This is an optimization exercise on Yosys and OpenROAD, whose aim is small area, not a production implementation.
In this exercise RTL edits were held to simulation tests only and were not proved equivalent to the original.
Not every run is shown, and edits may drop behaviour that the tests do not exercise.
Power is estimated from default activity; no workload was simulated.

--- flow/run.sh ---
#!/bin/bash
# synth_recipe.tcl (not shown) runs the flow's synth.tcl, then flattens the netlist and writes it again
# the make line also repeats each setting of config.mk as NAME=value (left out here)
make -C /OpenROAD-flow-scripts/flow DESIGN_CONFIG=/design/flow/config.mk WORK_HOME=/design/flow/orfs CLKGATE_MAP_FILE= SYNTH_SCRIPT=/design/flow/synth_recipe.tcl finish
--- flow/design.v ---
module CPS_v3
(	 
	input wire  			rst_i, clk_i,
	output reg  			vld_mem_o,
	input wire [383:0] 	doutb_bram12_i,
	input wire 				vld_i,
	input wire 				en_read_i,
	output reg 				rdy_o,
	output reg [6:0] 		addrb_bram12_o,
	input 					empty_i,
	output reg 				full_o,
	output reg 				wea_bram3_o,
	output reg [6:0] 		addra_bram3_o,
	output wire [383:0] 	dina_bram3_o,
	input [26:0] 			element_struct,
	input 					video_ACK_i);
	reg [3:0] 				vld_counter;
	reg [3:0] 				full_counter;
	reg		  				start_counter,read;
	reg [389:0] 			row2PE [2:0];  
	reg  						write_counter;
	wire 						WRITE;
	wire [383:0] 			processed;
	assign WRITE			= write_counter;
	always @(negedge clk_i or posedge rst_i)
	begin
		if(rst_i)
		begin
			addrb_bram12_o	<= 0;
			vld_counter		<= 0;
			rdy_o				<= 1'b1;
			read				<= 0;
		end
		else
		begin
			if( video_ACK_i )
			begin
				if( en_read_i == 1'b1 )
				begin
					if( vld_i )
					begin
						if( vld_counter != 4'd4 )
						begin
							rdy_o				<= 0;
							addrb_bram12_o	<= 0;
							vld_counter		<= 0;
							read				<= 1'b1;
						end
						else vld_counter	<= vld_counter + 1'b1;
					end
					else
					begin
						rdy_o	<= 1'b1;
						if( addrb_bram12_o != 7'd127 )
						begin
							addrb_bram12_o	<= addrb_bram12_o + 1'b1;
						end	
						else
						begin
							read	<= 0;
						end
					end
				end
				else
				begin
					addrb_bram12_o	<= 0;
					vld_counter		<= 0;
					rdy_o				<= 1'b1;
					read				<= 1'b0;
				end
			end	
		end
	end
	always @(posedge clk_i or posedge rst_i)
	begin
		if(rst_i)
		begin
			row2PE[0]		<= 0;
			row2PE[1]		<= 0;
			row2PE[2]		<= 0;
			write_counter	<= 0;
		end
		else
		begin
			if( video_ACK_i )
			begin
				if( read  &&  addrb_bram12_o != 0  &&  addrb_bram12_o != 7'd127 )
				begin
					row2PE[0][386:3]	<= doutb_bram12_i;
					row2PE[1][386:3]	<= row2PE[0][386:3];
					row2PE[2][386:3]	<= row2PE[1][386:3];
					if( write_counter == 1 )
					begin
						write_counter	<= 2'd1;
					end
					else 
					begin
						write_counter	<= write_counter+1'b1;
					end
				end
				else
				begin
					write_counter	<= 0;
					row2PE[0]		<= 0;
					row2PE[1]		<= 0;
					row2PE[2]		<= 0;
				end
			end	
		end
	end
	assign	processed[383:381]	= (element_struct=={row2PE[0][389:381],row2PE[1][389:381],row2PE[2][389:381]})? row2PE[1][386:384] : 3'b111;
	assign	processed[380:378]	= (element_struct=={row2PE[0][386:378],row2PE[1][386:378],row2PE[2][386:378]})? row2PE[1][383:381] : 3'b111;
	assign	processed[377:375]	= (element_struct=={row2PE[0][383:375],row2PE[1][383:375],row2PE[2][383:375]})? row2PE[1][380:378] : 3'b111;
	assign	processed[374:372]	= (element_struct=={row2PE[0][380:372],row2PE[1][380:372],row2PE[2][380:372]})? row2PE[1][377:375] : 3'b111;
	assign	processed[371:369]	= (element_struct=={row2PE[0][377:369],row2PE[1][377:369],row2PE[2][377:369]})? row2PE[1][374:372] : 3'b111;
	assign	processed[368:366]	= (element_struct=={row2PE[0][374:366],row2PE[1][374:366],row2PE[2][374:366]})? row2PE[1][371:369] : 3'b111;
	assign	processed[365:363]	= (element_struct=={row2PE[0][371:363],row2PE[1][371:363],row2PE[2][371:363]})? row2PE[1][368:366] : 3'b111;
	assign	processed[362:360]	= (element_struct=={row2PE[0][368:360],row2PE[1][368:360],row2PE[2][368:360]})? row2PE[1][365:363] : 3'b111;
	assign	processed[359:357]	= (element_struct=={row2PE[0][365:357],row2PE[1][365:357],row2PE[2][365:357]})? row2PE[1][362:360] : 3'b111;
	assign	processed[356:354]	= (element_struct=={row2PE[0][362:354],row2PE[1][362:354],row2PE[2][362:354]})? row2PE[1][359:357] : 3'b111;
	assign	processed[353:351]	= (element_struct=={row2PE[0][359:351],row2PE[1][359:351],row2PE[2][359:351]})? row2PE[1][356:354] : 3'b111;
	assign	processed[350:348]	= (element_struct=={row2PE[0][356:348],row2PE[1][356:348],row2PE[2][356:348]})? row2PE[1][353:351] : 3'b111;
	assign	processed[347:345]	= (element_struct=={row2PE[0][353:345],row2PE[1][353:345],row2PE[2][353:345]})? row2PE[1][350:348] : 3'b111;
	assign	processed[344:342]	= (element_struct=={row2PE[0][350:342],row2PE[1][350:342],row2PE[2][350:342]})? row2PE[1][347:345] : 3'b111;
	assign	processed[341:339]	= (element_struct=={row2PE[0][347:339],row2PE[1][347:339],row2PE[2][347:339]})? row2PE[1][344:342] : 3'b111;
	assign	processed[338:336]	= (element_struct=={row2PE[0][344:336],row2PE[1][344:336],row2PE[2][344:336]})? row2PE[1][341:339] : 3'b111;
	assign	processed[335:333]	= (element_struct=={row2PE[0][341:333],row2PE[1][341:333],row2PE[2][341:333]})? row2PE[1][338:336] : 3'b111;
	assign	processed[332:330]	= (element_struct=={row2PE[0][338:330],row2PE[1][338:330],row2PE[2][338:330]})? row2PE[1][335:333] : 3'b111;
	assign	processed[329:327]	= (element_struct=={row2PE[0][335:327],row2PE[1][335:327],row2PE[2][335:327]})? row2PE[1][332:330] : 3'b111;
	assign	processed[326:324]	= (element_struct=={row2PE[0][332:324],row2PE[1][332:324],row2PE[2][332:324]})? row2PE[1][329:327] : 3'b111;
	assign	processed[323:321]	= (element_struct=={row2PE[0][329:321],row2PE[1][329:321],row2PE[2][329:321]})? row2PE[1][326:324] : 3'b111;
	assign	processed[320:318]	= (element_struct=={row2PE[0][326:318],row2PE[1][326:318],row2PE[2][326:318]})? row2PE[1][323:321] : 3'b111;
	assign	processed[317:315]	= (element_struct=={row2PE[0][323:315],row2PE[1][323:315],row2PE[2][323:315]})? row2PE[1][320:318] : 3'b111;
	assign	processed[314:312]	= (element_struct=={row2PE[0][320:312],row2PE[1][320:312],row2PE[2][320:312]})? row2PE[1][317:315] : 3'b111;
	assign	processed[311:309]	= (element_struct=={row2PE[0][317:309],row2PE[1][317:309],row2PE[2][317:309]})? row2PE[1][314:312] : 3'b111;
	assign	processed[308:306]	= (element_struct=={row2PE[0][314:306],row2PE[1][314:306],row2PE[2][314:306]})? row2PE[1][311:309] : 3'b111;
	assign	processed[305:303]	= (element_struct=={row2PE[0][311:303],row2PE[1][311:303],row2PE[2][311:303]})? row2PE[1][308:306] : 3'b111;
	assign	processed[302:300]	= (element_struct=={row2PE[0][308:300],row2PE[1][308:300],row2PE[2][308:300]})? row2PE[1][305:303] : 3'b111;
	assign	processed[299:297]	= (element_struct=={row2PE[0][305:297],row2PE[1][305:297],row2PE[2][305:297]})? row2PE[1][302:300] : 3'b111;
	assign	processed[296:294]	= (element_struct=={row2PE[0][302:294],row2PE[1][302:294],row2PE[2][302:294]})? row2PE[1][299:297] : 3'b111;
	assign	processed[293:291]	= (element_struct=={row2PE[0][299:291],row2PE[1][299:291],row2PE[2][299:291]})? row2PE[1][296:294] : 3'b111;
	assign	processed[290:288]	= (element_struct=={row2PE[0][296:288],row2PE[1][296:288],row2PE[2][296:288]})? row2PE[1][293:291] : 3'b111;
	assign	processed[287:285]	= (element_struct=={row2PE[0][293:285],row2PE[1][293:285],row2PE[2][293:285]})? row2PE[1][290:288] : 3'b111;
	assign	processed[284:282]	= (element_struct=={row2PE[0][290:282],row2PE[1][290:282],row2PE[2][290:282]})? row2PE[1][287:285] : 3'b111;
	assign	processed[281:279]	= (element_struct=={row2PE[0][287:279],row2PE[1][287:279],row2PE[2][287:279]})? row2PE[1][284:282] : 3'b111;
	assign	processed[278:276]	= (element_struct=={row2PE[0][284:276],row2PE[1][284:276],row2PE[2][284:276]})? row2PE[1][281:279] : 3'b111;
	assign	processed[275:273]	= (element_struct=={row2PE[0][281:273],row2PE[1][281:273],row2PE[2][281:273]})? row2PE[1][278:276] : 3'b111;
	assign	processed[272:270]	= (element_struct=={row2PE[0][278:270],row2PE[1][278:270],row2PE[2][278:270]})? row2PE[1][275:273] : 3'b111;
	assign	processed[269:267]	= (element_struct=={row2PE[0][275:267],row2PE[1][275:267],row2PE[2][275:267]})? row2PE[1][272:270] : 3'b111;
	assign	processed[266:264]	= (element_struct=={row2PE[0][272:264],row2PE[1][272:264],row2PE[2][272:264]})? row2PE[1][269:267] : 3'b111;
	assign	processed[263:261]	= (element_struct=={row2PE[0][269:261],row2PE[1][269:261],row2PE[2][269:261]})? row2PE[1][266:264] : 3'b111;
	assign	processed[260:258]	= (element_struct=={row2PE[0][266:258],row2PE[1][266:258],row2PE[2][266:258]})? row2PE[1][263:261] : 3'b111;
	assign	processed[257:255]	= (element_struct=={row2PE[0][263:255],row2PE[1][263:255],row2PE[2][263:255]})? row2PE[1][260:258] : 3'b111;
	assign	processed[254:252]	= (element_struct=={row2PE[0][260:252],row2PE[1][260:252],row2PE[2][260:252]})? row2PE[1][257:255] : 3'b111;
	assign	processed[251:249]	= (element_struct=={row2PE[0][257:249],row2PE[1][257:249],row2PE[2][257:249]})? row2PE[1][254:252] : 3'b111;
	assign	processed[248:246]	= (element_struct=={row2PE[0][254:246],row2PE[1][254:246],row2PE[2][254:246]})? row2PE[1][251:249] : 3'b111;
	assign	processed[245:243]	= (element_struct=={row2PE[0][251:243],row2PE[1][251:243],row2PE[2][251:243]})? row2PE[1][248:246] : 3'b111;
	assign	processed[242:240]	= (element_struct=={row2PE[0][248:240],row2PE[1][248:240],row2PE[2][248:240]})? row2PE[1][245:243] : 3'b111;
	assign	processed[239:237]	= (element_struct=={row2PE[0][245:237],row2PE[1][245:237],row2PE[2][245:237]})? row2PE[1][242:240] : 3'b111;
	assign	processed[236:234]	= (element_struct=={row2PE[0][242:234],row2PE[1][242:234],row2PE[2][242:234]})? row2PE[1][239:237] : 3'b111;
	assign	processed[233:231]	= (element_struct=={row2PE[0][239:231],row2PE[1][239:231],row2PE[2][239:231]})? row2PE[1][236:234] : 3'b111;
	assign	processed[230:228]	= (element_struct=={row2PE[0][236:228],row2PE[1][236:228],row2PE[2][236:228]})? row2PE[1][233:231] : 3'b111;
	assign	processed[227:225]	= (element_struct=={row2PE[0][233:225],row2PE[1][233:225],row2PE[2][233:225]})? row2PE[1][230:228] : 3'b111;
	assign	processed[224:222]	= (element_struct=={row2PE[0][230:222],row2PE[1][230:222],row2PE[2][230:222]})? row2PE[1][227:225] : 3'b111;
	assign	processed[221:219]	= (element_struct=={row2PE[0][227:219],row2PE[1][227:219],row2PE[2][227:219]})? row2PE[1][224:222] : 3'b111;
	assign	processed[218:216]	= (element_struct=={row2PE[0][224:216],row2PE[1][224:216],row2PE[2][224:216]})? row2PE[1][221:219] : 3'b111;
	assign	processed[215:213]	= (element_struct=={row2PE[0][221:213],row2PE[1][221:213],row2PE[2][221:213]})? row2PE[1][218:216] : 3'b111;
	assign	processed[212:210]	= (element_struct=={row2PE[0][218:210],row2PE[1][218:210],row2PE[2][218:210]})? row2PE[1][215:213] : 3'b111;
	assign	processed[209:207]	= (element_struct=={row2PE[0][215:207],row2PE[1][215:207],row2PE[2][215:207]})? row2PE[1][212:210] : 3'b111;
	assign	processed[206:204]	= (element_struct=={row2PE[0][212:204],row2PE[1][212:204],row2PE[2][212:204]})? row2PE[1][209:207] : 3'b111;
	assign	processed[203:201]	= (element_struct=={row2PE[0][209:201],row2PE[1][209:201],row2PE[2][209:201]})? row2PE[1][206:204] : 3'b111;
	assign	processed[200:198]	= (element_struct=={row2PE[0][206:198],row2PE[1][206:198],row2PE[2][206:198]})? row2PE[1][203:201] : 3'b111;
	assign	processed[197:195]	= (element_struct=={row2PE[0][203:195],row2PE[1][203:195],row2PE[2][203:195]})? row2PE[1][200:198] : 3'b111;
	assign	processed[194:192]	= (element_struct=={row2PE[0][200:192],row2PE[1][200:192],row2PE[2][200:192]})? row2PE[1][197:195] : 3'b111;
	assign	processed[191:189]	= (element_struct=={row2PE[0][197:189],row2PE[1][197:189],row2PE[2][197:189]})? row2PE[1][194:192] : 3'b111;
	assign	processed[188:186]	= (element_struct=={row2PE[0][194:186],row2PE[1][194:186],row2PE[2][194:186]})? row2PE[1][191:189] : 3'b111;
	assign	processed[185:183]	= (element_struct=={row2PE[0][191:183],row2PE[1][191:183],row2PE[2][191:183]})? row2PE[1][188:186] : 3'b111;
	assign	processed[182:180]	= (element_struct=={row2PE[0][188:180],row2PE[1][188:180],row2PE[2][188:180]})? row2PE[1][185:183] : 3'b111;
	assign	processed[179:177]	= (element_struct=={row2PE[0][185:177],row2PE[1][185:177],row2PE[2][185:177]})? row2PE[1][182:180] : 3'b111;
	assign	processed[176:174]	= (element_struct=={row2PE[0][182:174],row2PE[1][182:174],row2PE[2][182:174]})? row2PE[1][179:177] : 3'b111;
	assign	processed[173:171]	= (element_struct=={row2PE[0][179:171],row2PE[1][179:171],row2PE[2][179:171]})? row2PE[1][176:174] : 3'b111;
	assign	processed[170:168]	= (element_struct=={row2PE[0][176:168],row2PE[1][176:168],row2PE[2][176:168]})? row2PE[1][173:171] : 3'b111;
	assign	processed[167:165]	= (element_struct=={row2PE[0][173:165],row2PE[1][173:165],row2PE[2][173:165]})? row2PE[1][170:168] : 3'b111;
	assign	processed[164:162]	= (element_struct=={row2PE[0][170:162],row2PE[1][170:162],row2PE[2][170:162]})? row2PE[1][167:165] : 3'b111;
	assign	processed[161:159]	= (element_struct=={row2PE[0][167:159],row2PE[1][167:159],row2PE[2][167:159]})? row2PE[1][164:162] : 3'b111;
	assign	processed[158:156]	= (element_struct=={row2PE[0][164:156],row2PE[1][164:156],row2PE[2][164:156]})? row2PE[1][161:159] : 3'b111;
	assign	processed[155:153]	= (element_struct=={row2PE[0][161:153],row2PE[1][161:153],row2PE[2][161:153]})? row2PE[1][158:156] : 3'b111;
	assign	processed[152:150]	= (element_struct=={row2PE[0][158:150],row2PE[1][158:150],row2PE[2][158:150]})? row2PE[1][155:153] : 3'b111;
	assign	processed[149:147]	= (element_struct=={row2PE[0][155:147],row2PE[1][155:147],row2PE[2][155:147]})? row2PE[1][152:150] : 3'b111;
	assign	processed[146:144]	= (element_struct=={row2PE[0][152:144],row2PE[1][152:144],row2PE[2][152:144]})? row2PE[1][149:147] : 3'b111;
	assign	processed[143:141]	= (element_struct=={row2PE[0][149:141],row2PE[1][149:141],row2PE[2][149:141]})? row2PE[1][146:144] : 3'b111;
	assign	processed[140:138]	= (element_struct=={row2PE[0][146:138],row2PE[1][146:138],row2PE[2][146:138]})? row2PE[1][143:141] : 3'b111;
	assign	processed[137:135]	= (element_struct=={row2PE[0][143:135],row2PE[1][143:135],row2PE[2][143:135]})? row2PE[1][140:138] : 3'b111;
	assign	processed[134:132]	= (element_struct=={row2PE[0][140:132],row2PE[1][140:132],row2PE[2][140:132]})? row2PE[1][137:135] : 3'b111;
	assign	processed[131:129]	= (element_struct=={row2PE[0][137:129],row2PE[1][137:129],row2PE[2][137:129]})? row2PE[1][134:132] : 3'b111;
	assign	processed[128:126]	= (element_struct=={row2PE[0][134:126],row2PE[1][134:126],row2PE[2][134:126]})? row2PE[1][131:129] : 3'b111;
	assign	processed[125:123]	= (element_struct=={row2PE[0][131:123],row2PE[1][131:123],row2PE[2][131:123]})? row2PE[1][128:126] : 3'b111;
	assign	processed[122:120]	= (element_struct=={row2PE[0][128:120],row2PE[1][128:120],row2PE[2][128:120]})? row2PE[1][125:123] : 3'b111;
	assign	processed[119:117]	= (element_struct=={row2PE[0][125:117],row2PE[1][125:117],row2PE[2][125:117]})? row2PE[1][122:120] : 3'b111;
	assign	processed[116:114]	= (element_struct=={row2PE[0][122:114],row2PE[1][122:114],row2PE[2][122:114]})? row2PE[1][119:117] : 3'b111;
	assign	processed[113:111]	= (element_struct=={row2PE[0][119:111],row2PE[1][119:111],row2PE[2][119:111]})? row2PE[1][116:114] : 3'b111;
	assign	processed[110:108]	= (element_struct=={row2PE[0][116:108],row2PE[1][116:108],row2PE[2][116:108]})? row2PE[1][113:111] : 3'b111;
	assign	processed[107:105]	= (element_struct=={row2PE[0][113:105],row2PE[1][113:105],row2PE[2][113:105]})? row2PE[1][110:108] : 3'b111;
	assign	processed[104:102]	= (element_struct=={row2PE[0][110:102],row2PE[1][110:102],row2PE[2][110:102]})? row2PE[1][107:105] : 3'b111;
	assign	processed[101:99]		= (element_struct=={row2PE[0][107:99], row2PE[1][107:99], row2PE[2][107:99]}) ? row2PE[1][104:102] : 3'b111;
	assign	processed[98:96]		= (element_struct=={row2PE[0][104:96], row2PE[1][104:96], row2PE[2][104:96]}) ? row2PE[1][101:99]  : 3'b111;
	assign	processed[95:93]		= (element_struct=={row2PE[0][101:93], row2PE[1][101:93], row2PE[2][101:93]}) ? row2PE[1][98:96]   : 3'b111;
	assign	processed[92:90]		= (element_struct=={row2PE[0][98:90],  row2PE[1][98:90],  row2PE[2][98:90]})  ? row2PE[1][95:93]   : 3'b111;
	assign	processed[89:87]		= (element_struct=={row2PE[0][95:87],  row2PE[1][95:87],  row2PE[2][95:87]})  ? row2PE[1][92:90]   : 3'b111;
	assign	processed[86:84]		= (element_struct=={row2PE[0][92:84],  row2PE[1][92:84],  row2PE[2][92:84]})  ? row2PE[1][89:87]   : 3'b111;
	assign	processed[83:81]		= (element_struct=={row2PE[0][89:81],  row2PE[1][89:81],  row2PE[2][89:81]})  ? row2PE[1][86:84]   : 3'b111;
	assign	processed[80:78]		= (element_struct=={row2PE[0][86:78],  row2PE[1][86:78],  row2PE[2][86:78]})  ? row2PE[1][83:81]   : 3'b111;
	assign	processed[77:75]		= (element_struct=={row2PE[0][83:75],  row2PE[1][83:75],  row2PE[2][83:75]})  ? row2PE[1][80:78]   : 3'b111;
	assign	processed[74:72]		= (element_struct=={row2PE[0][80:72],  row2PE[1][80:72],  row2PE[2][80:72]})  ? row2PE[1][77:75]   : 3'b111;
	assign	processed[71:69]		= (element_struct=={row2PE[0][77:69],  row2PE[1][77:69],  row2PE[2][77:69]})  ? row2PE[1][74:72]   : 3'b111;
	assign	processed[68:66]		= (element_struct=={row2PE[0][74:66],  row2PE[1][74:66],  row2PE[2][74:66]})  ? row2PE[1][71:69]   : 3'b111;
	assign	processed[65:63]		= (element_struct=={row2PE[0][71:63],  row2PE[1][71:63],  row2PE[2][71:63]})  ? row2PE[1][68:66]   : 3'b111;
	assign	processed[62:60]		= (element_struct=={row2PE[0][68:60],  row2PE[1][68:60],  row2PE[2][68:60]})  ? row2PE[1][65:63]   : 3'b111;
	assign	processed[59:57]		= (element_struct=={row2PE[0][65:57],  row2PE[1][65:57],  row2PE[2][65:57]})  ? row2PE[1][62:60]   : 3'b111;
	assign	processed[56:54]		= (element_struct=={row2PE[0][62:54],  row2PE[1][62:54],  row2PE[2][62:54]})  ? row2PE[1][59:57]   : 3'b111;
	assign	processed[53:51]		= (element_struct=={row2PE[0][59:51],  row2PE[1][59:51],  row2PE[2][59:51]})  ? row2PE[1][56:54]   : 3'b111;
	assign	processed[50:48]		= (element_struct=={row2PE[0][56:48],  row2PE[1][56:48],  row2PE[2][56:48]})  ? row2PE[1][53:51]   : 3'b111;
	assign	processed[47:45]		= (element_struct=={row2PE[0][53:45],  row2PE[1][53:45],  row2PE[2][53:45]})  ? row2PE[1][50:48]   : 3'b111;
	assign	processed[44:42]		= (element_struct=={row2PE[0][50:42],  row2PE[1][50:42],  row2PE[2][50:42]})  ? row2PE[1][47:45]   : 3'b111;
	assign	processed[41:39]		= (element_struct=={row2PE[0][47:39],  row2PE[1][47:39],  row2PE[2][47:39]})  ? row2PE[1][44:42]   : 3'b111;
	assign	processed[38:36]		= (element_struct=={row2PE[0][44:36],  row2PE[1][44:36],  row2PE[2][44:36]})  ? row2PE[1][41:39]   : 3'b111;
	assign	processed[35:33]		= (element_struct=={row2PE[0][41:33],  row2PE[1][41:33],  row2PE[2][41:33]})  ? row2PE[1][38:36]   : 3'b111;
	assign	processed[32:30]		= (element_struct=={row2PE[0][38:30],  row2PE[1][38:30],  row2PE[2][38:30]})  ? row2PE[1][35:33]   : 3'b111;
	assign	processed[29:27]		= (element_struct=={row2PE[0][35:27],  row2PE[1][35:27],  row2PE[2][35:27]})  ? row2PE[1][32:30]   : 3'b111;
	assign	processed[26:24]		= (element_struct=={row2PE[0][32:24],  row2PE[1][32:24],  row2PE[2][32:24]})  ? row2PE[1][29:27]   : 3'b111;
	assign	processed[23:21]		= (element_struct=={row2PE[0][29:21],  row2PE[1][29:21],  row2PE[2][29:21]})  ? row2PE[1][26:24]   : 3'b111;
	assign	processed[20:18]		= (element_struct=={row2PE[0][26:18],  row2PE[1][26:18],  row2PE[2][26:18]})  ? row2PE[1][23:21]   : 3'b111;
	assign	processed[17:15]		= (element_struct=={row2PE[0][23:15],  row2PE[1][23:15],  row2PE[2][23:15]})  ? row2PE[1][20:18]   : 3'b111;
	assign	processed[14:12]		= (element_struct=={row2PE[0][20:12],  row2PE[1][20:12],  row2PE[2][20:12]})  ? row2PE[1][17:15]   : 3'b111;
	assign	processed[11:9]		= (element_struct=={row2PE[0][17:9],   row2PE[1][17:9],   row2PE[2][17:9]})   ? row2PE[1][14:12]   : 3'b111;
	assign	processed[8:6]			= (element_struct=={row2PE[0][14:6],   row2PE[1][14:6],   row2PE[2][14:6]})   ? row2PE[1][11:9]    : 3'b111;
	assign	processed[5:3]	 		= (element_struct=={row2PE[0][11:3],   row2PE[1][11:3],   row2PE[2][11:3]})   ? row2PE[1][8:6]     : 3'b111;
	assign	processed[2:0]	 		= (element_struct=={row2PE[0][8:0],    row2PE[1][8:0],    row2PE[2][8:0]})    ? row2PE[1][5:3]     : 3'b111;
	assign 	dina_bram3_o	= processed;
	always @(negedge clk_i or posedge rst_i)
	begin
		if(rst_i)
		begin
			addra_bram3_o	<= 0;
			wea_bram3_o		<= 0;
			full_o			<= 0;
			full_counter	<= 0;
			start_counter	<= 0;
			vld_mem_o		<= 0;
		end
		else
		begin
			if( video_ACK_i )
			begin
				if( ~empty_i )
				begin
					full_o			<= 0;
					addra_bram3_o	<= 0;
					start_counter	<= 0;
					full_counter	<= 0;
				end
				else
				begin
					if( addra_bram3_o == 7'd125 ) start_counter<=1'b1;
					if( start_counter )
					begin
						if( full_counter > 4'h0 )
						begin
							full_o		<= 1'b1;
							vld_mem_o	<= 1'b1;
							wea_bram3_o	<= 1'b0;
						end
						else
						begin
							full_counter	<= full_counter + 1'b1;
						end
					end
					else
					begin
						full_o			<= 1'b0;
						full_counter	<= 0;
					end
				end
				if(WRITE) 
				begin
					if( addra_bram3_o[6] != 7'd126 )
					begin
						addra_bram3_o	<= addra_bram3_o + 1'b1;
						wea_bram3_o		<= 1'b1;
					end
					else
					begin
						wea_bram3_o		<= 1'b0;
					end
				end
				else
				begin
					wea_bram3_o			<= 1'b0;
				end	
			end		
		end
	end
endmodule
--- flow/config.mk ---
export PLATFORM = sky130hd
export DESIGN_NAME = CPS_v3
export DESIGN_NICKNAME = CPS_v3
export VERILOG_FILES = /design/flow/design.v
export SDC_FILE = /design/flow/constraint.sdc
export NUM_CORES = 4
export LEC_CHECK = 0
export CAP_MARGIN = 20
export CORE_MARGIN = 2
export CORE_UTILIZATION = 40
export PLACE_DENSITY = 0.6
export SLEW_MARGIN = 20
--- flow/constraint.sdc ---
create_clock -name core_clock -period 10.0 [get_ports {clk_i}]
set_input_delay 2.0000 -clock core_clock [delete_from_list [all_inputs] [get_ports {clk_i}]]
set_output_delay 2.0000 -clock core_clock [all_outputs]
set_load 0.01 [all_outputs]
==> flow_metrics.env, run 1 <==
export IMPL_path_class="reg -> out"
export IMPL_largest_register_ffs=1152
export IMPL_pwr_share_clk=0.447
export IMPL_grt_max_degree=195
export IMPL_cts_hold_buf=0
export IMPL_register_area_mm2=0.0296
export IMPL_top_regs="row2PE x1152, addra_bram3_o x7, addrb_bram12_o x7"
export IMPL_p_per_area_mw_per_mm2=135
export IMPL_hold_path_endpoint="vld_mem_o$_DFFE_NP0P_"
export IMPL_grt_overflow_total=0
export IMPL_cts_tree="built"
export IMPL_seq_share=0.298
export IMPL_drc=0
export IMPL_ff2ff_setup_slack_ns=2.00
export IMPL_synth_distinct_cells=49
export IMPL_setup_violations_final=0
export IMPL_critical_path_cell_chain="clkdlybuf4s50_1"
export IMPL_synth_top_area_frac=0.351
export IMPL_cpMaxStageDelayCell="clkdlybuf4s50_1"
export IMPL_synthSimpleGateAreaFrac=0.121
export IMPL_grt_pass1_vias=72500
export IMPL_cp_slowest_stage_delay_ns=0.60
export IMPL_p_total_w=0.0134
export IMPL_ys_warnings_count=2
export IMPL_worstHoldStart="vld_mem_o$_DFFE_NP0P_"
export IMPL_cp_depth=1
export IMPL_post_cts_buffers=0
export IMPL_synth_mux_area_frac=0.000248
export IMPL_fin_skew_ns=0.0870
export IMPL_holdPathStages=1
export IMPL_multi_input_area_share=0.514
export IMPL_avgViaCountPerCell=6.08
export IMPL_endpoint="addrb_bram12_o[4]"
export IMPL_power_internal_w=0.00955
export IMPL_fill_cells=19900
export IMPL_bufAreaShareNonClock=0.0965
export IMPL_hold_ws_ns=0.413
export IMPL_timing_critical_path_buf_inv=1
export IMPL_nonClockBufferCount=939
export IMPL_hpwl_mm=215
export IMPL_place_gp_congestion=0.900
export IMPL_grt_pass1_wl_mm=497
export IMPL_avgSynthCellArea_um2=9.33
export IMPL_min_path_type="reg -> reg"
export IMPL_start_kind="flip-flop"
export IMPL_p_leak_nw=34.4
export IMPL_relSlewSlack=0.262
export IMPL_postCtsResizedCells=0
export IMPL_num_tap_cells=2838
export IMPL_hold_viol_final=0
export IMPL_maxCapViolCount=0
export IMPL_area_growth_pct=15.5
export IMPL_synth_top_family_by_area="XOR/XNOR gates"
export IMPL_status="timing/DRC/antenna clean"
export IMPL_clock_sinks=1181
export IMPL_synth_edf_count=0
export IMPL_arrival_ns=6.90
export IMPL_multi_input_area_mm2=0.0510
export IMPL_synth_compound_area_frac=0.121
export IMPL_synth_adder_area_share=0.00116
export IMPL_switching_share=0.289
export IMPL_worst_ep_required_time_ns=8.00
export IMPL_rsz0062_at_grt="no"
export IMPL_seq_cell_count=1181
export IMPL_r2r_cells=8
export IMPL_crit_family="buffers and inverters"
export IMPL_stdcell_count=11900
export IMPL_diodes=25
export IMPL_synth_xor_area_share=0.351
export IMPL_ys_ff_latch=1181
export IMPL_drive_gt1_frac=0.0450
export IMPL_timing_rr_start="addrb_bram12_o[0]$_DFFE_NP0P_"
export IMPL_p_seq_frac=0.386
export IMPL_worst_slew_pin_slew_ns=1.11
export IMPL_clk_pin_slew_ns=0.04
export IMPL_wl_per_cell_um=28.5
==> run 1: power by group through the flow <==
| stage | clock network [W] | registers (W) | logic, W |
|---|---|---|---|
| 2_1_floorplan | 0.00000125 | 0.00502 | 0.00173 |
| 3_3_place_gp | 0.00000125 | 0.00526 | 0.00218 |
| 3_5_place_dp | 0.00000125 | 0.00526 | 0.00221 |
| 4_1_cts | 0.00610 | 0.00518 | 0.00222 |
| 5_1_grt | 0.00629 | 0.00519 | 0.00239 |
| 6_report | 0.00601 | 0.00519 | 0.00224 |
==> run 1: per-stage QoR <==
step / worst slack, ns / cell area, um^2 / setup TNS [ns] / util
global route: 1.00 / 99300 / 0 / 0.464
CTS: 1.06 / 99200 / 0 / 0.464
global placement: 1.18 / 93800 / 0 / 0.438
finish: 1.10 / 99300 / 0 / 0.464
detailed placement: 1.21 / 93800 / 0 / 0.438
floorplan: -12.89 / 85900 / -9936.60 / -
==> run 1: layer usage <==
layer | wire, um | vias to the layer above | GRT usage
met5 | 180 | - | 0
met4 | 20600 | 28 | 0.172
met3 | 30000 | 1015 | 0.0632
met2 | 153000 | 4071 | 0.469
met1 | 135000 | 36400 | 0.386
li1 | - | 30700 | -
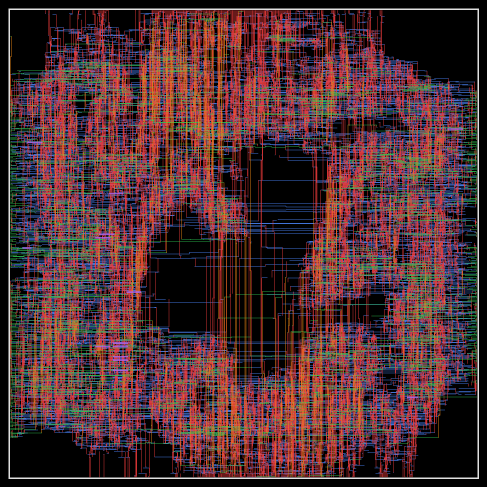
(run_1/metal_stack.png)
Drawn at 1 px/um.
red -> met2  # wire length 153 mm
purple -> met5  # wire length 180 um
blue -> met1  # wire length 135 mm
green -> met3  # wire length 30.0 mm
orange -> met4  # wire length 20.6 mm
Vias: 72,300
total track usage: 0.301

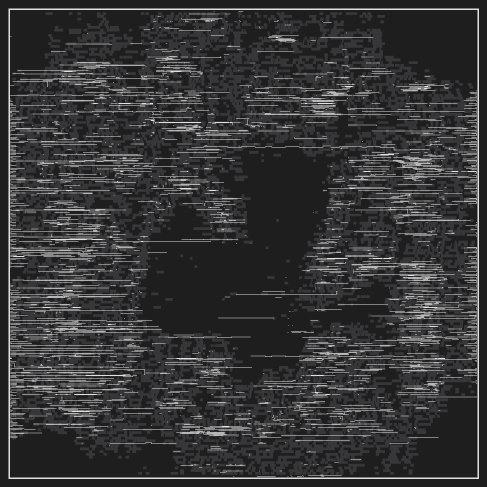
(run_1/met3.png)
Drawn at 1 px/um. Cells faint in the background.
longest straight run = 127 um
wire length on this layer = 30.0 mm
nets with wire on the layer = 1,349

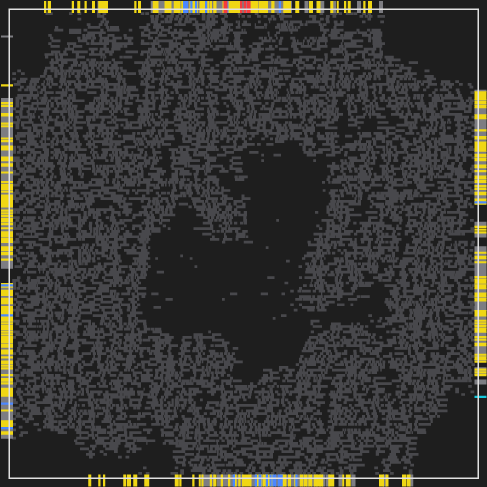
(run_1/pins.png)
Drawn at 1 px/um. Pins as bars across the die edge, other pins in gray.
cyan -> rst_i  # pins 1, direction input, edge right
red -> addra_bram3_o  # pins 7, direction output, edge top
blue -> element_struct  # pins 27, direction input, edge 13 bottom, 9 top, 4 left, 1 right
yellow -> doutb_bram12_i  # pins 384, direction input, edge 113 left, 103 top, 87 bottom, 81 right
all pins by edge = 241 left, 206 top, 188 right, 184 bottom
Die X: 467 um
Die Y: 467 um
IO buf count: 818

## Run 2: files that changed since run 1, shown whole
==> flow/design.v <==
module CPS_v3
(	 
	input wire  			rst_i, clk_i,
	output reg  			vld_mem_o,
	input wire [383:0] 	doutb_bram12_i,
	input wire 				vld_i,
	input wire 				en_read_i,
	output reg 				rdy_o,
	output reg [6:0] 		addrb_bram12_o,
	input 					empty_i,
	output reg 				full_o,
	output reg 				wea_bram3_o,
	output reg [6:0] 		addra_bram3_o,
	output wire [383:0] 	dina_bram3_o,
	input [26:0] 			element_struct,
	input 					video_ACK_i);
	reg						read;
	reg						full_counter, start_counter;
	reg						write_counter;
	reg						clr_q;
	reg [127:0]				W, Y, Z;
	always @(negedge clk_i or posedge rst_i)
	begin
		if(rst_i)
		begin
			addrb_bram12_o	<= 0;
			rdy_o			<= 1'b1;
			read			<= 0;
		end
		else if( video_ACK_i )
		begin
			if( en_read_i )
			begin
				if( vld_i )
				begin
					rdy_o			<= 0;
					addrb_bram12_o	<= 0;
					read			<= 1'b1;
				end
				else
				begin
					rdy_o	<= 1'b1;
					if( addrb_bram12_o != 7'd127 )
						addrb_bram12_o	<= addrb_bram12_o + 1'b1;
					else
						read	<= 0;
				end
			end
			else
			begin
				addrb_bram12_o	<= 0;
				rdy_o			<= 1'b1;
				read			<= 1'b0;
			end
		end
	end
	wire [389:0] prow = {3'b000, doutb_bram12_i, 3'b000};
	wire [127:0] m0, m1, m2;
	genvar g;
	generate
		for (g = 0; g < 128; g = g + 1)
		begin : col
			assign m0[g] = (prow[3*g+8:3*g] == element_struct[26:18]);
			assign m1[g] = (prow[3*g+8:3*g] == element_struct[17:9]);
			assign m2[g] = (prow[3*g+8:3*g] == element_struct[8:0]);
		end
	endgenerate
	wire c2   = (element_struct[8:0]  == 9'd0);
	wire c12  = (element_struct[17:0] == 18'd0);
	wire c012 = (element_struct       == 27'd0);
	wire [127:0] W_eff = clr_q ? {128{c2}}   : W;
	wire [127:0] Y_eff = clr_q ? {128{c12}}  : Y;
	wire [127:0] Z_eff = clr_q ? {128{c012}} : Z;
	wire load = read && addrb_bram12_o != 7'd0 && addrb_bram12_o != 7'd127;
	always @(posedge clk_i or posedge rst_i)
	begin
		if(rst_i)
			write_counter	<= 0;
		else if( video_ACK_i )
			write_counter	<= load;
	end
	always @(posedge clk_i)
	begin
		if( video_ACK_i )
		begin
			clr_q	<= ~load;
			if( load )
			begin
				W	<= m2;
				Y	<= m1 & W_eff;
				Z	<= m0 & Y_eff;
			end
		end
	end
	generate
		for (g = 0; g < 128; g = g + 1)
		begin : outp
			assign dina_bram3_o[3*g+2:3*g] = Z_eff[g] ? element_struct[14:12] : 3'b111;
		end
	endgenerate
	always @(negedge clk_i or posedge rst_i)
	begin
		if(rst_i)
		begin
			addra_bram3_o	<= 0;
			wea_bram3_o		<= 0;
			full_o			<= 0;
			full_counter	<= 0;
			start_counter	<= 0;
			vld_mem_o		<= 0;
		end
		else if( video_ACK_i )
		begin
			if( ~empty_i )
			begin
				full_o			<= 0;
				addra_bram3_o	<= 0;
				start_counter	<= 0;
				full_counter	<= 0;
			end
			else
			begin
				if( addra_bram3_o == 7'd125 ) start_counter <= 1'b1;
				if( start_counter )
				begin
					if( full_counter )
					begin
						full_o		<= 1'b1;
						vld_mem_o	<= 1'b1;
					end
					else
						full_counter	<= 1'b1;
				end
				else
				begin
					full_o			<= 1'b0;
					full_counter	<= 0;
				end
			end
			wea_bram3_o	<= write_counter;
			if( write_counter )
				addra_bram3_o	<= addra_bram3_o + 1'b1;
		end
	end
endmodule
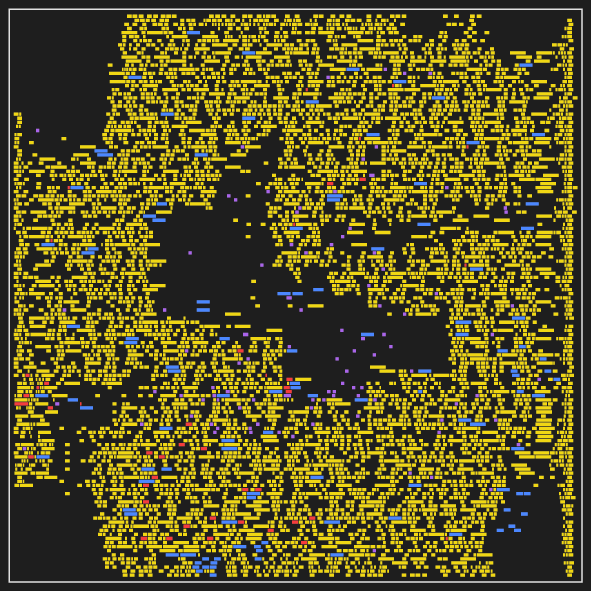
(run_2/drive_strength.png)
Drawn at 1.5 px/um.
purple -> drive 3 to 4  # cells 97
red -> drive 2  # cells 44
blue -> drive 6 and up  # cells 114
yellow -> drive 1 or less  # cells 6,513
final worst setup slack: 1.20 ns
Layout area overhead: 17.9%
non-clock buffer count: 916
final instance area: 0.0670 mm^2

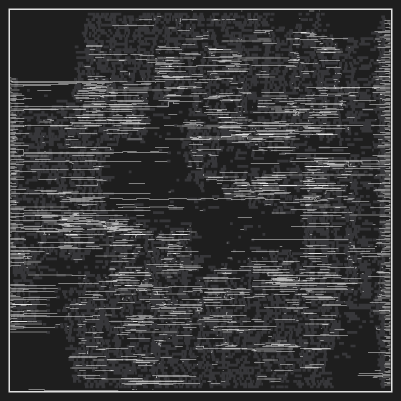
(run_2/met3.png)
Drawn at 1 px/um. Cells faint in the background.
nets with wire on the layer = 900
longest straight run = 158 um
wire length on this layer = 23.4 mm
main direction = horizontal
GR Util met3: 0.0643
Vias: 52,300
DRT Wirelength: 242 mm

==> run 2 against run 1 <==
Net effect:
- area after synthesis fell by 34%
- die area shrank 34%
- non-clock buffer count decreased by 23
- core utilization rose by 1.0 points
- sequential power down 62%
- design area decreased by 33%
- total power fell by 47%
- via count fell by 28%
- register-to-register slack about the same
- setup slack improved by 0.10 ns
==> flow_metrics.env, run 2 <==
export IMPL_fin_skew_ns=0.0507
export IMPL_worst_ep_required_time_ns=8.00
export IMPL_diodes=29
export IMPL_p_per_area_mw_per_mm2=106
export IMPL_cp_slowest_stage_delay_ns=0.60
export IMPL_clk_pin_slew_ns=0.04
export IMPL_ys_ff_latch=407
export IMPL_rsz0062_at_grt="no"
export IMPL_synth_adder_area_share=0.000881
export IMPL_grt_use_met2=0.501
export IMPL_clock_sinks=407
export IMPL_top_regs="W x128, Y x128, Z x128"
export IMPL_critical_path_cell_chain="clkdlybuf4s50_1"
export IMPL_relSlewSlack=0.201
export IMPL_fp_dieH_um=381
export IMPL_gr_max_usage_layer="met2"
export IMPL_grtUsageMet1=0.424
export IMPL_seq_cell_power_w=0.00197
export IMPL_crit_family="buffers and inverters"
export IMPL_timing_rr_start="addrb_bram12_o[1]$_DFFE_NP0P_"
export IMPL_grt_max_degree=129
export IMPL_worstHoldStart="vld_mem_o$_DFFE_NP0P_"
export IMPL_avgViaCountPerCell=6.02
export IMPL_postPlaceCellArea_mm2=0.0649
export IMPL_num_tap_cells=1890
export IMPL_report_final_slew_viol_count=0
export IMPL_postCtsResizedCells=0
export IMPL_preCtsSetupSlack_ns=1.28
export IMPL_top_layer_used="met5"
export IMPL_path_class="reg -> out"
export IMPL_pwr_share_clk=0.332
export IMPL_hold_path_endpoint="vld_mem_o$_DFFE_NP0P_"
export IMPL_avgSynthCellArea_um2=8.54
export IMPL_powerClk_w=0.00235
export IMPL_utilization=0.474
export IMPL_hold_viol_final=0
export IMPL_stdcell_count=8687
export IMPL_arrival_ns=6.80
export IMPL_seq_share=0.181
export IMPL_multi_input_area_mm2=0.0412
export IMPL_cpMaxStageDelayCell="clkdlybuf4s50_1"
export IMPL_post_cts_buffers=0
export IMPL_setup_violations_final=0
export IMPL_multi_input_area_share=0.615
export IMPL_synth_xor_area_share=0.530
export IMPL_timing_critical_path_buf_inv=1
export IMPL_synth_compound_area_frac=0.0612
export IMPL_hold_ws_ns=0.432
export IMPL_start_kind="flip-flop"
export IMPL_wl_met1_mm=101
export IMPL_yosysSeqAreaShare=0.213
export IMPL_cts_hold_buf=0
export IMPL_switching_share=0.363
export IMPL_inv_count=9
export IMPL_grt_pass1_vias=51800
export IMPL_maxPowerGroup="combinational cells"
export IMPL_hpwl_mm=150
export IMPL_place_gp_congestion=0.877
export IMPL_p_total_w=0.00709
export IMPL_status="timing/DRC/antenna clean"
export IMPL_ys_warnings_count=1
export IMPL_bufAreaShareNonClock=0.137
export IMPL_wl_met3_mm=23.4
export IMPL_grtUsageTotal=0.317
export IMPL_maxCapViolCount=0
export IMPL_register_area_mm2=0.0121
export IMPL_synthSimpleGateAreaFrac=0.131
export IMPL_holdPathStages=1
export IMPL_synth_mux_area_frac=0.000771
export IMPL_grt_pass1_wl_mm=354
export IMPL_cts_tree="built"
export IMPL_comb_power_w=0.00277
export IMPL_synth_edf_count=385
export IMPL_ff2ff_setup_slack_ns=2.01
export IMPL_vdd_ir_drop_max_v=0.000131
export IMPL_worst_slew_pin_slew_ns=1.19
export IMPL_fill_cells=13500
export IMPL_port_buffers=818
export IMPL_synth_top_area_frac=0.479
export IMPL_grt_overflow_total=0
export IMPL_dieWidth_um=381
export IMPL_p_seq_frac=0.278
export IMPL_synth_top_family_by_area="XOR/XNOR gates"
export IMPL_power_internal_w=0.00451
export IMPL_seq_cell_count=407
## run 2: cell count changes in the layout (fill, tap and decap cells not counted), moves of 235 or more
cell | before | now
a21oi_1 | 4 | 388
nand3_1 | 514 | 137
edfxtp_1 | 0 | 385
dfrtp_1 | 1153 | 1
nor4_1 | 131 | 370
xnor2_1 | 3439 | 3107
o21ai_0 | 15 | 250
a22o_1 | 1161 | 5
xor2_1 | 0 | 331
nor2_1 | 514 | 16
## run 2: worst max-delay path by stage
| stage | startpoint | to | slack (ns) | cells after the start |
|---|---|---|---|---|
| after floorplan | addrb_bram12_o[0]$_DFFE_NP0P_ | W[0]$_DFFE_PP_ | 0.70 | 5 |
| after global placement | vld_i | addrb_bram12_o[3]$_DFFE_NP0P_ | 1.27 | 5 |
| after detailed placement | vld_i | addrb_bram12_o[3]$_DFFE_NP0P_ | 1.28 | 5 |
| after CTS | rdy_o$_DFFE_NP1P_ | rdy_o | 1.18 | 1 |
| after global routing | addrb_bram12_o[2]$_DFFE_NP0P_ | addrb_bram12_o[2] | 1.15 | 1 |
| final | addrb_bram12_o[2]$_DFFE_NP0P_ | addrb_bram12_o[2] | 1.20 | 1 |
==> run 2 -> run 3 <==
--- a/flow/design.v
+++ b/flow/design.v
@@ -17,7 +17,6 @@
 	reg						read;
 	reg						full_counter, start_counter;
 	reg						write_counter;
-	reg						clr_q;
 	reg [127:0]				W, Y, Z;
 	always @(negedge clk_i or posedge rst_i)
 	begin
@@ -54,24 +53,34 @@
 			end
 		end
 	end
-	wire [389:0] prow = {3'b000, doutb_bram12_i, 3'b000};
-	wire [127:0] m0, m1, m2;
+	wire [389:0] prow  = {3'b000, doutb_bram12_i, 3'b000};
+	wire [389:0] prown = ~prow;
+	wire [26:0]  e_n   = ~element_struct;
+	wire c2   = (element_struct[8:0]  == 9'd0);
+	wire c12  = (element_struct[17:0] == 18'd0);
+	wire c012 = (element_struct       == 27'd0);
+	wire load = read && addrb_bram12_o != 7'd0 && addrb_bram12_o != 7'd127;
+	wire ld    = video_ACK_i & load;
+	wire hold  = ~video_ACK_i;
+	wire clr   = video_ACK_i & ~load;
+	wire w_clr = clr & c2;
+	wire y_clr = clr & c12;
+	wire z_clr = clr & c012;
+	wire [127:0] W_d, Y_d, Z_d;
 	genvar g;
 	generate
 		for (g = 0; g < 128; g = g + 1)
 		begin : col
-			assign m0[g] = (prow[3*g+8:3*g] == element_struct[26:18]);
-			assign m1[g] = (prow[3*g+8:3*g] == element_struct[17:9]);
-			assign m2[g] = (prow[3*g+8:3*g] == element_struct[8:0]);
+			CPS_v3_col u_col (
+				.p(prow[3*g+8:3*g]), .pn(prown[3*g+8:3*g]),
+				.e(element_struct), .en(e_n),
+				.ld(ld), .hold(hold),
+				.w(W[g]), .w_clr(w_clr),
+				.y(Y[g]), .y_clr(y_clr),
+				.z(Z[g]), .z_clr(z_clr),
+				.w_d(W_d[g]), .y_d(Y_d[g]), .z_d(Z_d[g]));
 		end
 	endgenerate
-	wire c2   = (element_struct[8:0]  == 9'd0);
-	wire c12  = (element_struct[17:0] == 18'd0);
-	wire c012 = (element_struct       == 27'd0);
-	wire [127:0] W_eff = clr_q ? {128{c2}}   : W;
-	wire [127:0] Y_eff = clr_q ? {128{c12}}  : Y;
-	wire [127:0] Z_eff = clr_q ? {128{c012}} : Z;
-	wire load = read && addrb_bram12_o != 7'd0 && addrb_bram12_o != 7'd127;
 	always @(posedge clk_i or posedge rst_i)
 	begin
 		if(rst_i)
@@ -81,21 +90,14 @@
 	end
 	always @(posedge clk_i)
 	begin
-		if( video_ACK_i )
-		begin
-			clr_q	<= ~load;
-			if( load )
-			begin
-				W	<= m2;
-				Y	<= m1 & W_eff;
-				Z	<= m0 & Y_eff;
-			end
-		end
+		W	<= W_d;
+		Y	<= Y_d;
+		Z	<= Z_d;
 	end
 	generate
 		for (g = 0; g < 128; g = g + 1)
 		begin : outp
-			assign dina_bram3_o[3*g+2:3*g] = Z_eff[g] ? element_struct[14:12] : 3'b111;
+			assign dina_bram3_o[3*g+2:3*g] = Z[g] ? element_struct[14:12] : 3'b111;
 		end
 	endgenerate
 	always @(negedge clk_i or posedge rst_i)
@@ -143,3 +145,22 @@
 		end
 	end
 endmodule
+module CPS_v3_col
+(
+	input  [8:0]  p, pn,
+	input  [26:0] e, en,
+	input        ld, hold,
+	input        w, w_clr,
+	input        y, y_clr,
+	input        z, z_clr,
+	output       w_d, y_d, z_d);
+	wire [26:0] pp  = {p, p, p};
+	wire [26:0] ppn = {pn, pn, pn};
+	wire [26:0] lit = (e | ppn) & (en | pp);
+	wire m0 = &lit[26:18];
+	wire m1 = &lit[17:9];
+	wire m2 = &lit[8:0];
+	assign w_d = (ld & m2)     | (hold & w) | w_clr;
+	assign y_d = (ld & m1 & w) | (hold & y) | y_clr;
+	assign z_d = (ld & m0 & y) | (hold & z) | z_clr;
+endmodule
==> flow/flow/run.sh (new file) <==
#!/bin/bash
# Standard ORFS layout, with the port buffers that global placement inserts on
# every input and output made of the smallest buffer cell (buf_1) instead of
# the cell buffer_ports picks by default.
set -euo pipefail
export BUFFER_PORTS_ARGS="-buffer_cell sky130_fd_sc_hd__buf_1"
bash standard.sh finish > standard_flow.log 2>&1
==> flow/standard.sh (new file) <==
#!/bin/bash
# synth_recipe.tcl (not shown) runs the flow's synth.tcl, then flattens the netlist and writes it again
# the make line also repeats each setting of config.mk as NAME=value (left out here)
make -C /OpenROAD-flow-scripts/flow DESIGN_CONFIG=/design/flow/config.mk WORK_HOME=/design/flow/orfs CLKGATE_MAP_FILE= SYNTH_SCRIPT=/design/flow/synth_recipe.tcl "${@:-finish}"
--- a/flow/config.mk
+++ b/flow/config.mk
@@ -7,6 +7,8 @@
 export LEC_CHECK = 0
 export CAP_MARGIN = 20
 export CORE_MARGIN = 2
-export CORE_UTILIZATION = 40
-export PLACE_DENSITY = 0.6
+export CORE_UTILIZATION = 20
+export PLACE_DENSITY = 0.3
 export SLEW_MARGIN = 20
+export SYNTH_HIERARCHICAL = 1
+export SYNTH_MINIMUM_KEEP_SIZE = 0
removed: flow/run.sh
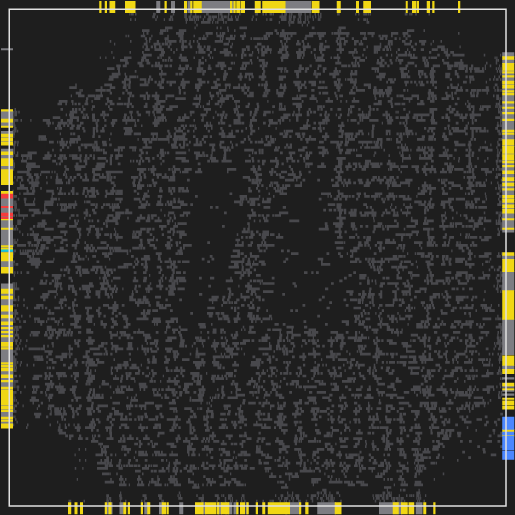
(run_3/pins.png)
Drawn at 1 px/um. Pins as bars across the die edge, other pins in gray.
red -> addra_bram3_o  # pins 7, direction output, edge left
yellow -> doutb_bram12_i  # pins 384, direction input, edge 108 right, 99 bottom, 91 left, 86 top
blue -> element_struct  # pins 27, direction input, edge right
cyan -> rst_i  # pins 1, direction input, edge left
all pins by edge = 263 right, 216 left, 182 bottom, 158 top
Die Y: 495 um
Die X: 495 um

==> run 3 against run 2 <==
Net effect:
- via count rose by 61%
- flip-flop and latch count fell by 1
- combinational power barely moved
- worst hold slack improved by 0.0047 ns
- sequential power fell by 17%
- total power rose by 1.4%
- non-clock buffer count rose by 85
==> flow_metrics.env, run 3 <==
export IMPL_status="timing/DRC/antenna clean"
export IMPL_avgViaCountPerCell=7.28
export IMPL_critical_path_cell_chain="inv_1 > ha_1 > nand3b_1 > nor2b_2 > and2_4 > buf_4 > o211ai_1 > nor4_1 > nand3_1 > o31ai_2"
export IMPL_synth_top_family_by_area="compound AO/OA/AOI/OAI gates"
export IMPL_yosysSeqAreaShare=0.171
export IMPL_min_path_type="reg -> reg"
export IMPL_grtUsageMet1=0.461
export IMPL_first_iter_violations=14300
export IMPL_synth_compound_area_frac=0.592
export IMPL_grtUsageTotal=0.360
export IMPL_grt_pass1_vias=81600
export IMPL_dp_cells=11400
export IMPL_place_gp_congestion=0.871
export IMPL_comb_power_w=0.00275
export IMPL_synth_mux_area_frac=0.00111
export IMPL_grt_pass1_wl_mm=650
export IMPL_cp_end_kind="flip-flop"
export IMPL_rsz0062_at_grt="no"
export IMPL_synth_edf_count=0
export IMPL_firstDrtPassIters=9
export IMPL_ys_ff_latch=406
export IMPL_synth_distinct_cells=44
export IMPL_worst_ep_required_time_ns=10.65
export IMPL_p_leak_nw=17.7
export IMPL_seq_cell_power_w=0.00164
export IMPL_pwr_share_clk=0.390
export IMPL_utilization=0.248
export IMPL_start_util=0.201
export IMPL_p_per_area_mw_per_mm2=120
export IMPL_synth_top_area_frac=0.382
export IMPL_yosysTopAreaCell="o22ai_1"
export IMPL_antenna_found_initial=78
export IMPL_path_class="reg -> reg"
export IMPL_gr_max_usage_layer="met2"
export IMPL_drive_gt1_frac=0.0750
export IMPL_maxCapViolCount=0
export IMPL_report_final_slew_viol_count=0
export IMPL_maxPowerGroup="the clock network"
export IMPL_hold_viol_final=0
export IMPL_layout_commonest_cell="o22ai_1"
export IMPL_postPlaceCellArea_mm2=0.0571
export IMPL_preCtsSetupSlack_ns=1.49
export IMPL_vdd_ir_drop_max_v=0.000118
export IMPL_pwr_share_comb=0.382
export IMPL_hold_ws_ns=0.436
export IMPL_met2_length_mm=197
export IMPL_grt_overflow_total=0
export IMPL_synth_adder_area_share=0.00104
export IMPL_start_kind="flip-flop"
export IMPL_synth_area_mm2=0.0483
export IMPL_synthSimpleGateAreaFrac=0.199
export IMPL_clockBufferDepth=3
export IMPL_clk_pin_slew_ns=0.06
export IMPL_rows=180
export IMPL_grt_max_degree=131
export IMPL_arrival_ns=9.19
export IMPL_io_pins=819
export IMPL_nets=8728
export IMPL_fin_setup_tns_ns=0
export IMPL_wl_per_cell_um=40.6
export IMPL_clock_sinks=406
export IMPL_ys_async_sr_fraction=0.0542
export IMPL_wl_met1_mm=187
export IMPL_relSlewSlack=0.115
export IMPL_area_growth_pct=23.7
export IMPL_avgSynthCellArea_um2=6.66
export IMPL_power_internal_w=0.00389
export IMPL_cts_hold_buf=0
export IMPL_setup_violations_final=0
export IMPL_cts_made_buffers=72
export IMPL_powerClk_w=0.00281
export IMPL_synth_most_common_cell="o22ai_1"
export IMPL_stdcell_area_mm2=0.0597
export IMPL_synthCells=7244
export IMPL_wl_met3_mm=58.6
export IMPL_p_total_w=0.00719
export IMPL_dieArea_mm2=0.245
export IMPL_postCtsResizedCells=0
export IMPL_top_layer_used="met5"
export IMPL_yosys_top_cells_area="o22ai_1 38%, dfxtp_1 16%, nor4_1 6.7%"
export IMPL_ys_warnings_count=7
export IMPL_ant_nets=0
export IMPL_p_switching_w=0.00330
export IMPL_clock_latency_ns=0.75
export IMPL_timing_critical_path_buf_inv=2
export IMPL_cp_slowest_stage_delay_ns=0.70
export IMPL_cts_tree="built"
export IMPL_worst_slack_ns=1.46
export IMPL_port_buffers=818
export IMPL_hpwl_mm=261
export IMPL_final_cell_mix="2,944 x o22ai_1, 791 x buf_1, 775 x nor2_1, 528 x nand2_1, 513 x nor4_1"
export IMPL_crit_family="simple AND/OR/NAND/NOR gates"
export IMPL_synth_xor_area_share=0
export IMPL_worst_slew_pin_slew_ns=1.33
export IMPL_cts_root_buf="clkbuf_16"
export IMPL_cpMaxStageDelayCell="buf_4"
export IMPL_p_seq_frac=0.227
export IMPL_top_regs="W x128, Y x128, Z x128"
export IMPL_use_met3=0.115
export IMPL_post_cts_buffers=0
export IMPL_drc=0
export IMPL_core_mm2=0.240
export IMPL_switching_share=0.460
export IMPL_grt_use_met2=0.527
export IMPL_ys_flop_type="dfxtp_1"
export IMPL_stdcell_count=11600
export IMPL_fin_skew_ns=0.0836
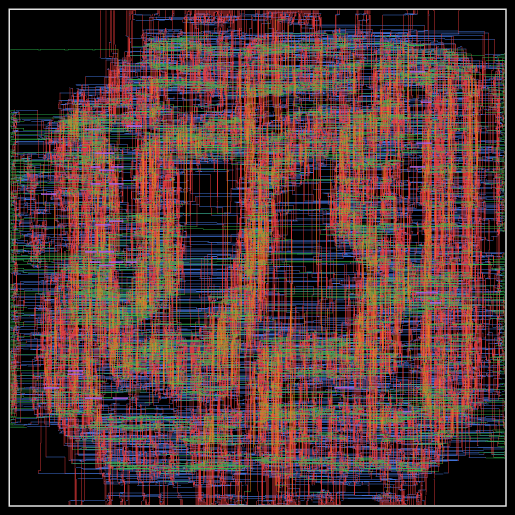
(run_3/metal_stack.png)
Drawn at 1 px/um.
purple -> met5  # wire length 386 um
red -> met2  # wire length 197 mm
green -> met3  # wire length 58.6 mm
orange -> met4  # wire length 27.9 mm
blue -> met1  # wire length 187 mm
Vias: 84,400
DRT Wirelength: 470 mm

## run 3: worst reg2reg max path: cells and delay by family, from the launching register on
kind,cells,cell delay [ns]
and+or+nand+nor,5,1.59
buffers and inverters,2,0.81
DFF,1,0.45
AOI/OAI and AO/OA,2,0.45
adders and majority gates,1,0.21
## run 3: worst paths after layout
check                                              start                      endpoint  slack [ns]  cells after the start
setup / recovery           addrb_bram12_o[0]$_DFFE_NP0P_                 Z[98]$_DFF_P_        1.46                     10
max in group asynchronous                          rst_i  addra_bram3_o[5]$_DFFE_NP0P_        3.04                      2
hold / removal                     vld_mem_o$_DFFE_NP0P_         vld_mem_o$_DFFE_NP0P_        0.44                      1
setup reg to reg           addrb_bram12_o[0]$_DFFE_NP0P_                 Z[98]$_DFF_P_        1.46                     10
min in group asynchronous                          rst_i     write_counter$_DFFE_PP0P_        1.43                      2
hold reg to reg                    vld_mem_o$_DFFE_NP0P_         vld_mem_o$_DFFE_NP0P_        0.44                      1
## run 3: layout make-up
class,instances,area [um^2]
repair buffers,1001,4770
inverters,419,1730
diodes,39,97.6
well taps,3185,3990
clock buffers,113,2270
fillers,27100,181000
clock inverters,17,170
flip-flops and latches,406,8240
multi-input cells,6406,38400
==> run 3 -> run 4 <==
--- a/flow/design.v
+++ b/flow/design.v
@@ -60,7 +60,7 @@
 	wire c12  = (element_struct[17:0] == 18'd0);
 	wire c012 = (element_struct       == 27'd0);
 	wire load = read && addrb_bram12_o != 7'd0 && addrb_bram12_o != 7'd127;
-	wire ld    = video_ACK_i & load;
+	wire ld_n  = ~(video_ACK_i & load);
 	wire hold  = ~video_ACK_i;
 	wire clr   = video_ACK_i & ~load;
 	wire w_clr = clr & c2;
@@ -74,7 +74,7 @@
 			CPS_v3_col u_col (
 				.p(prow[3*g+8:3*g]), .pn(prown[3*g+8:3*g]),
 				.e(element_struct), .en(e_n),
-				.ld(ld), .hold(hold),
+				.ld_n(ld_n), .hold(hold),
 				.w(W[g]), .w_clr(w_clr),
 				.y(Y[g]), .y_clr(y_clr),
 				.z(Z[g]), .z_clr(z_clr),
@@ -149,7 +149,7 @@
 (
 	input  [8:0]  p, pn,
 	input  [26:0] e, en,
-	input        ld, hold,
+	input        ld_n, hold,
 	input        w, w_clr,
 	input        y, y_clr,
 	input        z, z_clr,
@@ -160,6 +160,7 @@
 	wire m0 = &lit[26:18];
 	wire m1 = &lit[17:9];
 	wire m2 = &lit[8:0];
+	wire ld = ~ld_n;
 	assign w_d = (ld & m2)     | (hold & w) | w_clr;
 	assign y_d = (ld & m1 & w) | (hold & y) | y_clr;
 	assign z_d = (ld & m0 & y) | (hold & z) | z_clr;
==> flow/flow/run.sh (replaced) <==
#!/bin/bash
# Standard ORFS layout, except:
#  - the column matcher CPS_v3_col is read as a hand-mapped gate-level module
#    (flow/col_gates.v, same function as the RTL module) instead of being
#    mapped by ABC; all registers stay in the top module and go through the
#    standard synthesis unchanged;
#  - the port buffers that global placement puts on every input and output
#    use the smallest buffer cell (buf_1).
set -euo pipefail
python3 flow/swap_col.py design.v flow/col_gates.v design_mapped.v > swap_col.log 2>&1
export BUFFER_PORTS_ARGS="-buffer_cell sky130_fd_sc_hd__buf_1"
bash standard.sh VERILOG_FILES="$PWD/design_mapped.v" finish > standard_flow.log 2>&1
==> flow/flow/col_gates.v (new file) <==
// Gate-level CPS_v3_col for sky130hd: one o22ai per compared bit (its output
// is high on a mismatch), NOR4/NOR2 trees, and a NAND/AOI stage that merges
// the load, hold and clear terms. Same function as CPS_v3_col in the RTL.
module CPS_v3_col
(
	input  [8:0]  p, pn,
	input  [26:0] e, en,
	input        ld_n, hold,
	input        w, w_clr,
	input        y, y_clr,
	input        z, z_clr,
	output       w_d, y_d, z_d);

	wire [26:0] pp  = {p, p, p};
	wire [26:0] ppn = {pn, pn, pn};
	wire [26:0] x;
	genvar k;
	generate
		for (k = 0; k < 27; k = k + 1)
		begin : lit
			sky130_fd_sc_hd__o22ai_1 u_x (.A1(e[k]), .A2(ppn[k]), .B1(en[k]), .B2(pp[k]), .Y(x[k]));
		end
	endgenerate

	wire [2:0] a, b, c, g, h;
	wire [2:0] hq = {z, y, w};
	wire [2:0] hc = {z_clr, y_clr, w_clr};
	wire [2:0] o;
	generate
		for (k = 0; k < 3; k = k + 1)
		begin : row
			sky130_fd_sc_hd__nor4_1 u_a (.A(x[9*k+0]), .B(x[9*k+1]), .C(x[9*k+2]), .D(x[9*k+3]), .Y(a[k]));
			sky130_fd_sc_hd__nor4_1 u_b (.A(x[9*k+4]), .B(x[9*k+5]), .C(x[9*k+6]), .D(x[9*k+7]), .Y(b[k]));
			sky130_fd_sc_hd__nor2_1 u_c (.A(x[9*k+8]), .B(ld_n), .Y(c[k]));
			sky130_fd_sc_hd__a21oi_1 u_h (.A1(hold), .A2(hq[k]), .B1(hc[k]), .Y(h[k]));
			sky130_fd_sc_hd__nand2_1 u_o (.A(g[k]), .B(h[k]), .Y(o[k]));
		end
	endgenerate
	sky130_fd_sc_hd__nand3_1 u_g0 (.A(a[0]), .B(b[0]), .C(c[0]), .Y(g[0]));
	sky130_fd_sc_hd__nand4_1 u_g1 (.A(a[1]), .B(b[1]), .C(c[1]), .D(w), .Y(g[1]));
	sky130_fd_sc_hd__nand4_1 u_g2 (.A(a[2]), .B(b[2]), .C(c[2]), .D(y), .Y(g[2]));
	assign w_d = o[0];
	assign y_d = o[1];
	assign z_d = o[2];
endmodule
==> flow/flow/swap_col.py (new file) <==
# Writes design_mapped.v: design.v with the RTL module CPS_v3_col replaced by
# the gate-level CPS_v3_col in flow/col_gates.v.
import re, sys
src = open(sys.argv[1]).read()
gates = open(sys.argv[2]).read()
m = re.search(r'^module CPS_v3_col\b.*?^endmodule\b', src, re.S | re.M)
if not m:
    sys.exit('CPS_v3_col not found in ' + sys.argv[1])
open(sys.argv[3], 'w').write(src[:m.start()] + src[m.end():] + '\n' + gates)
--- a/flow/config.mk
+++ b/flow/config.mk
@@ -6,9 +6,12 @@
 export NUM_CORES = 4
 export LEC_CHECK = 0
 export CAP_MARGIN = 20
+export CELL_PAD_IN_SITES_DETAIL_PLACEMENT = 1
+export CELL_PAD_IN_SITES_GLOBAL_PLACEMENT = 1
 export CORE_MARGIN = 2
-export CORE_UTILIZATION = 20
-export PLACE_DENSITY = 0.3
+export CORE_UTILIZATION = 30
+export CTS_BUF_LIST = sky130_fd_sc_hd__clkbuf_4 sky130_fd_sc_hd__clkbuf_8
+export PLACE_DENSITY = 0.5
 export SLEW_MARGIN = 20
 export SYNTH_HIERARCHICAL = 1
 export SYNTH_MINIMUM_KEEP_SIZE = 0
==> run 4 against run 3 <==
Net effect:
- sequential share of layout area rose by 1.1 points
- total power fell by 6.7%
- area after synthesis fell by 5.6%
- setup slack got worse by 0.0070 ns
- clock-buffer cell count rose by 39
- flip-flop and latch count did not move
==> flow_metrics.env, run 4 <==
export IMPL_status="timing/DRC/antenna clean"
export IMPL_cts_hold_buf=0
export IMPL_cpMaxStageDelayCell="dfrtn_1"
export IMPL_powerClk_w=0.00242
export IMPL_synth_distinct_cells=41
export IMPL_worst_ep_required_time_ns=8.00
export IMPL_synth_edf_count=0
export IMPL_relSlewSlack=0.140
export IMPL_layout_commonest_cell="o22ai_1"
export IMPL_ant_nets=0
export IMPL_hold_ws_ns=0.419
export IMPL_met2_length_mm=166
export IMPL_start_util=0.303
export IMPL_top_regs="W x128, Y x128, Z x128"
export IMPL_grt_use_met2=0.699
export IMPL_grtUsageTotal=0.485
export IMPL_p_seq_frac=0.244
export IMPL_start_kind="flip-flop"
export IMPL_utilization=0.367
export IMPL_grt_pass1_vias=81900
export IMPL_report_final_slew_viol_count=0
export IMPL_final_cell_mix="3,456 x o22ai_1, 791 x buf_1, 784 x nand2_1, 769 x nor4_1, 392 x inv_1"
export IMPL_pwr_share_clk=0.361
export IMPL_grt_pass1_wl_mm=578
export IMPL_wl_met3_mm=59.2
export IMPL_path_class="reg -> out"
export IMPL_ys_flop_type="dfxtp_1"
export IMPL_io_pins=819
export IMPL_synth_most_common_cell="o22ai_1"
export IMPL_multi_input_area_mm2=0.0357
export IMPL_post_cts_buffers=0
export IMPL_area_growth_pct=21.2
export IMPL_fin_setup_tns_ns=0
export IMPL_cp_depth=1
export IMPL_grt_max_degree=163
export IMPL_worstReg2RegEnd="Z[10]$_DFF_P_"
export IMPL_drive_gt1_frac=0.0492
export IMPL_holdPathStages=1
export IMPL_cp_slowest_stage_delay_ns=0.57
export IMPL_pwr_share_comb=0.395
export IMPL_power_internal_w=0.00365
export IMPL_wl_met1_mm=150
export IMPL_dieWidth_um=394
export IMPL_antenna_found_initial=109
==> run 4: cell type report <==
class | instances | share of cell area
clock buffers | 152 | 0.0354
flip-flops and latches | 406 | 0.149
diodes | 70 | 0.00317
clock inverters | 27 | 0.00460
inverters | 419 | 0.0314
well taps | 2016 | 0.0457
repair buffers | 975 | 0.0830
multi-input cells | 6278 | 0.647
==> run 4: cells by family after synthesis <==
kind of cell	after synthesis	share of synthesized area
adders and majority gates	4	0.00110
muxes	5	0.00118
buffers and inverters	466	0.0386
AOI/OAI and AO/OA	3872	0.522
DFF	406	0.181
and+or+nand+nor	2361	0.256
other	2	0.000165
==> run 4: worst register-to-register path, delay by kind of cell, from the launching register on <==
family / cells / cell delay (ns)
buf+inv: 1 / 0.50
compound gates: 1 / 0.34
simple gates: 6 / 1.41
flops: 1 / 0.48
fa+ha+maj: 1 / 0.24
==> run 4: stage by stage <==
step	instance area, um^2	total power, W	cells
6_report	55200	0.00671	10300
5_1_grt	55100	0.00681	10300
4_1_cts	55000	0.00653	10300
3_5_place_dp	52800	0.00412	10100
3_3_place_gp	52800	0.00410	10100
2_1_floorplan	45700	0.00292	7150
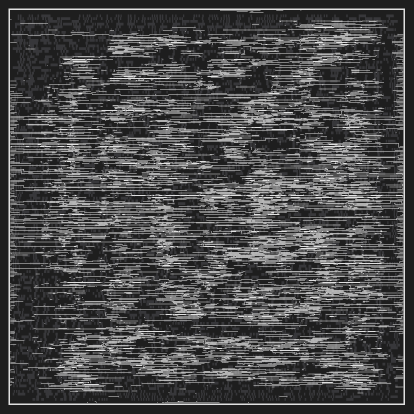
(run_4/met3.png)
Drawn at 1 px/um. Cells faint in the background.
wire length on this layer = 59.2 mm
nets with wire on the layer = 1,558
main direction = horizontal
longest straight run = 173 um
GR Util met3: 0.182
Vias: 83,200
DRT Wirelength: 403 mm

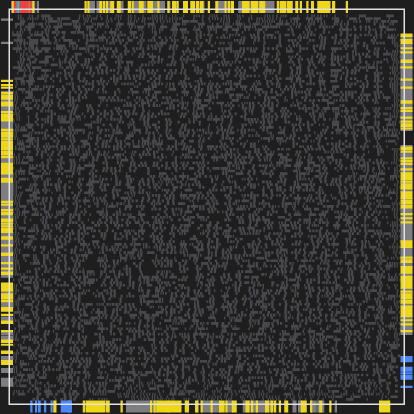
(run_4/pins.png)
Drawn at 1 px/um. Pins as bars across the die edge, other pins in gray.
cyan -> rst_i  # pins 1, direction input, edge top
red -> addra_bram3_o  # pins 7, direction output, edge top
yellow -> doutb_bram12_i  # pins 384, direction input, edge 105 bottom, 98 top, 91 right, 90 left
blue -> element_struct  # pins 27, direction input, edge 15 bottom, 12 right
all pins by edge = 222 right, 212 bottom, 195 left, 190 top

==> run_4/drive_strength.png <==
Drawn at 1.5 px/um.
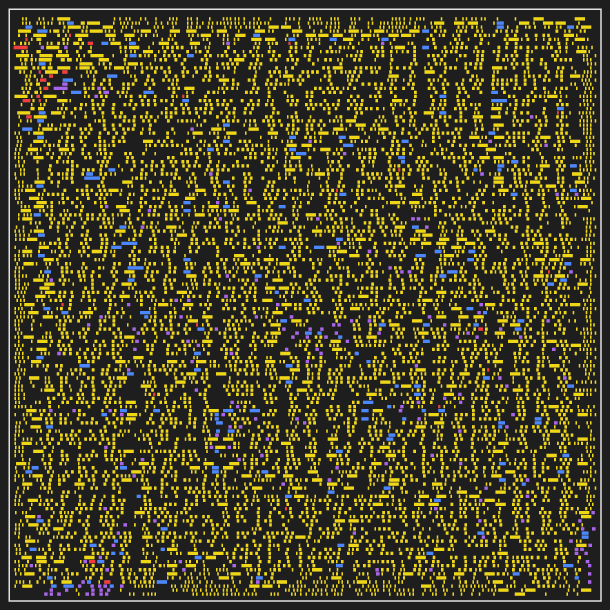

==> run 4 -> run 5 <==
--- a/flow/design.v
+++ b/flow/design.v
@@ -71,7 +71,7 @@
 	generate
 		for (g = 0; g < 128; g = g + 1)
 		begin : col
-			CPS_v3_col u_col (
+			CPS_v3_col #(.EDGE(g == 0 ? 1 : g == 127 ? 2 : 0)) u_col (
 				.p(prow[3*g+8:3*g]), .pn(prown[3*g+8:3*g]),
 				.e(element_struct), .en(e_n),
 				.ld_n(ld_n), .hold(hold),
@@ -146,6 +146,9 @@
 	end
 endmodule
 module CPS_v3_col
+#(
+	parameter EDGE = 0
+)
 (
 	input  [8:0]  p, pn,
 	input  [26:0] e, en,
@@ -154,9 +157,10 @@
 	input        y, y_clr,
 	input        z, z_clr,
 	output       w_d, y_d, z_d);
+	localparam [26:0] OUT = EDGE == 1 ? {3{9'b000_000_111}} : EDGE == 2 ? {3{9'b111_000_000}} : 27'd0;
 	wire [26:0] pp  = {p, p, p};
 	wire [26:0] ppn = {pn, pn, pn};
-	wire [26:0] lit = (e | ppn) & (en | pp);
+	wire [26:0] lit = ((e | ppn) & (en | pp) & ~OUT) | (~e & OUT);
 	wire m0 = &lit[26:18];
 	wire m1 = &lit[17:9];
 	wire m2 = &lit[8:0];
--- a/flow/flow/col_gates.v
+++ b/flow/flow/col_gates.v
@@ -1,7 +1,11 @@
 // Gate-level CPS_v3_col for sky130hd: one o22ai per compared bit (its output
 // is high on a mismatch), NOR4/NOR2 trees, and a NAND/AOI stage that merges
-// the load, hold and clear terms. Same function as CPS_v3_col in the RTL.
+// the load, hold and clear terms. Same function as CPS_v3_col in the RTL,
+// including its EDGE parameter.
 module CPS_v3_col
+#(
+	parameter EDGE = 0
+)
 (
 	input  [8:0]  p, pn,
 	input  [26:0] e, en,
@@ -18,7 +22,15 @@
 	generate
 		for (k = 0; k < 27; k = k + 1)
 		begin : lit
-			sky130_fd_sc_hd__o22ai_1 u_x (.A1(e[k]), .A2(ppn[k]), .B1(en[k]), .B2(pp[k]), .Y(x[k]));
+			// a window pixel outside the row is 0: its bits mismatch where e is 1
+			if ((EDGE == 1 && k % 9 < 3) || (EDGE == 2 && k % 9 >= 6))
+			begin : out
+				assign x[k] = e[k];
+			end
+			else
+			begin : in
+				sky130_fd_sc_hd__o22ai_1 u_x (.A1(e[k]), .A2(ppn[k]), .B1(en[k]), .B2(pp[k]), .Y(x[k]));
+			end
 		end
 	endgenerate
 
--- a/flow/config.mk
+++ b/flow/config.mk
@@ -10,7 +10,9 @@
 export CELL_PAD_IN_SITES_GLOBAL_PLACEMENT = 1
 export CORE_MARGIN = 2
 export CORE_UTILIZATION = 30
-export CTS_BUF_LIST = sky130_fd_sc_hd__clkbuf_4 sky130_fd_sc_hd__clkbuf_8
+export CTS_BUF_LIST = sky130_fd_sc_hd__clkbuf_8
+export CTS_CLUSTER_DIAMETER = 80
+export CTS_CLUSTER_SIZE = 14
 export PLACE_DENSITY = 0.5
 export SLEW_MARGIN = 20
 export SYNTH_HIERARCHICAL = 1
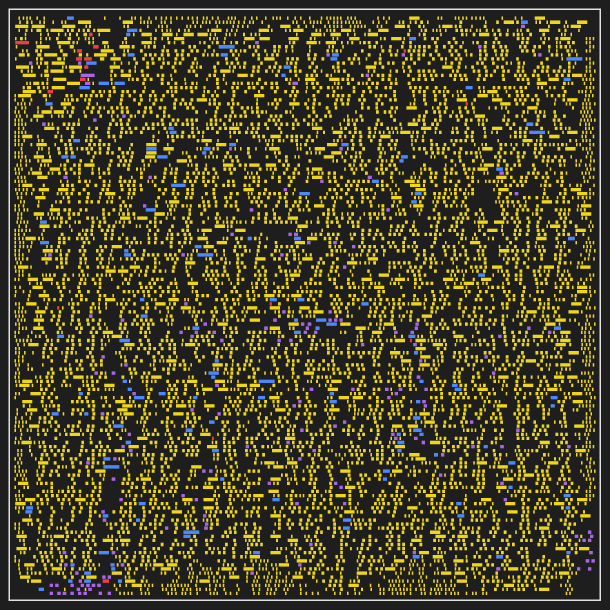
(run_5/drive_strength.png)
Drawn at 1.5 px/um.
yellow -> drive 1 or less  # cells 7,803
purple -> drive 3 to 4  # cells 176
red -> drive 2  # cells 17
blue -> drive 6 and up  # cells 136

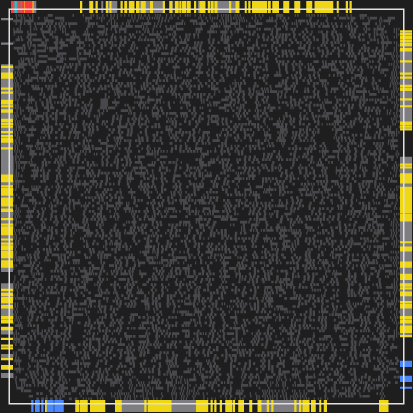
(run_5/pins.png)
Drawn at 1 px/um. Pins as bars across the die edge, other pins in gray.
blue -> element_struct  # pins 27, direction input, edge 18 bottom, 9 right
red -> addra_bram3_o  # pins 7, direction output, edge top
yellow -> doutb_bram12_i  # pins 384, direction input, edge 107 bottom, 104 top, 87 left, 86 right
cyan -> rst_i  # pins 1, direction input, edge top
Die X: 393 um
Die Y: 393 um

==> run 5 against run 4 <==
Net effect:
- non-clock buffer count fell by 5
- clock-buffer cell count is 89 lower
- cell count is 1.1% lower
- synthesized cell count down 0.28%
- clock power is 22% lower
- still clean on timing, DRC and antenna
- area after synthesis decreased by 0.26%
- first-iteration DRC count up 1.7%
- flip-flop and latch count stayed put
- largest power group unchanged
- combinational power about the same
- total power decreased by 7.7%
- critical endpoint unchanged
==> flow_metrics.env, run 5 <==
export IMPL_h_tree_depth=2
export IMPL_worstHoldStart="vld_mem_o$_DFFE_NP0P_"
export IMPL_hold_viol_final=0
export IMPL_postCtsResizedCells=0
export IMPL_multi_input_area_mm2=0.0355
export IMPL_dieArea_mm2=0.154
export IMPL_port_buffers=818
export IMPL_register_area_mm2=0.00824
export IMPL_crit_family="flip-flops"
export IMPL_comb_power_w=0.00267
export IMPL_final_cell_mix="3,438 x o22ai_1, 791 x buf_1, 784 x nand2_1, 770 x nor4_1, 396 x inv_1"
export IMPL_hpwl_mm=226
export IMPL_drc=0
export IMPL_maxPowerGroup="combinational cells"
export IMPL_p_per_area_mw_per_mm2=114
export IMPL_pwr_share_clk=0.305
export IMPL_grt_max_degree=162
export IMPL_rows=142
export IMPL_area_growth_pct=19.2
export IMPL_cts_tree="built"
export IMPL_clockBufferDepth=3
export IMPL_fin_setup_tns_ns=0
export IMPL_drive_gt1_frac=0.0405
export IMPL_hold_path_endpoint="vld_mem_o$_DFFE_NP0P_"
export IMPL_io_pins=819
export IMPL_endpoint="addrb_bram12_o[3]"
export IMPL_arrival_ns=6.57
export IMPL_setup_violations_final=0
export IMPL_clock_sinks=406
export IMPL_timing_rr_start="addrb_bram12_o[1]$_DFFE_NP0P_"
export IMPL_cts_hold_buf=0
export IMPL_utilization=0.360
export IMPL_synthCells=7096
export IMPL_fin_skew_ns=0.210
export IMPL_maxCapViolCount=0
export IMPL_cp_slowest_stage_delay_ns=0.60
export IMPL_num_vias=83700
export IMPL_start_kind="flip-flop"
export IMPL_wl_per_cell_um=40.2
export IMPL_power_internal_w=0.00313
export IMPL_worst_ep_required_time_ns=8.00
export IMPL_timing_critical_path_buf_inv=1
export IMPL_powerClk_w=0.00189
export IMPL_ys_warnings_count=7
export IMPL_grt_pass1_vias=81300
export IMPL_min_path_type="reg -> reg"
export IMPL_p_leak_nw=17.6
export IMPL_switching_share=0.495
export IMPL_cts_root_buf="clkbuf_8"
export IMPL_antenna_found_initial=121
export IMPL_firstDrtPassIters=7
export IMPL_synth_area_mm2=0.0454
export IMPL_cp_end_kind="output pin"
export IMPL_place_gp_congestion=0.943
export IMPL_critical_path_cell_chain="buf_1"
export IMPL_clock_latency_ns=0.96
export IMPL_crit_start="addrb_bram12_o[3]$_DFFE_NP0P_"
export IMPL_nets=8503
export IMPL_clk_pin_slew_ns=0.07
export IMPL_hold_ws_ns=0.423
export IMPL_avgViaCountPerCell=8.18
export IMPL_grtUsageTotal=0.500
export IMPL_core_mm2=0.150
export IMPL_wl_mm=412
export IMPL_seq_cell_power_w=0.00163
export IMPL_path_class="reg -> out"
export IMPL_cpMaxStageDelayCell="dfrtn_1"
export IMPL_worstReg2RegEnd="Z[60]$_DFF_P_"
export IMPL_p_seq_frac=0.264
export IMPL_post_cts_buffers=0
export IMPL_r2r_cells=9
export IMPL_relSlewSlack=0.129
export IMPL_holdPathStages=1
export IMPL_report_final_slew_viol_count=0
export IMPL_avgSynthCellArea_um2=6.40
export IMPL_ff2ff_setup_slack_ns=2.08
export IMPL_fill_cells=19800
export IMPL_worst_slew_pin_slew_ns=1.31
export IMPL_p_switching_w=0.00306
export IMPL_grt_overflow_total=0
export IMPL_rsz0062_at_grt="no"
export IMPL_vdd_ir_drop_max_v=0.000122
export IMPL_cp_depth=1
export IMPL_cts_made_buffers=60
export IMPL_layout_commonest_cell="o22ai_1"
export IMPL_first_iter_violations=16200
export IMPL_status="timing/DRC/antenna clean"
export IMPL_grt_pass1_wl_mm=583
export IMPL_top_regs="W x128, Y x128, Z x128"
export IMPL_pwr_share_comb=0.432
export IMPL_start_util=0.302
export IMPL_ant_nets=0
## run 5: metal layers
metal  track usage  share of wire
met3         0.189           0.15
met2         0.714           0.41
met4         0.351          0.078
met1         0.614           0.36
met5       0.00638         0.0015
## run 5: cell type report
type                            instances  share of cell area
Tap cell                             2016              0.0466
Multi-Input combinational cell       6224               0.655
Clock inverter                         50              0.0105
Clock buffer                           63              0.0160
Inverter                              419              0.0320
Antenna cell                           86             0.00398
Timing Repair Buffer                  970              0.0833
Sequential cell                       406               0.152
## run 5: per-stage QoR
| stage | total power (W) | worst slack [ns] | std cells | instance area (um^2) |
|---|---|---|---|---|
| after floorplan | 0.00291 | -0.291 | 7096 | 45400 |
| after global placement | 0.00411 | 1.31 | 10000 | 52400 |
| after detailed placement | 0.00414 | 1.26 | 10000 | 52400 |
| after CTS | 0.00600 | 1.41 | 10100 | 53900 |
| after global routing | 0.00627 | 1.38 | 10200 | 54100 |
| final | 0.00619 | 1.43 | 10200 | 54100 |
==> run 5 -> run 6 <==
==> flow/config.mk (replaced) <==
export PLATFORM = sky130hd
export DESIGN_NAME = CPS_v3
export DESIGN_NICKNAME = CPS_v3
export VERILOG_FILES = /design/flow/design.v
export SDC_FILE = /design/flow/constraint.sdc
export NUM_CORES = 4
export LEC_CHECK = 0
export CAP_MARGIN = 10
export CELL_PAD_IN_SITES_DETAIL_PLACEMENT = 1
export CELL_PAD_IN_SITES_GLOBAL_PLACEMENT = 1
export CORE_MARGIN = 2
export CORE_UTILIZATION = 35
export CTS_BUF_LIST = sky130_fd_sc_hd__clkbuf_8
export CTS_CLUSTER_DIAMETER = 70
export CTS_CLUSTER_SIZE = 12
export PLACE_DENSITY = 0.55
export SLEW_MARGIN = 10
export SYNTH_HIERARCHICAL = 1
export SYNTH_MINIMUM_KEEP_SIZE = 0
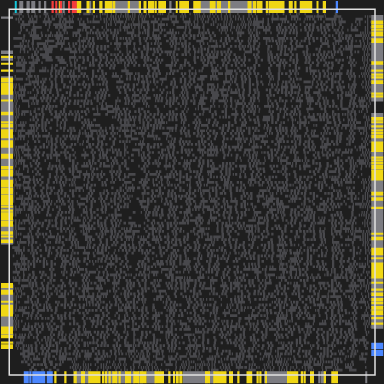
(run_6/pins.png)
Drawn at 1 px/um. Pins as bars across the die edge, other pins in gray.
red -> addra_bram3_o  # pins 7, direction output, edge top
yellow -> doutb_bram12_i  # pins 384, direction input, edge 102 bottom, 98 left, 97 top, 87 right
cyan -> rst_i  # pins 1, direction input, edge top
blue -> element_struct  # pins 27, direction input, edge 18 bottom, 8 right, 1 top

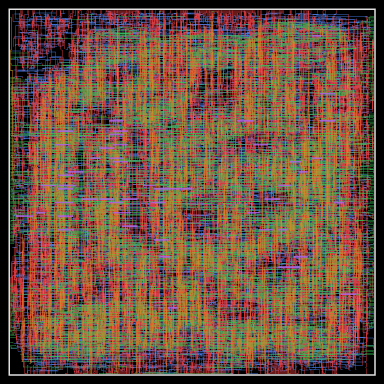
(run_6/metal_stack.png)
Drawn at 1 px/um.
green -> met3  # wire length 69.8 mm
blue -> met1  # wire length 135 mm
orange -> met4  # wire length 34.0 mm
purple -> met5  # wire length 647 um
red -> met2  # wire length 153 mm
DRT Wirelength: 392 mm
total track usage: 0.556

==> run 6 against run 5 <==
Net effect:
- highest routed layer unchanged
- combinational power barely moved
- critical path depth stayed put
- global-route usage rose by 5.6 points
- area after synthesis unchanged
- die area is 14% lower
- worst hold slack better by 0.011 ns
- setup slack better by 0.070 ns
==> flow_metrics.env, run 6 <==
export IMPL_min_path_type="reg -> reg"
export IMPL_post_cts_buffers=0
export IMPL_nets=8513
export IMPL_clock_latency_ns=0.87
export IMPL_pwr_share_comb=0.416
export IMPL_clk_pin_slew_ns=0.06
export IMPL_r2r_cells=8
export IMPL_arrival_ns=6.50
export IMPL_critical_path_cell_chain="buf_1"
export IMPL_power_internal_w=0.00333
export IMPL_hold_viol_final=0
export IMPL_postCtsResizedCells=0
export IMPL_ant_nets=0
export IMPL_fp_dieH_um=364
export IMPL_clockBufferDepth=3
export IMPL_grt_pass1_wl_mm=561
export IMPL_grt_max_degree=153
export IMPL_fill_cells=17500
export IMPL_report_final_slew_viol_count=0
export IMPL_p_total_w=0.00638
export IMPL_dieWidth_um=364
export IMPL_antenna_found_initial=125
export IMPL_top_regs="W x128, Y x128, Z x128"
export IMPL_p_per_area_mw_per_mm2=118
export IMPL_worst_slack_ns=1.50
export IMPL_hold_path_endpoint="vld_mem_o$_DFFE_NP0P_"
export IMPL_postPlaceCellArea_mm2=0.0521
export IMPL_status="timing/DRC/antenna clean"
export IMPL_avgViaCountPerCell=8.52
export IMPL_avgSynthCellArea_um2=6.40
export IMPL_worst_ep_required_time_ns=8.00
export IMPL_place_gp_congestion=0.947
export IMPL_rows=132
export IMPL_relSlewSlack=0.118
export IMPL_dieArea_mm2=0.133
export IMPL_cts_hold_buf=0
export IMPL_maxCapViolCount=0
export IMPL_cp_slowest_stage_delay_ns=0.58
export IMPL_crit_start="addrb_bram12_o[3]$_DFFE_NP0P_"
export IMPL_timing_critical_path_buf_inv=1
export IMPL_hpwl_mm=210
export IMPL_preCtsSetupSlack_ns=1.52
export IMPL_worstReg2RegEnd="Z[72]$_DFF_P_"
export IMPL_path_class="reg -> out"
export IMPL_fin_setup_tns_ns=0
export IMPL_final_cell_mix="3,438 x o22ai_1, 791 x buf_1, 784 x nand2_1, 770 x nor4_1, 398 x inv_1"
export IMPL_pwr_share_clk=0.328
export IMPL_cpMaxStageDelayCell="dfrtn_1"
export IMPL_cts_made_buffers=73
export IMPL_grt_pass1_vias=81800
export IMPL_ff2ff_setup_slack_ns=1.87
export IMPL_cp_end_kind="output pin"
export IMPL_stdcell_count=9972
export IMPL_start_util=0.352
export IMPL_cts_tree="built"
export IMPL_num_vias=85000
export IMPL_dp_cells=9759
export IMPL_port_buffers=818
export IMPL_clock_sinks=406
export IMPL_drive_gt1_frac=0.0423
export IMPL_crit_family="flip-flops"
export IMPL_endpoint="addrb_bram12_o[3]"
export IMPL_ys_warnings_count=7
export IMPL_vdd_ir_drop_max_v=0.000100
export IMPL_worstHoldStart="vld_mem_o$_DFFE_NP0P_"
export IMPL_cts_root_buf="clkbuf_8"
export IMPL_drc=0
export IMPL_h_tree_depth=3
export IMPL_firstDrtPassIters=14
export IMPL_io_pins=819
export IMPL_first_iter_violations=19900
export IMPL_p_leak_nw=17.7
export IMPL_cp_depth=1
export IMPL_synthCells=7096
export IMPL_worst_slew_pin_slew_ns=1.32
export IMPL_crit_fanout=9
export IMPL_synth_area_mm2=0.0454
export IMPL_area_growth_pct=18.9
export IMPL_fin_skew_ns=0.159
export IMPL_setup_violations_final=0
export IMPL_rsz0062_at_grt="no"
export IMPL_p_seq_frac=0.256
export IMPL_layout_commonest_cell="o22ai_1"
export IMPL_stdcell_area_mm2=0.0540
export IMPL_switching_share=0.478
export IMPL_wl_per_cell_um=39.3
export IMPL_holdPathStages=1
export IMPL_timing_rr_start="addrb_bram12_o[1]$_DFFE_NP0P_"
export IMPL_core_mm2=0.129
export IMPL_start_kind="flip-flop"
export IMPL_grt_overflow_total=0
export IMPL_p_switching_w=0.00305
run 6: power groups by stage:
stage          registers, W  clock network [W]  logic (W)
2_1_floorplan       0.00167         0.00000125    0.00124
3_3_place_gp        0.00167         0.00000125    0.00237
3_5_place_dp        0.00167         0.00000125    0.00241
4_1_cts             0.00163            0.00208    0.00242
5_1_grt             0.00163            0.00215    0.00265
6_report            0.00163            0.00209    0.00265
run 6: metal layers:
layer  part of all wire  track usage
met2               0.39        0.758
met5             0.0016      0.00617
met3               0.18        0.265
met1               0.34        0.667
met4              0.087        0.421
run 6: through the flow:
stage / hold slack (ns) / util
final: 0.434 / 0.418
after global routing: 0.448 / 0.418
after CTS: 0.445 / 0.417
after detailed placement: 0.440 / 0.403
after global placement: 0.413 / 0.403
after floorplan: 0.435 / -
run 6: area by class of cell:
class	instances	area [um^2]	area share
antenna	80	200	0.00371
clock buffer	82	1130	0.0209
clock inverter	52	589	0.0109
inverter	419	1730	0.0321
multi-input combinational	6224	35500	0.657
sequential	406	8240	0.153
tap	1742	2180	0.0404
timing repair buffer	967	4470	0.0827
==> run_6/drive_strength.png <==
Drawn at 1.5 px/um.
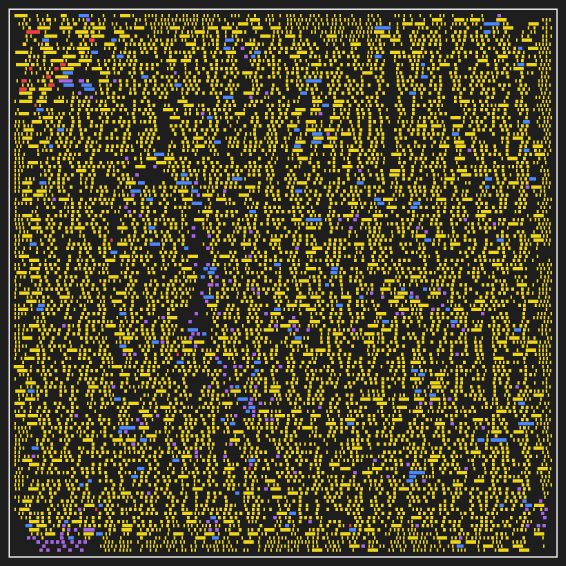

==> run 6 -> run 7 <==
--- a/flow/flow/run.sh
+++ b/flow/flow/run.sh
@@ -5,8 +5,9 @@
 #    mapped by ABC; all registers stay in the top module and go through the
 #    standard synthesis unchanged;
 #  - the port buffers that global placement puts on every input and output
-#    use the smallest buffer cell (buf_1).
+#    use the smallest buffer cell (buf_1);
 set -euo pipefail
 python3 flow/swap_col.py design.v flow/col_gates.v design_mapped.v > swap_col.log 2>&1
 export BUFFER_PORTS_ARGS="-buffer_cell sky130_fd_sc_hd__buf_1"
+export CTS_ARGS="-sink_clustering_enable -repair_clock_nets -buf_list sky130_fd_sc_hd__clkbuf_8 -sink_clustering_size 14 -sink_clustering_max_diameter 80 -dont_use_dummy_load"
 bash standard.sh VERILOG_FILES="$PWD/design_mapped.v" finish > standard_flow.log 2>&1
--- a/flow/config.mk
+++ b/flow/config.mk
@@ -11,8 +11,8 @@
 export CORE_MARGIN = 2
 export CORE_UTILIZATION = 35
 export CTS_BUF_LIST = sky130_fd_sc_hd__clkbuf_8
-export CTS_CLUSTER_DIAMETER = 70
-export CTS_CLUSTER_SIZE = 12
+export CTS_CLUSTER_DIAMETER = 80
+export CTS_CLUSTER_SIZE = 14
 export PLACE_DENSITY = 0.55
 export SLEW_MARGIN = 10
 export SYNTH_HIERARCHICAL = 1
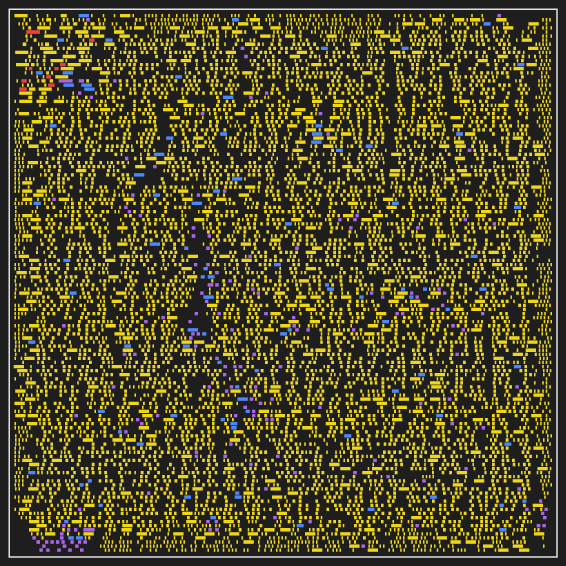
(run_7/drive_strength.png)
Drawn at 1.5 px/um.
yellow -> drive 1 or less  # cells 7,799
red -> drive 2  # cells 9
purple -> drive 3 to 4  # cells 166
blue -> drive 6 and up  # cells 95

==> run 7 against run 6 <==
Net effect:
- synthesized cell count is the same
- flip-flop and latch count is the same
- setup slack lost 0.024 ns
- worst hold slack lost 0.048 ns
- sequential power is essentially flat
- area after synthesis is the same
- clock power shrank 38%
- critical path type unchanged
- largest cell class unchanged
- highest routed layer unchanged
==> flow_metrics.env, run 7 <==
export IMPL_avgViaCountPerCell=8.57
export IMPL_ys_warnings_count=7
export IMPL_cp_end_kind="output pin"
export IMPL_io_pins=819
export IMPL_worst_ep_required_time_ns=8.00
export IMPL_setup_violations_final=0
export IMPL_layout_commonest_cell="o22ai_1"
export IMPL_min_path_type="reg -> reg"
export IMPL_preCtsSetupSlack_ns=1.52
export IMPL_fill_cells=17500
export IMPL_crit_start="addrb_bram12_o[3]$_DFFE_NP0P_"
export IMPL_synthCells=7096
export IMPL_grt_max_degree=153
export IMPL_worstHoldStart="Y[82]$_DFF_P_"
export IMPL_post_cts_buffers=0
export IMPL_register_area_mm2=0.00824
export IMPL_area_growth_pct=16.7
export IMPL_arrival_ns=6.52
export IMPL_postCtsResizedCells=0
export IMPL_place_gp_congestion=0.947
export IMPL_use_met3=0.256
export IMPL_grt_pass1_wl_mm=560
export IMPL_wl_met1_mm=134
export IMPL_fp_dieH_um=364
export IMPL_worst_slack_ns=1.48
export IMPL_final_cell_mix="3,438 x o22ai_1, 791 x buf_1, 784 x nand2_1, 770 x nor4_1, 392 x inv_1"
export IMPL_maxCapViolCount=0
export IMPL_grt_overflow_total=0
export IMPL_path_class="reg -> out"
export IMPL_cts_hold_buf=0
export IMPL_clock_sinks=406
export IMPL_p_leak_nw=17.2
export IMPL_ant_nets=0
export IMPL_drc=0
export IMPL_cp_depth=1
export IMPL_fin_skew_ns=0.210
export IMPL_r2r_cells=8
export IMPL_drive_gt1_frac=0.0335
export IMPL_cts_root_buf="clkbuf_8"
export IMPL_timing_critical_path_buf_inv=1
export IMPL_worstReg2RegEnd="Z[25]$_DFF_P_"
export IMPL_endpoint="addrb_bram12_o[3]"
export IMPL_clock_latency_ns=0.92
export IMPL_ff2ff_setup_slack_ns=1.89
export IMPL_firstDrtPassIters=17
export IMPL_cpMaxStageDelayCell="dfrtn_1"
export IMPL_hold_path_endpoint="Z[82]$_DFF_P_"
export IMPL_grt_use_met2=0.761
export IMPL_rows=132
export IMPL_dieArea_mm2=0.133
export IMPL_worst_slew_pin_slew_ns=1.35
export IMPL_port_buffers=818
export IMPL_start_util=0.352
export IMPL_critical_path_cell_chain="buf_1"
export IMPL_cts_made_buffers=52
export IMPL_cp_slowest_stage_delay_ns=0.60
export IMPL_antenna_found_initial=126
export IMPL_cts_tree="built"
export IMPL_gr_max_usage_layer="met2"
export IMPL_synth_area_mm2=0.0454
export IMPL_nets=8492
export IMPL_postPlaceCellArea_mm2=0.0521
export IMPL_dp_cells=9759
export IMPL_avgSynthCellArea_um2=6.40
export IMPL_vdd_ir_drop_max_v=0.000106
export IMPL_hold_ws_ns=0.386
export IMPL_first_iter_violations=20400
export IMPL_stdcell_area_mm2=0.0530
export IMPL_hold_viol_final=0
export IMPL_stdcell_count=9892
export IMPL_wl_met3_mm=68.5
export IMPL_relSlewSlack=0.103
export IMPL_clk_pin_slew_ns=0.12
export IMPL_start_kind="flip-flop"
export IMPL_met2_length_mm=152
export IMPL_timing_rr_start="addrb_bram12_o[1]$_DFFE_NP0P_"
export IMPL_p_per_area_mw_per_mm2=105
export IMPL_crit_fanout=9
export IMPL_status="timing/DRC/antenna clean"
export IMPL_core_mm2=0.129
export IMPL_clockBufferDepth=3
export IMPL_rsz0062_at_grt="no"
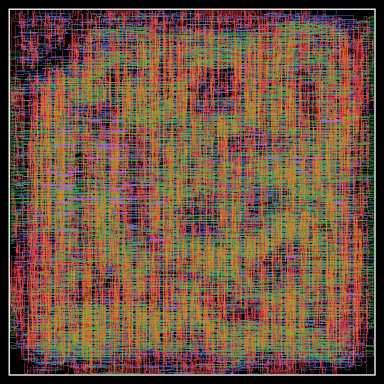
(run_7/metal_stack.png)
Drawn at 1 px/um.
blue -> met1  # wire length 134 mm
purple -> met5  # wire length 589 um
orange -> met4  # wire length 34.7 mm
green -> met3  # wire length 68.5 mm
red -> met2  # wire length 152 mm
total track usage: 0.552
DRT Wirelength: 390 mm
per-cell routed wire length: 39.4 um
Vias: 84,700

## run 7: changes by cell type in the layout (fill, tap and decap cells not counted), moves of 4 or more
cell        before  now
clkinvlp_4      13    0
clkinv_2         6    0
inv_8            7    3
inv_1          398  392
clkinv_4         4    0
bufinv_16        9    0
inv_6           31   24
clkbuf_8        82   52
## run 7: final cells by class
| class | count | area share |
|---|---|---|
| Antenna cell | 81 | 0.00382 |
| Clock buffer | 52 | 0.0135 |
| Clock inverter | 1 | 0.0000708 |
| Inverter | 419 | 0.0327 |
| Multi-Input combinational cell | 6224 | 0.669 |
| Sequential cell | 406 | 0.155 |
| Tap cell | 1742 | 0.0411 |
| Timing Repair Buffer | 967 | 0.0842 |
## run 7: power by group
group          switching, W  leakage (nW)  internal, W
sequential       0.00000834          3.39      0.00162
combinational       0.00198          13.4     0.000672
clock              0.000840         0.380     0.000459
## run 7: stage by stage
stage / utilization / total power (W) / TNS [ns]
floorplan: - / 0.00291 / -37.30
global placement: 0.403 / 0.00405 / 0
detailed placement: 0.403 / 0.00408 / 0
CTS: 0.409 / 0.00533 / 0
global route: 0.410 / 0.00562 / 0
finish: 0.410 / 0.00558 / 0
==> run 7 -> run 8 <==
--- a/flow/config.mk
+++ b/flow/config.mk
@@ -9,11 +9,11 @@
 export CELL_PAD_IN_SITES_DETAIL_PLACEMENT = 1
 export CELL_PAD_IN_SITES_GLOBAL_PLACEMENT = 1
 export CORE_MARGIN = 2
-export CORE_UTILIZATION = 35
+export CORE_UTILIZATION = 40
 export CTS_BUF_LIST = sky130_fd_sc_hd__clkbuf_8
 export CTS_CLUSTER_DIAMETER = 80
 export CTS_CLUSTER_SIZE = 14
-export PLACE_DENSITY = 0.55
+export PLACE_DENSITY = 0.6
 export SLEW_MARGIN = 10
 export SYNTH_HIERARCHICAL = 1
 export SYNTH_MINIMUM_KEEP_SIZE = 0
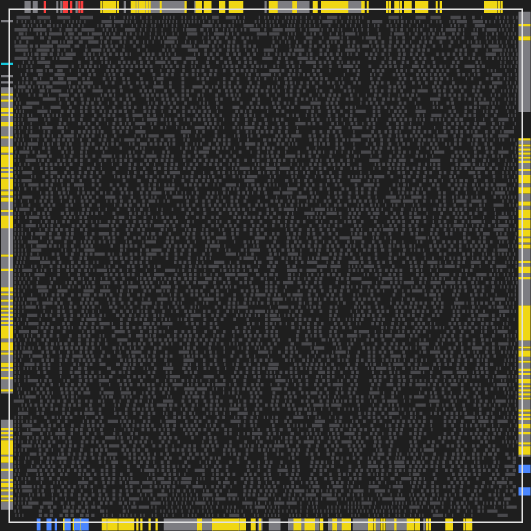
(run_8/pins.png)
Drawn at 1.5 px/um. Pins as bars across the die edge, other pins in gray.
cyan -> rst_i  # pins 1, direction input, edge left
yellow -> doutb_bram12_i  # pins 384, direction input, edge 113 top, 108 bottom, 83 left, 80 right
red -> addra_bram3_o  # pins 7, direction output, edge top
blue -> element_struct  # pins 27, direction input, edge 19 bottom, 8 right
Die Y: 341 um
Die X: 341 um

==> run 8 against run 7 <==
Net effect:
- clock power decreased by 3%
- core utilization increased by 5.7 points
- sequential power about the same
- largest power group unchanged
- still clean on timing, DRC and antenna
- critical path type unchanged
- total power decreased by 1.2%
- combinational power about the same
- wire length decreased by 4.1%
- worst hold slack improved by 0.042 ns
- die area decreased by 12%
==> flow_metrics.env, run 8 <==
export IMPL_hpwl_mm=198
export IMPL_fin_setup_tns_ns=0
export IMPL_setup_violations_final=0
export IMPL_grtUsageTotal=0.601
export IMPL_place_gp_congestion=0.971
export IMPL_wl_met1_mm=121
export IMPL_p_seq_frac=0.296
export IMPL_layout_commonest_cell="o22ai_1"
export IMPL_drive_gt1_frac=0.0306
export IMPL_core_mm2=0.112
export IMPL_worst_ep_required_time_ns=8.00
export IMPL_crit_start="addrb_bram12_o[5]$_DFFE_NP0P_"
export IMPL_fill_cells=15600
export IMPL_post_cts_buffers=0
export IMPL_clock_latency_ns=0.85
export IMPL_crit_fanout=8
export IMPL_pwr_share_comb=0.476
export IMPL_utilization=0.467
export IMPL_grt_pass1_wl_mm=541
export IMPL_final_cell_mix="3,438 x o22ai_1, 791 x buf_1, 784 x nand2_1, 769 x nor4_1, 392 x inv_1"
export IMPL_ys_warnings_count=7
export IMPL_worstReg2RegEnd="Z[25]$_DFF_P_"
export IMPL_p_switching_w=0.00279
export IMPL_met2_length_mm=143
export IMPL_avgSynthCellArea_um2=6.40
export IMPL_vdd_ir_drop_max_v=0.000101
export IMPL_cp_depth=1
export IMPL_p_total_w=0.00551
export IMPL_fin_skew_ns=0.135
export IMPL_worstHoldStart="vld_mem_o$_DFFE_NP0P_"
export IMPL_postCtsResizedCells=0
export IMPL_cpMaxStageDelayCell="dfrtn_1"
export IMPL_crit_family="flip-flops"
export IMPL_p_per_area_mw_per_mm2=105
export IMPL_top_layer_used="met5"
export IMPL_maxCapViolCount=0
export IMPL_p_leak_nw=17.1
export IMPL_first_iter_violations=22100
export IMPL_status="timing/DRC/antenna clean"
export IMPL_cts_made_buffers=49
export IMPL_dieArea_mm2=0.116
export IMPL_worst_slack_ns=1.50
export IMPL_r2r_cells=8
export IMPL_report_final_slew_viol_count=0
export IMPL_synth_area_mm2=0.0454
export IMPL_arrival_ns=6.50
export IMPL_grt_pass1_vias=82500
export IMPL_antenna_found_initial=125
export IMPL_avgViaCountPerCell=8.89
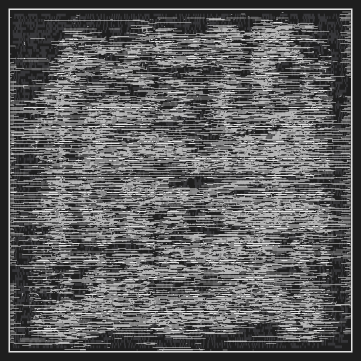
(run_8/met3.png)
Drawn at 1 px/um. Cells faint in the background.
longest straight run = 190 um
main direction = horizontal
share of all routed wire = 19%
nets with wire on the layer = 1,706
DRT Wirelength: 374 mm
Vias: 85,800
GR Util met3: 0.320

run 8: layout make-up:
cell class / count / area (um^2) / share of cell area
Antenna cell: 102 / 255 / 0.00486
Clock buffer: 49 / 674 / 0.0128
Clock inverter: 1 / 3.75 / 0.0000714
Inverter: 419 / 1730 / 0.0330
Multi-Input combinational cell: 6224 / 35500 / 0.675
Sequential cell: 406 / 8240 / 0.157
Tap cell: 1500 / 1880 / 0.0357
Timing Repair Buffer: 945 / 4290 / 0.0816
run 8: power by group through the flow:
stage / Clock (W) / Combinational, W / Sequential (W)
floorplan: 0.00000125 / 0.00124 / 0.00167
global placement: 0.00000125 / 0.00232 / 0.00167
detailed placement: 0.00000125 / 0.00236 / 0.00167
CTS: 0.00122 / 0.00237 / 0.00163
global route: 0.00127 / 0.00261 / 0.00163
finish: 0.00126 / 0.00262 / 0.00163
run 8: metal layers:
layer,global-route usage,vias up
li1,-,32700
met3,0.320,3856
met2,0.808,10400
met5,0.0118,-
met4,0.488,74
met1,0.697,38800
run 8: stage by stage:
stage	cell area (um^2)	std cells
after floorplan	45400	7096
after global placement	51600	9495
after detailed placement	51600	9495
after CTS	52300	9544
after global routing	52400	9608
final	52500	9646
==> run 8 -> run 9 <==
==> flow/config.mk (replaced) <==
export PLATFORM = sky130hd
export DESIGN_NAME = CPS_v3
export DESIGN_NICKNAME = CPS_v3
export VERILOG_FILES = /design/flow/design.v
export SDC_FILE = /design/flow/constraint.sdc
export NUM_CORES = 4
export LEC_CHECK = 0
export CAP_MARGIN = 20
export CELL_PAD_IN_SITES_DETAIL_PLACEMENT = 1
export CELL_PAD_IN_SITES_GLOBAL_PLACEMENT = 1
export CORE_MARGIN = 2
export CORE_UTILIZATION = 30
export CTS_BUF_LIST = sky130_fd_sc_hd__clkbuf_8
export CTS_CLUSTER_DIAMETER = 80
export CTS_CLUSTER_SIZE = 14
export PLACE_DENSITY = 0.5
export SLEW_MARGIN = 20
export SYNTH_HIERARCHICAL = 1
export SYNTH_MINIMUM_KEEP_SIZE = 0
==> run 9 against run 8 <==
Net effect:
- wire length increased by 10%
- design area increased by 1.8%
- register-to-register slack improved by 0.20 ns
- via count decreased by 2.5%
- setup slack got worse by 0.058 ns
- first-iteration DRC count decreased by 26%
- core utilization decreased by 11 points
- area after synthesis unchanged
- global-route usage decreased by 10 points
- die area increased by 33%
- critical path type unchanged
- largest power group unchanged
- highest routed layer unchanged
==> flow_metrics.env, run 9 <==
export IMPL_p_per_area_mw_per_mm2=107
export IMPL_postPlaceCellArea_mm2=0.0524
export IMPL_synthCells=7096
export IMPL_report_final_slew_viol_count=0
export IMPL_clk_pin_slew_ns=0.06
export IMPL_multi_input_area_mm2=0.0355
export IMPL_status="timing/DRC/antenna clean"
export IMPL_worst_slack_ns=1.44
export IMPL_cts_hold_buf=0
export IMPL_hold_path_endpoint="vld_mem_o$_DFFE_NP0P_"
export IMPL_dieWidth_um=393
export IMPL_io_pins=819
export IMPL_drc=0
export IMPL_cp_depth=1
export IMPL_rows=142
export IMPL_hpwl_mm=226
export IMPL_antenna_found_initial=122
export IMPL_fin_setup_tns_ns=0
export IMPL_dp_cells=10000
export IMPL_dieArea_mm2=0.154
export IMPL_worstReg2RegEnd="Z[60]$_DFF_P_"
export IMPL_area_growth_pct=17.8
export IMPL_rsz0062_at_grt="no"
export IMPL_top_regs="W x128, Y x128, Z x128"
export IMPL_grt_pass1_vias=81100
export IMPL_maxCapViolCount=0
export IMPL_critical_path_cell_chain="buf_1"
export IMPL_fill_cells=19900
export IMPL_cts_root_buf="clkbuf_8"
export IMPL_holdPathStages=1
export IMPL_start_util=0.302
export IMPL_fin_skew_ns=0.207
export IMPL_worst_slew_pin_slew_ns=1.30
export IMPL_path_class="reg -> out"
export IMPL_grtUsageTotal=0.500
export IMPL_timing_rr_start="addrb_bram12_o[1]$_DFFE_NP0P_"
export IMPL_fp_dieH_um=393
export IMPL_postCtsResizedCells=0
export IMPL_clock_latency_ns=0.94
export IMPL_ff2ff_setup_slack_ns=2.02
export IMPL_nets=8503
export IMPL_grt_pass1_wl_mm=583
export IMPL_wl_mm=412
export IMPL_core_mm2=0.150
export IMPL_start_kind="flip-flop"
export IMPL_crit_fanout=9
export IMPL_cts_made_buffers=60
export IMPL_clock_sinks=406
export IMPL_register_area_mm2=0.00824
export IMPL_avgViaCountPerCell=8.22
export IMPL_arrival_ns=6.56
export IMPL_grt_use_met2=0.717
export IMPL_worst_ep_required_time_ns=8.00
export IMPL_num_vias=83600
export IMPL_use_met3=0.189
export IMPL_drive_gt1_frac=0.0348
export IMPL_grt_overflow_total=0
export IMPL_cts_tree="built"
export IMPL_avgSynthCellArea_um2=6.40
export IMPL_layout_commonest_cell="o22ai_1"
export IMPL_synth_area_mm2=0.0454
export IMPL_place_gp_congestion=0.943
export IMPL_wl_per_cell_um=40.5
export IMPL_min_path_type="reg -> reg"
export IMPL_relSlewSlack=0.133
export IMPL_final_cell_mix="3,438 x o22ai_1, 791 x buf_1, 784 x nand2_1, 770 x nor4_1, 392 x inv_1"
export IMPL_gr_max_usage_layer="met2"
export IMPL_clockBufferDepth=3
export IMPL_hold_viol_final=0
export IMPL_h_tree_depth=2
export IMPL_preCtsSetupSlack_ns=1.26
export IMPL_endpoint="addrb_bram12_o[3]"
export IMPL_r2r_cells=9
export IMPL_crit_start="addrb_bram12_o[3]$_DFFE_NP0P_"
export IMPL_ys_warnings_count=7
export IMPL_first_iter_violations=16300
export IMPL_post_cts_buffers=0
export IMPL_grtUsageMet1=0.616
export IMPL_crit_family="flip-flops"
export IMPL_grt_max_degree=162
export IMPL_setup_violations_final=0
export IMPL_cp_slowest_stage_delay_ns=0.60
export IMPL_cp_end_kind="output pin"
export IMPL_vdd_ir_drop_max_v=0.000119
export IMPL_port_buffers=818
export IMPL_stdcell_count=10200
export IMPL_timing_critical_path_buf_inv=1
export IMPL_stdcell_area_mm2=0.0535
export IMPL_cpMaxStageDelayCell="dfrtn_1"
export IMPL_p_leak_nw=17.3
export IMPL_worstHoldStart="vld_mem_o$_DFFE_NP0P_"
export IMPL_ant_nets=0
export IMPL_firstDrtPassIters=7
[run 9: per-stage QoR]
step | utilization | power [W] | hold WS (ns)
6_report | 0.356 | 0.00571 | 0.419
4_1_cts | 0.355 | 0.00551 | 0.423
3_5_place_dp | 0.349 | 0.00414 | 0.422
3_3_place_gp | 0.349 | 0.00411 | 0.414
5_1_grt | 0.356 | 0.00577 | 0.453
2_1_floorplan | - | 0.00291 | 0.435
[run 9: per-layer routing]
| metal | vias to the layer above | routed length [um] |
|---|---|---|
| li1 | 32800 | - |
| met1 | 39700 | 150000 |
| met2 | 8427 | 167000 |
| met3 | 2608 | 62200 |
| met4 | 84 | 31400 |
| met5 | - | 535 |
[run 9: area by class of cell]
class,count,share of cell area
multi-input combinational,6224,0.663
sequential,406,0.154
timing repair buffer,970,0.0843
tap,2016,0.0471
inverter,419,0.0324
clock buffer,60,0.0154
antenna,80,0.00374
clock inverter,1,0.0000702
[run 9: power breakdown]
group	total (W)	internal [W]	switching, W
Combinational	0.00267	0.000674	0.00200
Sequential	0.00163	0.00162	0.00000822
Clock	0.00141	0.000526	0.000879
Total	0.00571	0.00283	0.00289
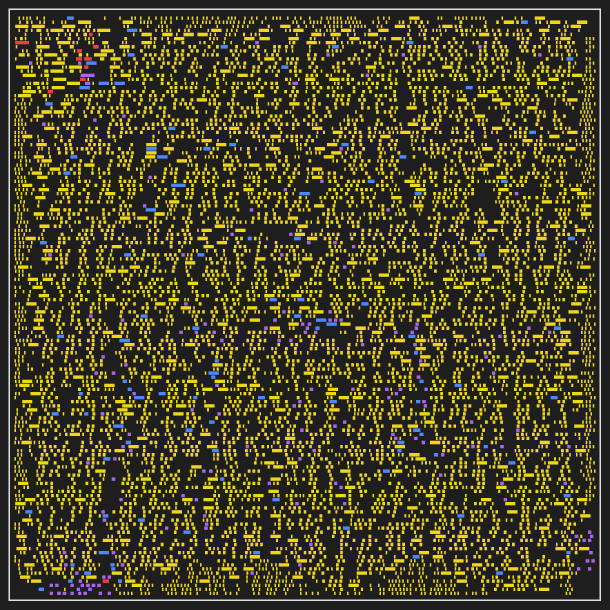
(run_9/drive_strength.png)
Drawn at 1.5 px/um.
purple -> drive 3 to 4  # cells 167
blue -> drive 6 and up  # cells 104
yellow -> drive 1 or less  # cells 7,799
red -> drive 2  # cells 10

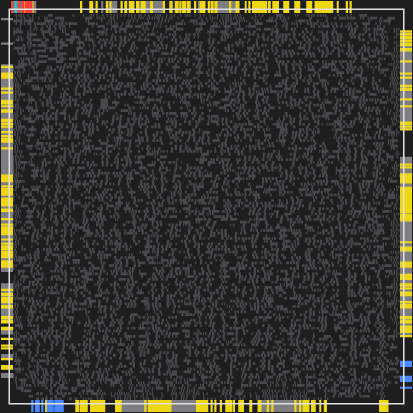
(run_9/pins.png)
Drawn at 1 px/um. Pins as bars across the die edge, other pins in gray.
cyan -> rst_i  # pins 1, direction input, edge top
blue -> element_struct  # pins 27, direction input, edge 18 bottom, 9 right
red -> addra_bram3_o  # pins 7, direction output, edge top
yellow -> doutb_bram12_i  # pins 384, direction input, edge 107 bottom, 104 top, 87 left, 86 right
all pins by edge = 226 bottom, 214 right, 201 left, 178 top

==> run 9 -> run 10 <==
--- a/flow/flow/run.sh
+++ b/flow/flow/run.sh
@@ -9,5 +9,5 @@
 set -euo pipefail
 python3 flow/swap_col.py design.v flow/col_gates.v design_mapped.v > swap_col.log 2>&1
 export BUFFER_PORTS_ARGS="-buffer_cell sky130_fd_sc_hd__buf_1"
-export CTS_ARGS="-sink_clustering_enable -repair_clock_nets -buf_list sky130_fd_sc_hd__clkbuf_8 -sink_clustering_size 14 -sink_clustering_max_diameter 80 -dont_use_dummy_load"
+export CTS_ARGS="-sink_clustering_enable -repair_clock_nets -buf_list sky130_fd_sc_hd__clkbuf_8 -sink_clustering_size 16 -sink_clustering_max_diameter 90 -dont_use_dummy_load"
 bash standard.sh VERILOG_FILES="$PWD/design_mapped.v" finish > standard_flow.log 2>&1
--- a/flow/config.mk
+++ b/flow/config.mk
@@ -11,8 +11,8 @@
 export CORE_MARGIN = 2
 export CORE_UTILIZATION = 30
 export CTS_BUF_LIST = sky130_fd_sc_hd__clkbuf_8
-export CTS_CLUSTER_DIAMETER = 80
-export CTS_CLUSTER_SIZE = 14
+export CTS_CLUSTER_DIAMETER = 90
+export CTS_CLUSTER_SIZE = 16
 export PLACE_DENSITY = 0.5
 export SLEW_MARGIN = 20
 export SYNTH_HIERARCHICAL = 1
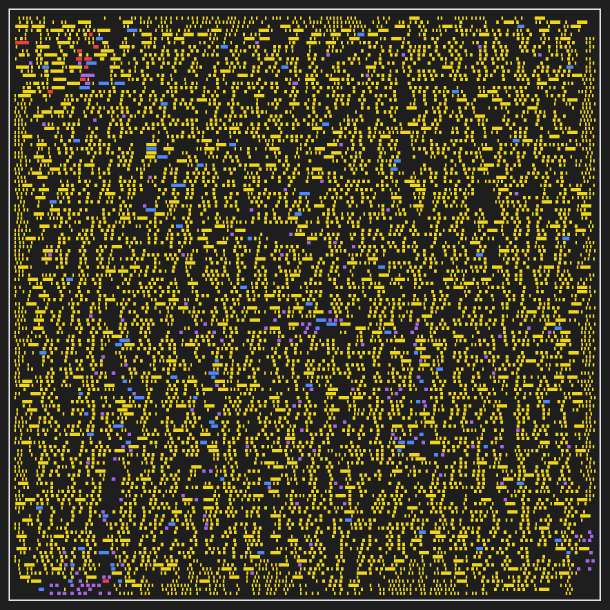
(run_10/drive_strength.png)
Drawn at 1.5 px/um.
red -> drive 2  # cells 10
blue -> drive 6 and up  # cells 92
purple -> drive 3 to 4  # cells 167
yellow -> drive 1 or less  # cells 7,799
non-clock buffer count: 970
final instance area: 0.0533 mm^2
Layout area overhead: 17.5%
final worst setup slack: 1.47 ns

==> run 10 against run 9 <==
Net effect:
- register-to-register slack lost 0.03 ns
- wire length shrank 0.30%
- global-route usage shrank 0.11 points
- combinational power is essentially flat
- sequential share of layout area is essentially flat
- cell count is essentially flat
- synthesized cell count is the same
- clock power shrank 11%
- highest routed layer unchanged
- total power shrank 2.6%
- critical path depth is the same
- flip-flop and latch count is the same
==> flow_metrics.env, run 10 <==
export IMPL_status="timing/DRC/antenna clean"
export IMPL_final_cell_mix="3,438 x o22ai_1, 791 x buf_1, 784 x nand2_1, 770 x nor4_1, 392 x inv_1"
export IMPL_vdd_ir_drop_max_v=0.000106
export IMPL_rows=142
export IMPL_path_class="reg -> out"
export IMPL_dieArea_mm2=0.154
export IMPL_drc=0
export IMPL_maxCapViolCount=0
export IMPL_worst_ep_required_time_ns=8.00
export IMPL_ant_nets=0
export IMPL_postPlaceCellArea_mm2=0.0524
export IMPL_fin_setup_tns_ns=0
export IMPL_clock_sinks=406
export IMPL_hold_ws_ns=0.419
export IMPL_avgSynthCellArea_um2=6.40
export IMPL_wl_per_cell_um=40.4
export IMPL_worstReg2RegEnd="Z[67]$_DFF_P_"
export IMPL_cts_root_buf="clkbuf_8"
export IMPL_preCtsSetupSlack_ns=1.26
export IMPL_relSlewSlack=0.141
export IMPL_hold_viol_final=0
export IMPL_wl_met3_mm=62.2
export IMPL_crit_fanout=9
export IMPL_worst_slew_pin_slew_ns=1.29
export IMPL_register_area_mm2=0.00824
export IMPL_crit_family="flip-flops"
export IMPL_antenna_found_initial=120
export IMPL_min_path_type="reg -> reg"
export IMPL_drive_gt1_frac=0.0333
export IMPL_cts_tree="built"
export IMPL_timing_rr_start="addrb_bram12_o[1]$_DFFE_NP0P_"
export IMPL_synthCells=7096
export IMPL_fp_dieH_um=393
export IMPL_met2_length_mm=167
export IMPL_arrival_ns=6.53
export IMPL_setup_violations_final=0
export IMPL_cts_made_buffers=48
export IMPL_dieWidth_um=393
export IMPL_clk_pin_slew_ns=0.07
export IMPL_postCtsResizedCells=0
export IMPL_grt_max_degree=162
export IMPL_avgViaCountPerCell=8.23
export IMPL_crit_start="addrb_bram12_o[3]$_DFFE_NP0P_"
export IMPL_multi_input_area_mm2=0.0355
export IMPL_num_vias=83700
export IMPL_rsz0062_at_grt="no"
export IMPL_critical_path_cell_chain="buf_1"
export IMPL_timing_critical_path_buf_inv=1
export IMPL_nets=8491
export IMPL_grtUsageTotal=0.499
export IMPL_cpMaxStageDelayCell="dfrtn_1"
export IMPL_worstHoldStart="vld_mem_o$_DFFE_NP0P_"
export IMPL_place_gp_congestion=0.943
export IMPL_ff2ff_setup_slack_ns=1.99
export IMPL_dp_cells=10000
export IMPL_p_leak_nw=17.2
export IMPL_h_tree_depth=2
export IMPL_first_iter_violations=16300
export IMPL_grt_pass1_wl_mm=581
export IMPL_holdPathStages=1
export IMPL_synth_area_mm2=0.0454
export IMPL_p_per_area_mw_per_mm2=104
export IMPL_fill_cells=19800
export IMPL_cts_hold_buf=0
export IMPL_hold_path_endpoint="vld_mem_o$_DFFE_NP0P_"
export IMPL_clock_latency_ns=0.85
export IMPL_start_kind="flip-flop"
export IMPL_r2r_cells=9
export IMPL_io_pins=819
export IMPL_wl_mm=411
export IMPL_ys_warnings_count=7
export IMPL_post_cts_buffers=0
export IMPL_top_layer_used="met5"
export IMPL_wl_met1_mm=150
export IMPL_p_total_w=0.00556
export IMPL_report_final_slew_viol_count=0
export IMPL_cp_slowest_stage_delay_ns=0.60
export IMPL_hpwl_mm=226
export IMPL_clockBufferDepth=3
export IMPL_port_buffers=818
export IMPL_grt_overflow_total=0
export IMPL_grt_pass1_vias=81000
export IMPL_start_util=0.302
export IMPL_cp_end_kind="output pin"
export IMPL_utilization=0.355
export IMPL_fin_skew_ns=0.139
export IMPL_top_regs="W x128, Y x128, Z x128"
export IMPL_stdcell_count=10200
export IMPL_core_mm2=0.150
export IMPL_layout_commonest_cell="o22ai_1"
export IMPL_firstDrtPassIters=10
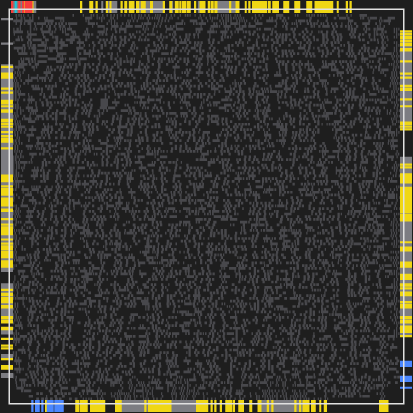
(run_10/pins.png)
Drawn at 1 px/um. Pins as bars across the die edge, other pins in gray.
yellow -> doutb_bram12_i  # pins 384, direction input, edge 107 bottom, 104 top, 87 left, 86 right
cyan -> rst_i  # pins 1, direction input, edge top
red -> addra_bram3_o  # pins 7, direction output, edge top
blue -> element_struct  # pins 27, direction input, edge 18 bottom, 9 right

-- run 10: power breakdown --
part           total, W  switching, W  internal [W]
sequential      0.00163    0.00000814       0.00162
clock           0.00126      0.000836      0.000425
combinational   0.00267       0.00200      0.000674
-- run 10: worst max-delay path by stage --
stage | end | slack, ns | depth (start not counted)
3_5_place_dp | addra_bram3_o[5]$_DFFE_NP0P_ | 1.26 | 3
2_1_floorplan | Z[0]$_DFF_P_ | -0.29 | 7
4_1_cts | addrb_bram12_o[3] | 1.44 | 1
3_3_place_gp | addra_bram3_o[2]$_DFFE_NP0P_ | 1.31 | 3
6_report | addrb_bram12_o[3] | 1.47 | 1
5_1_grt | addrb_bram12_o[3] | 1.41 | 1
-- run 10: layout make-up --
cell class              instances  share of cell area
clock buffers                  48              0.0124
inverters                     419              0.0325
clock inverters                 1           0.0000704
flip-flops and latches        406               0.154
repair buffers                970              0.0845
well taps                    2016              0.0473
diodes                         83             0.00389
multi-input cells            6224               0.665
-- run 10: layer usage --
layer / track usage / vias to the layer above
li1: - / 32700
met1: 0.614 / 39900
met2: 0.716 / 8394
met3: 0.187 / 2563
met4: 0.343 / 90
met5: 0.00638 / -
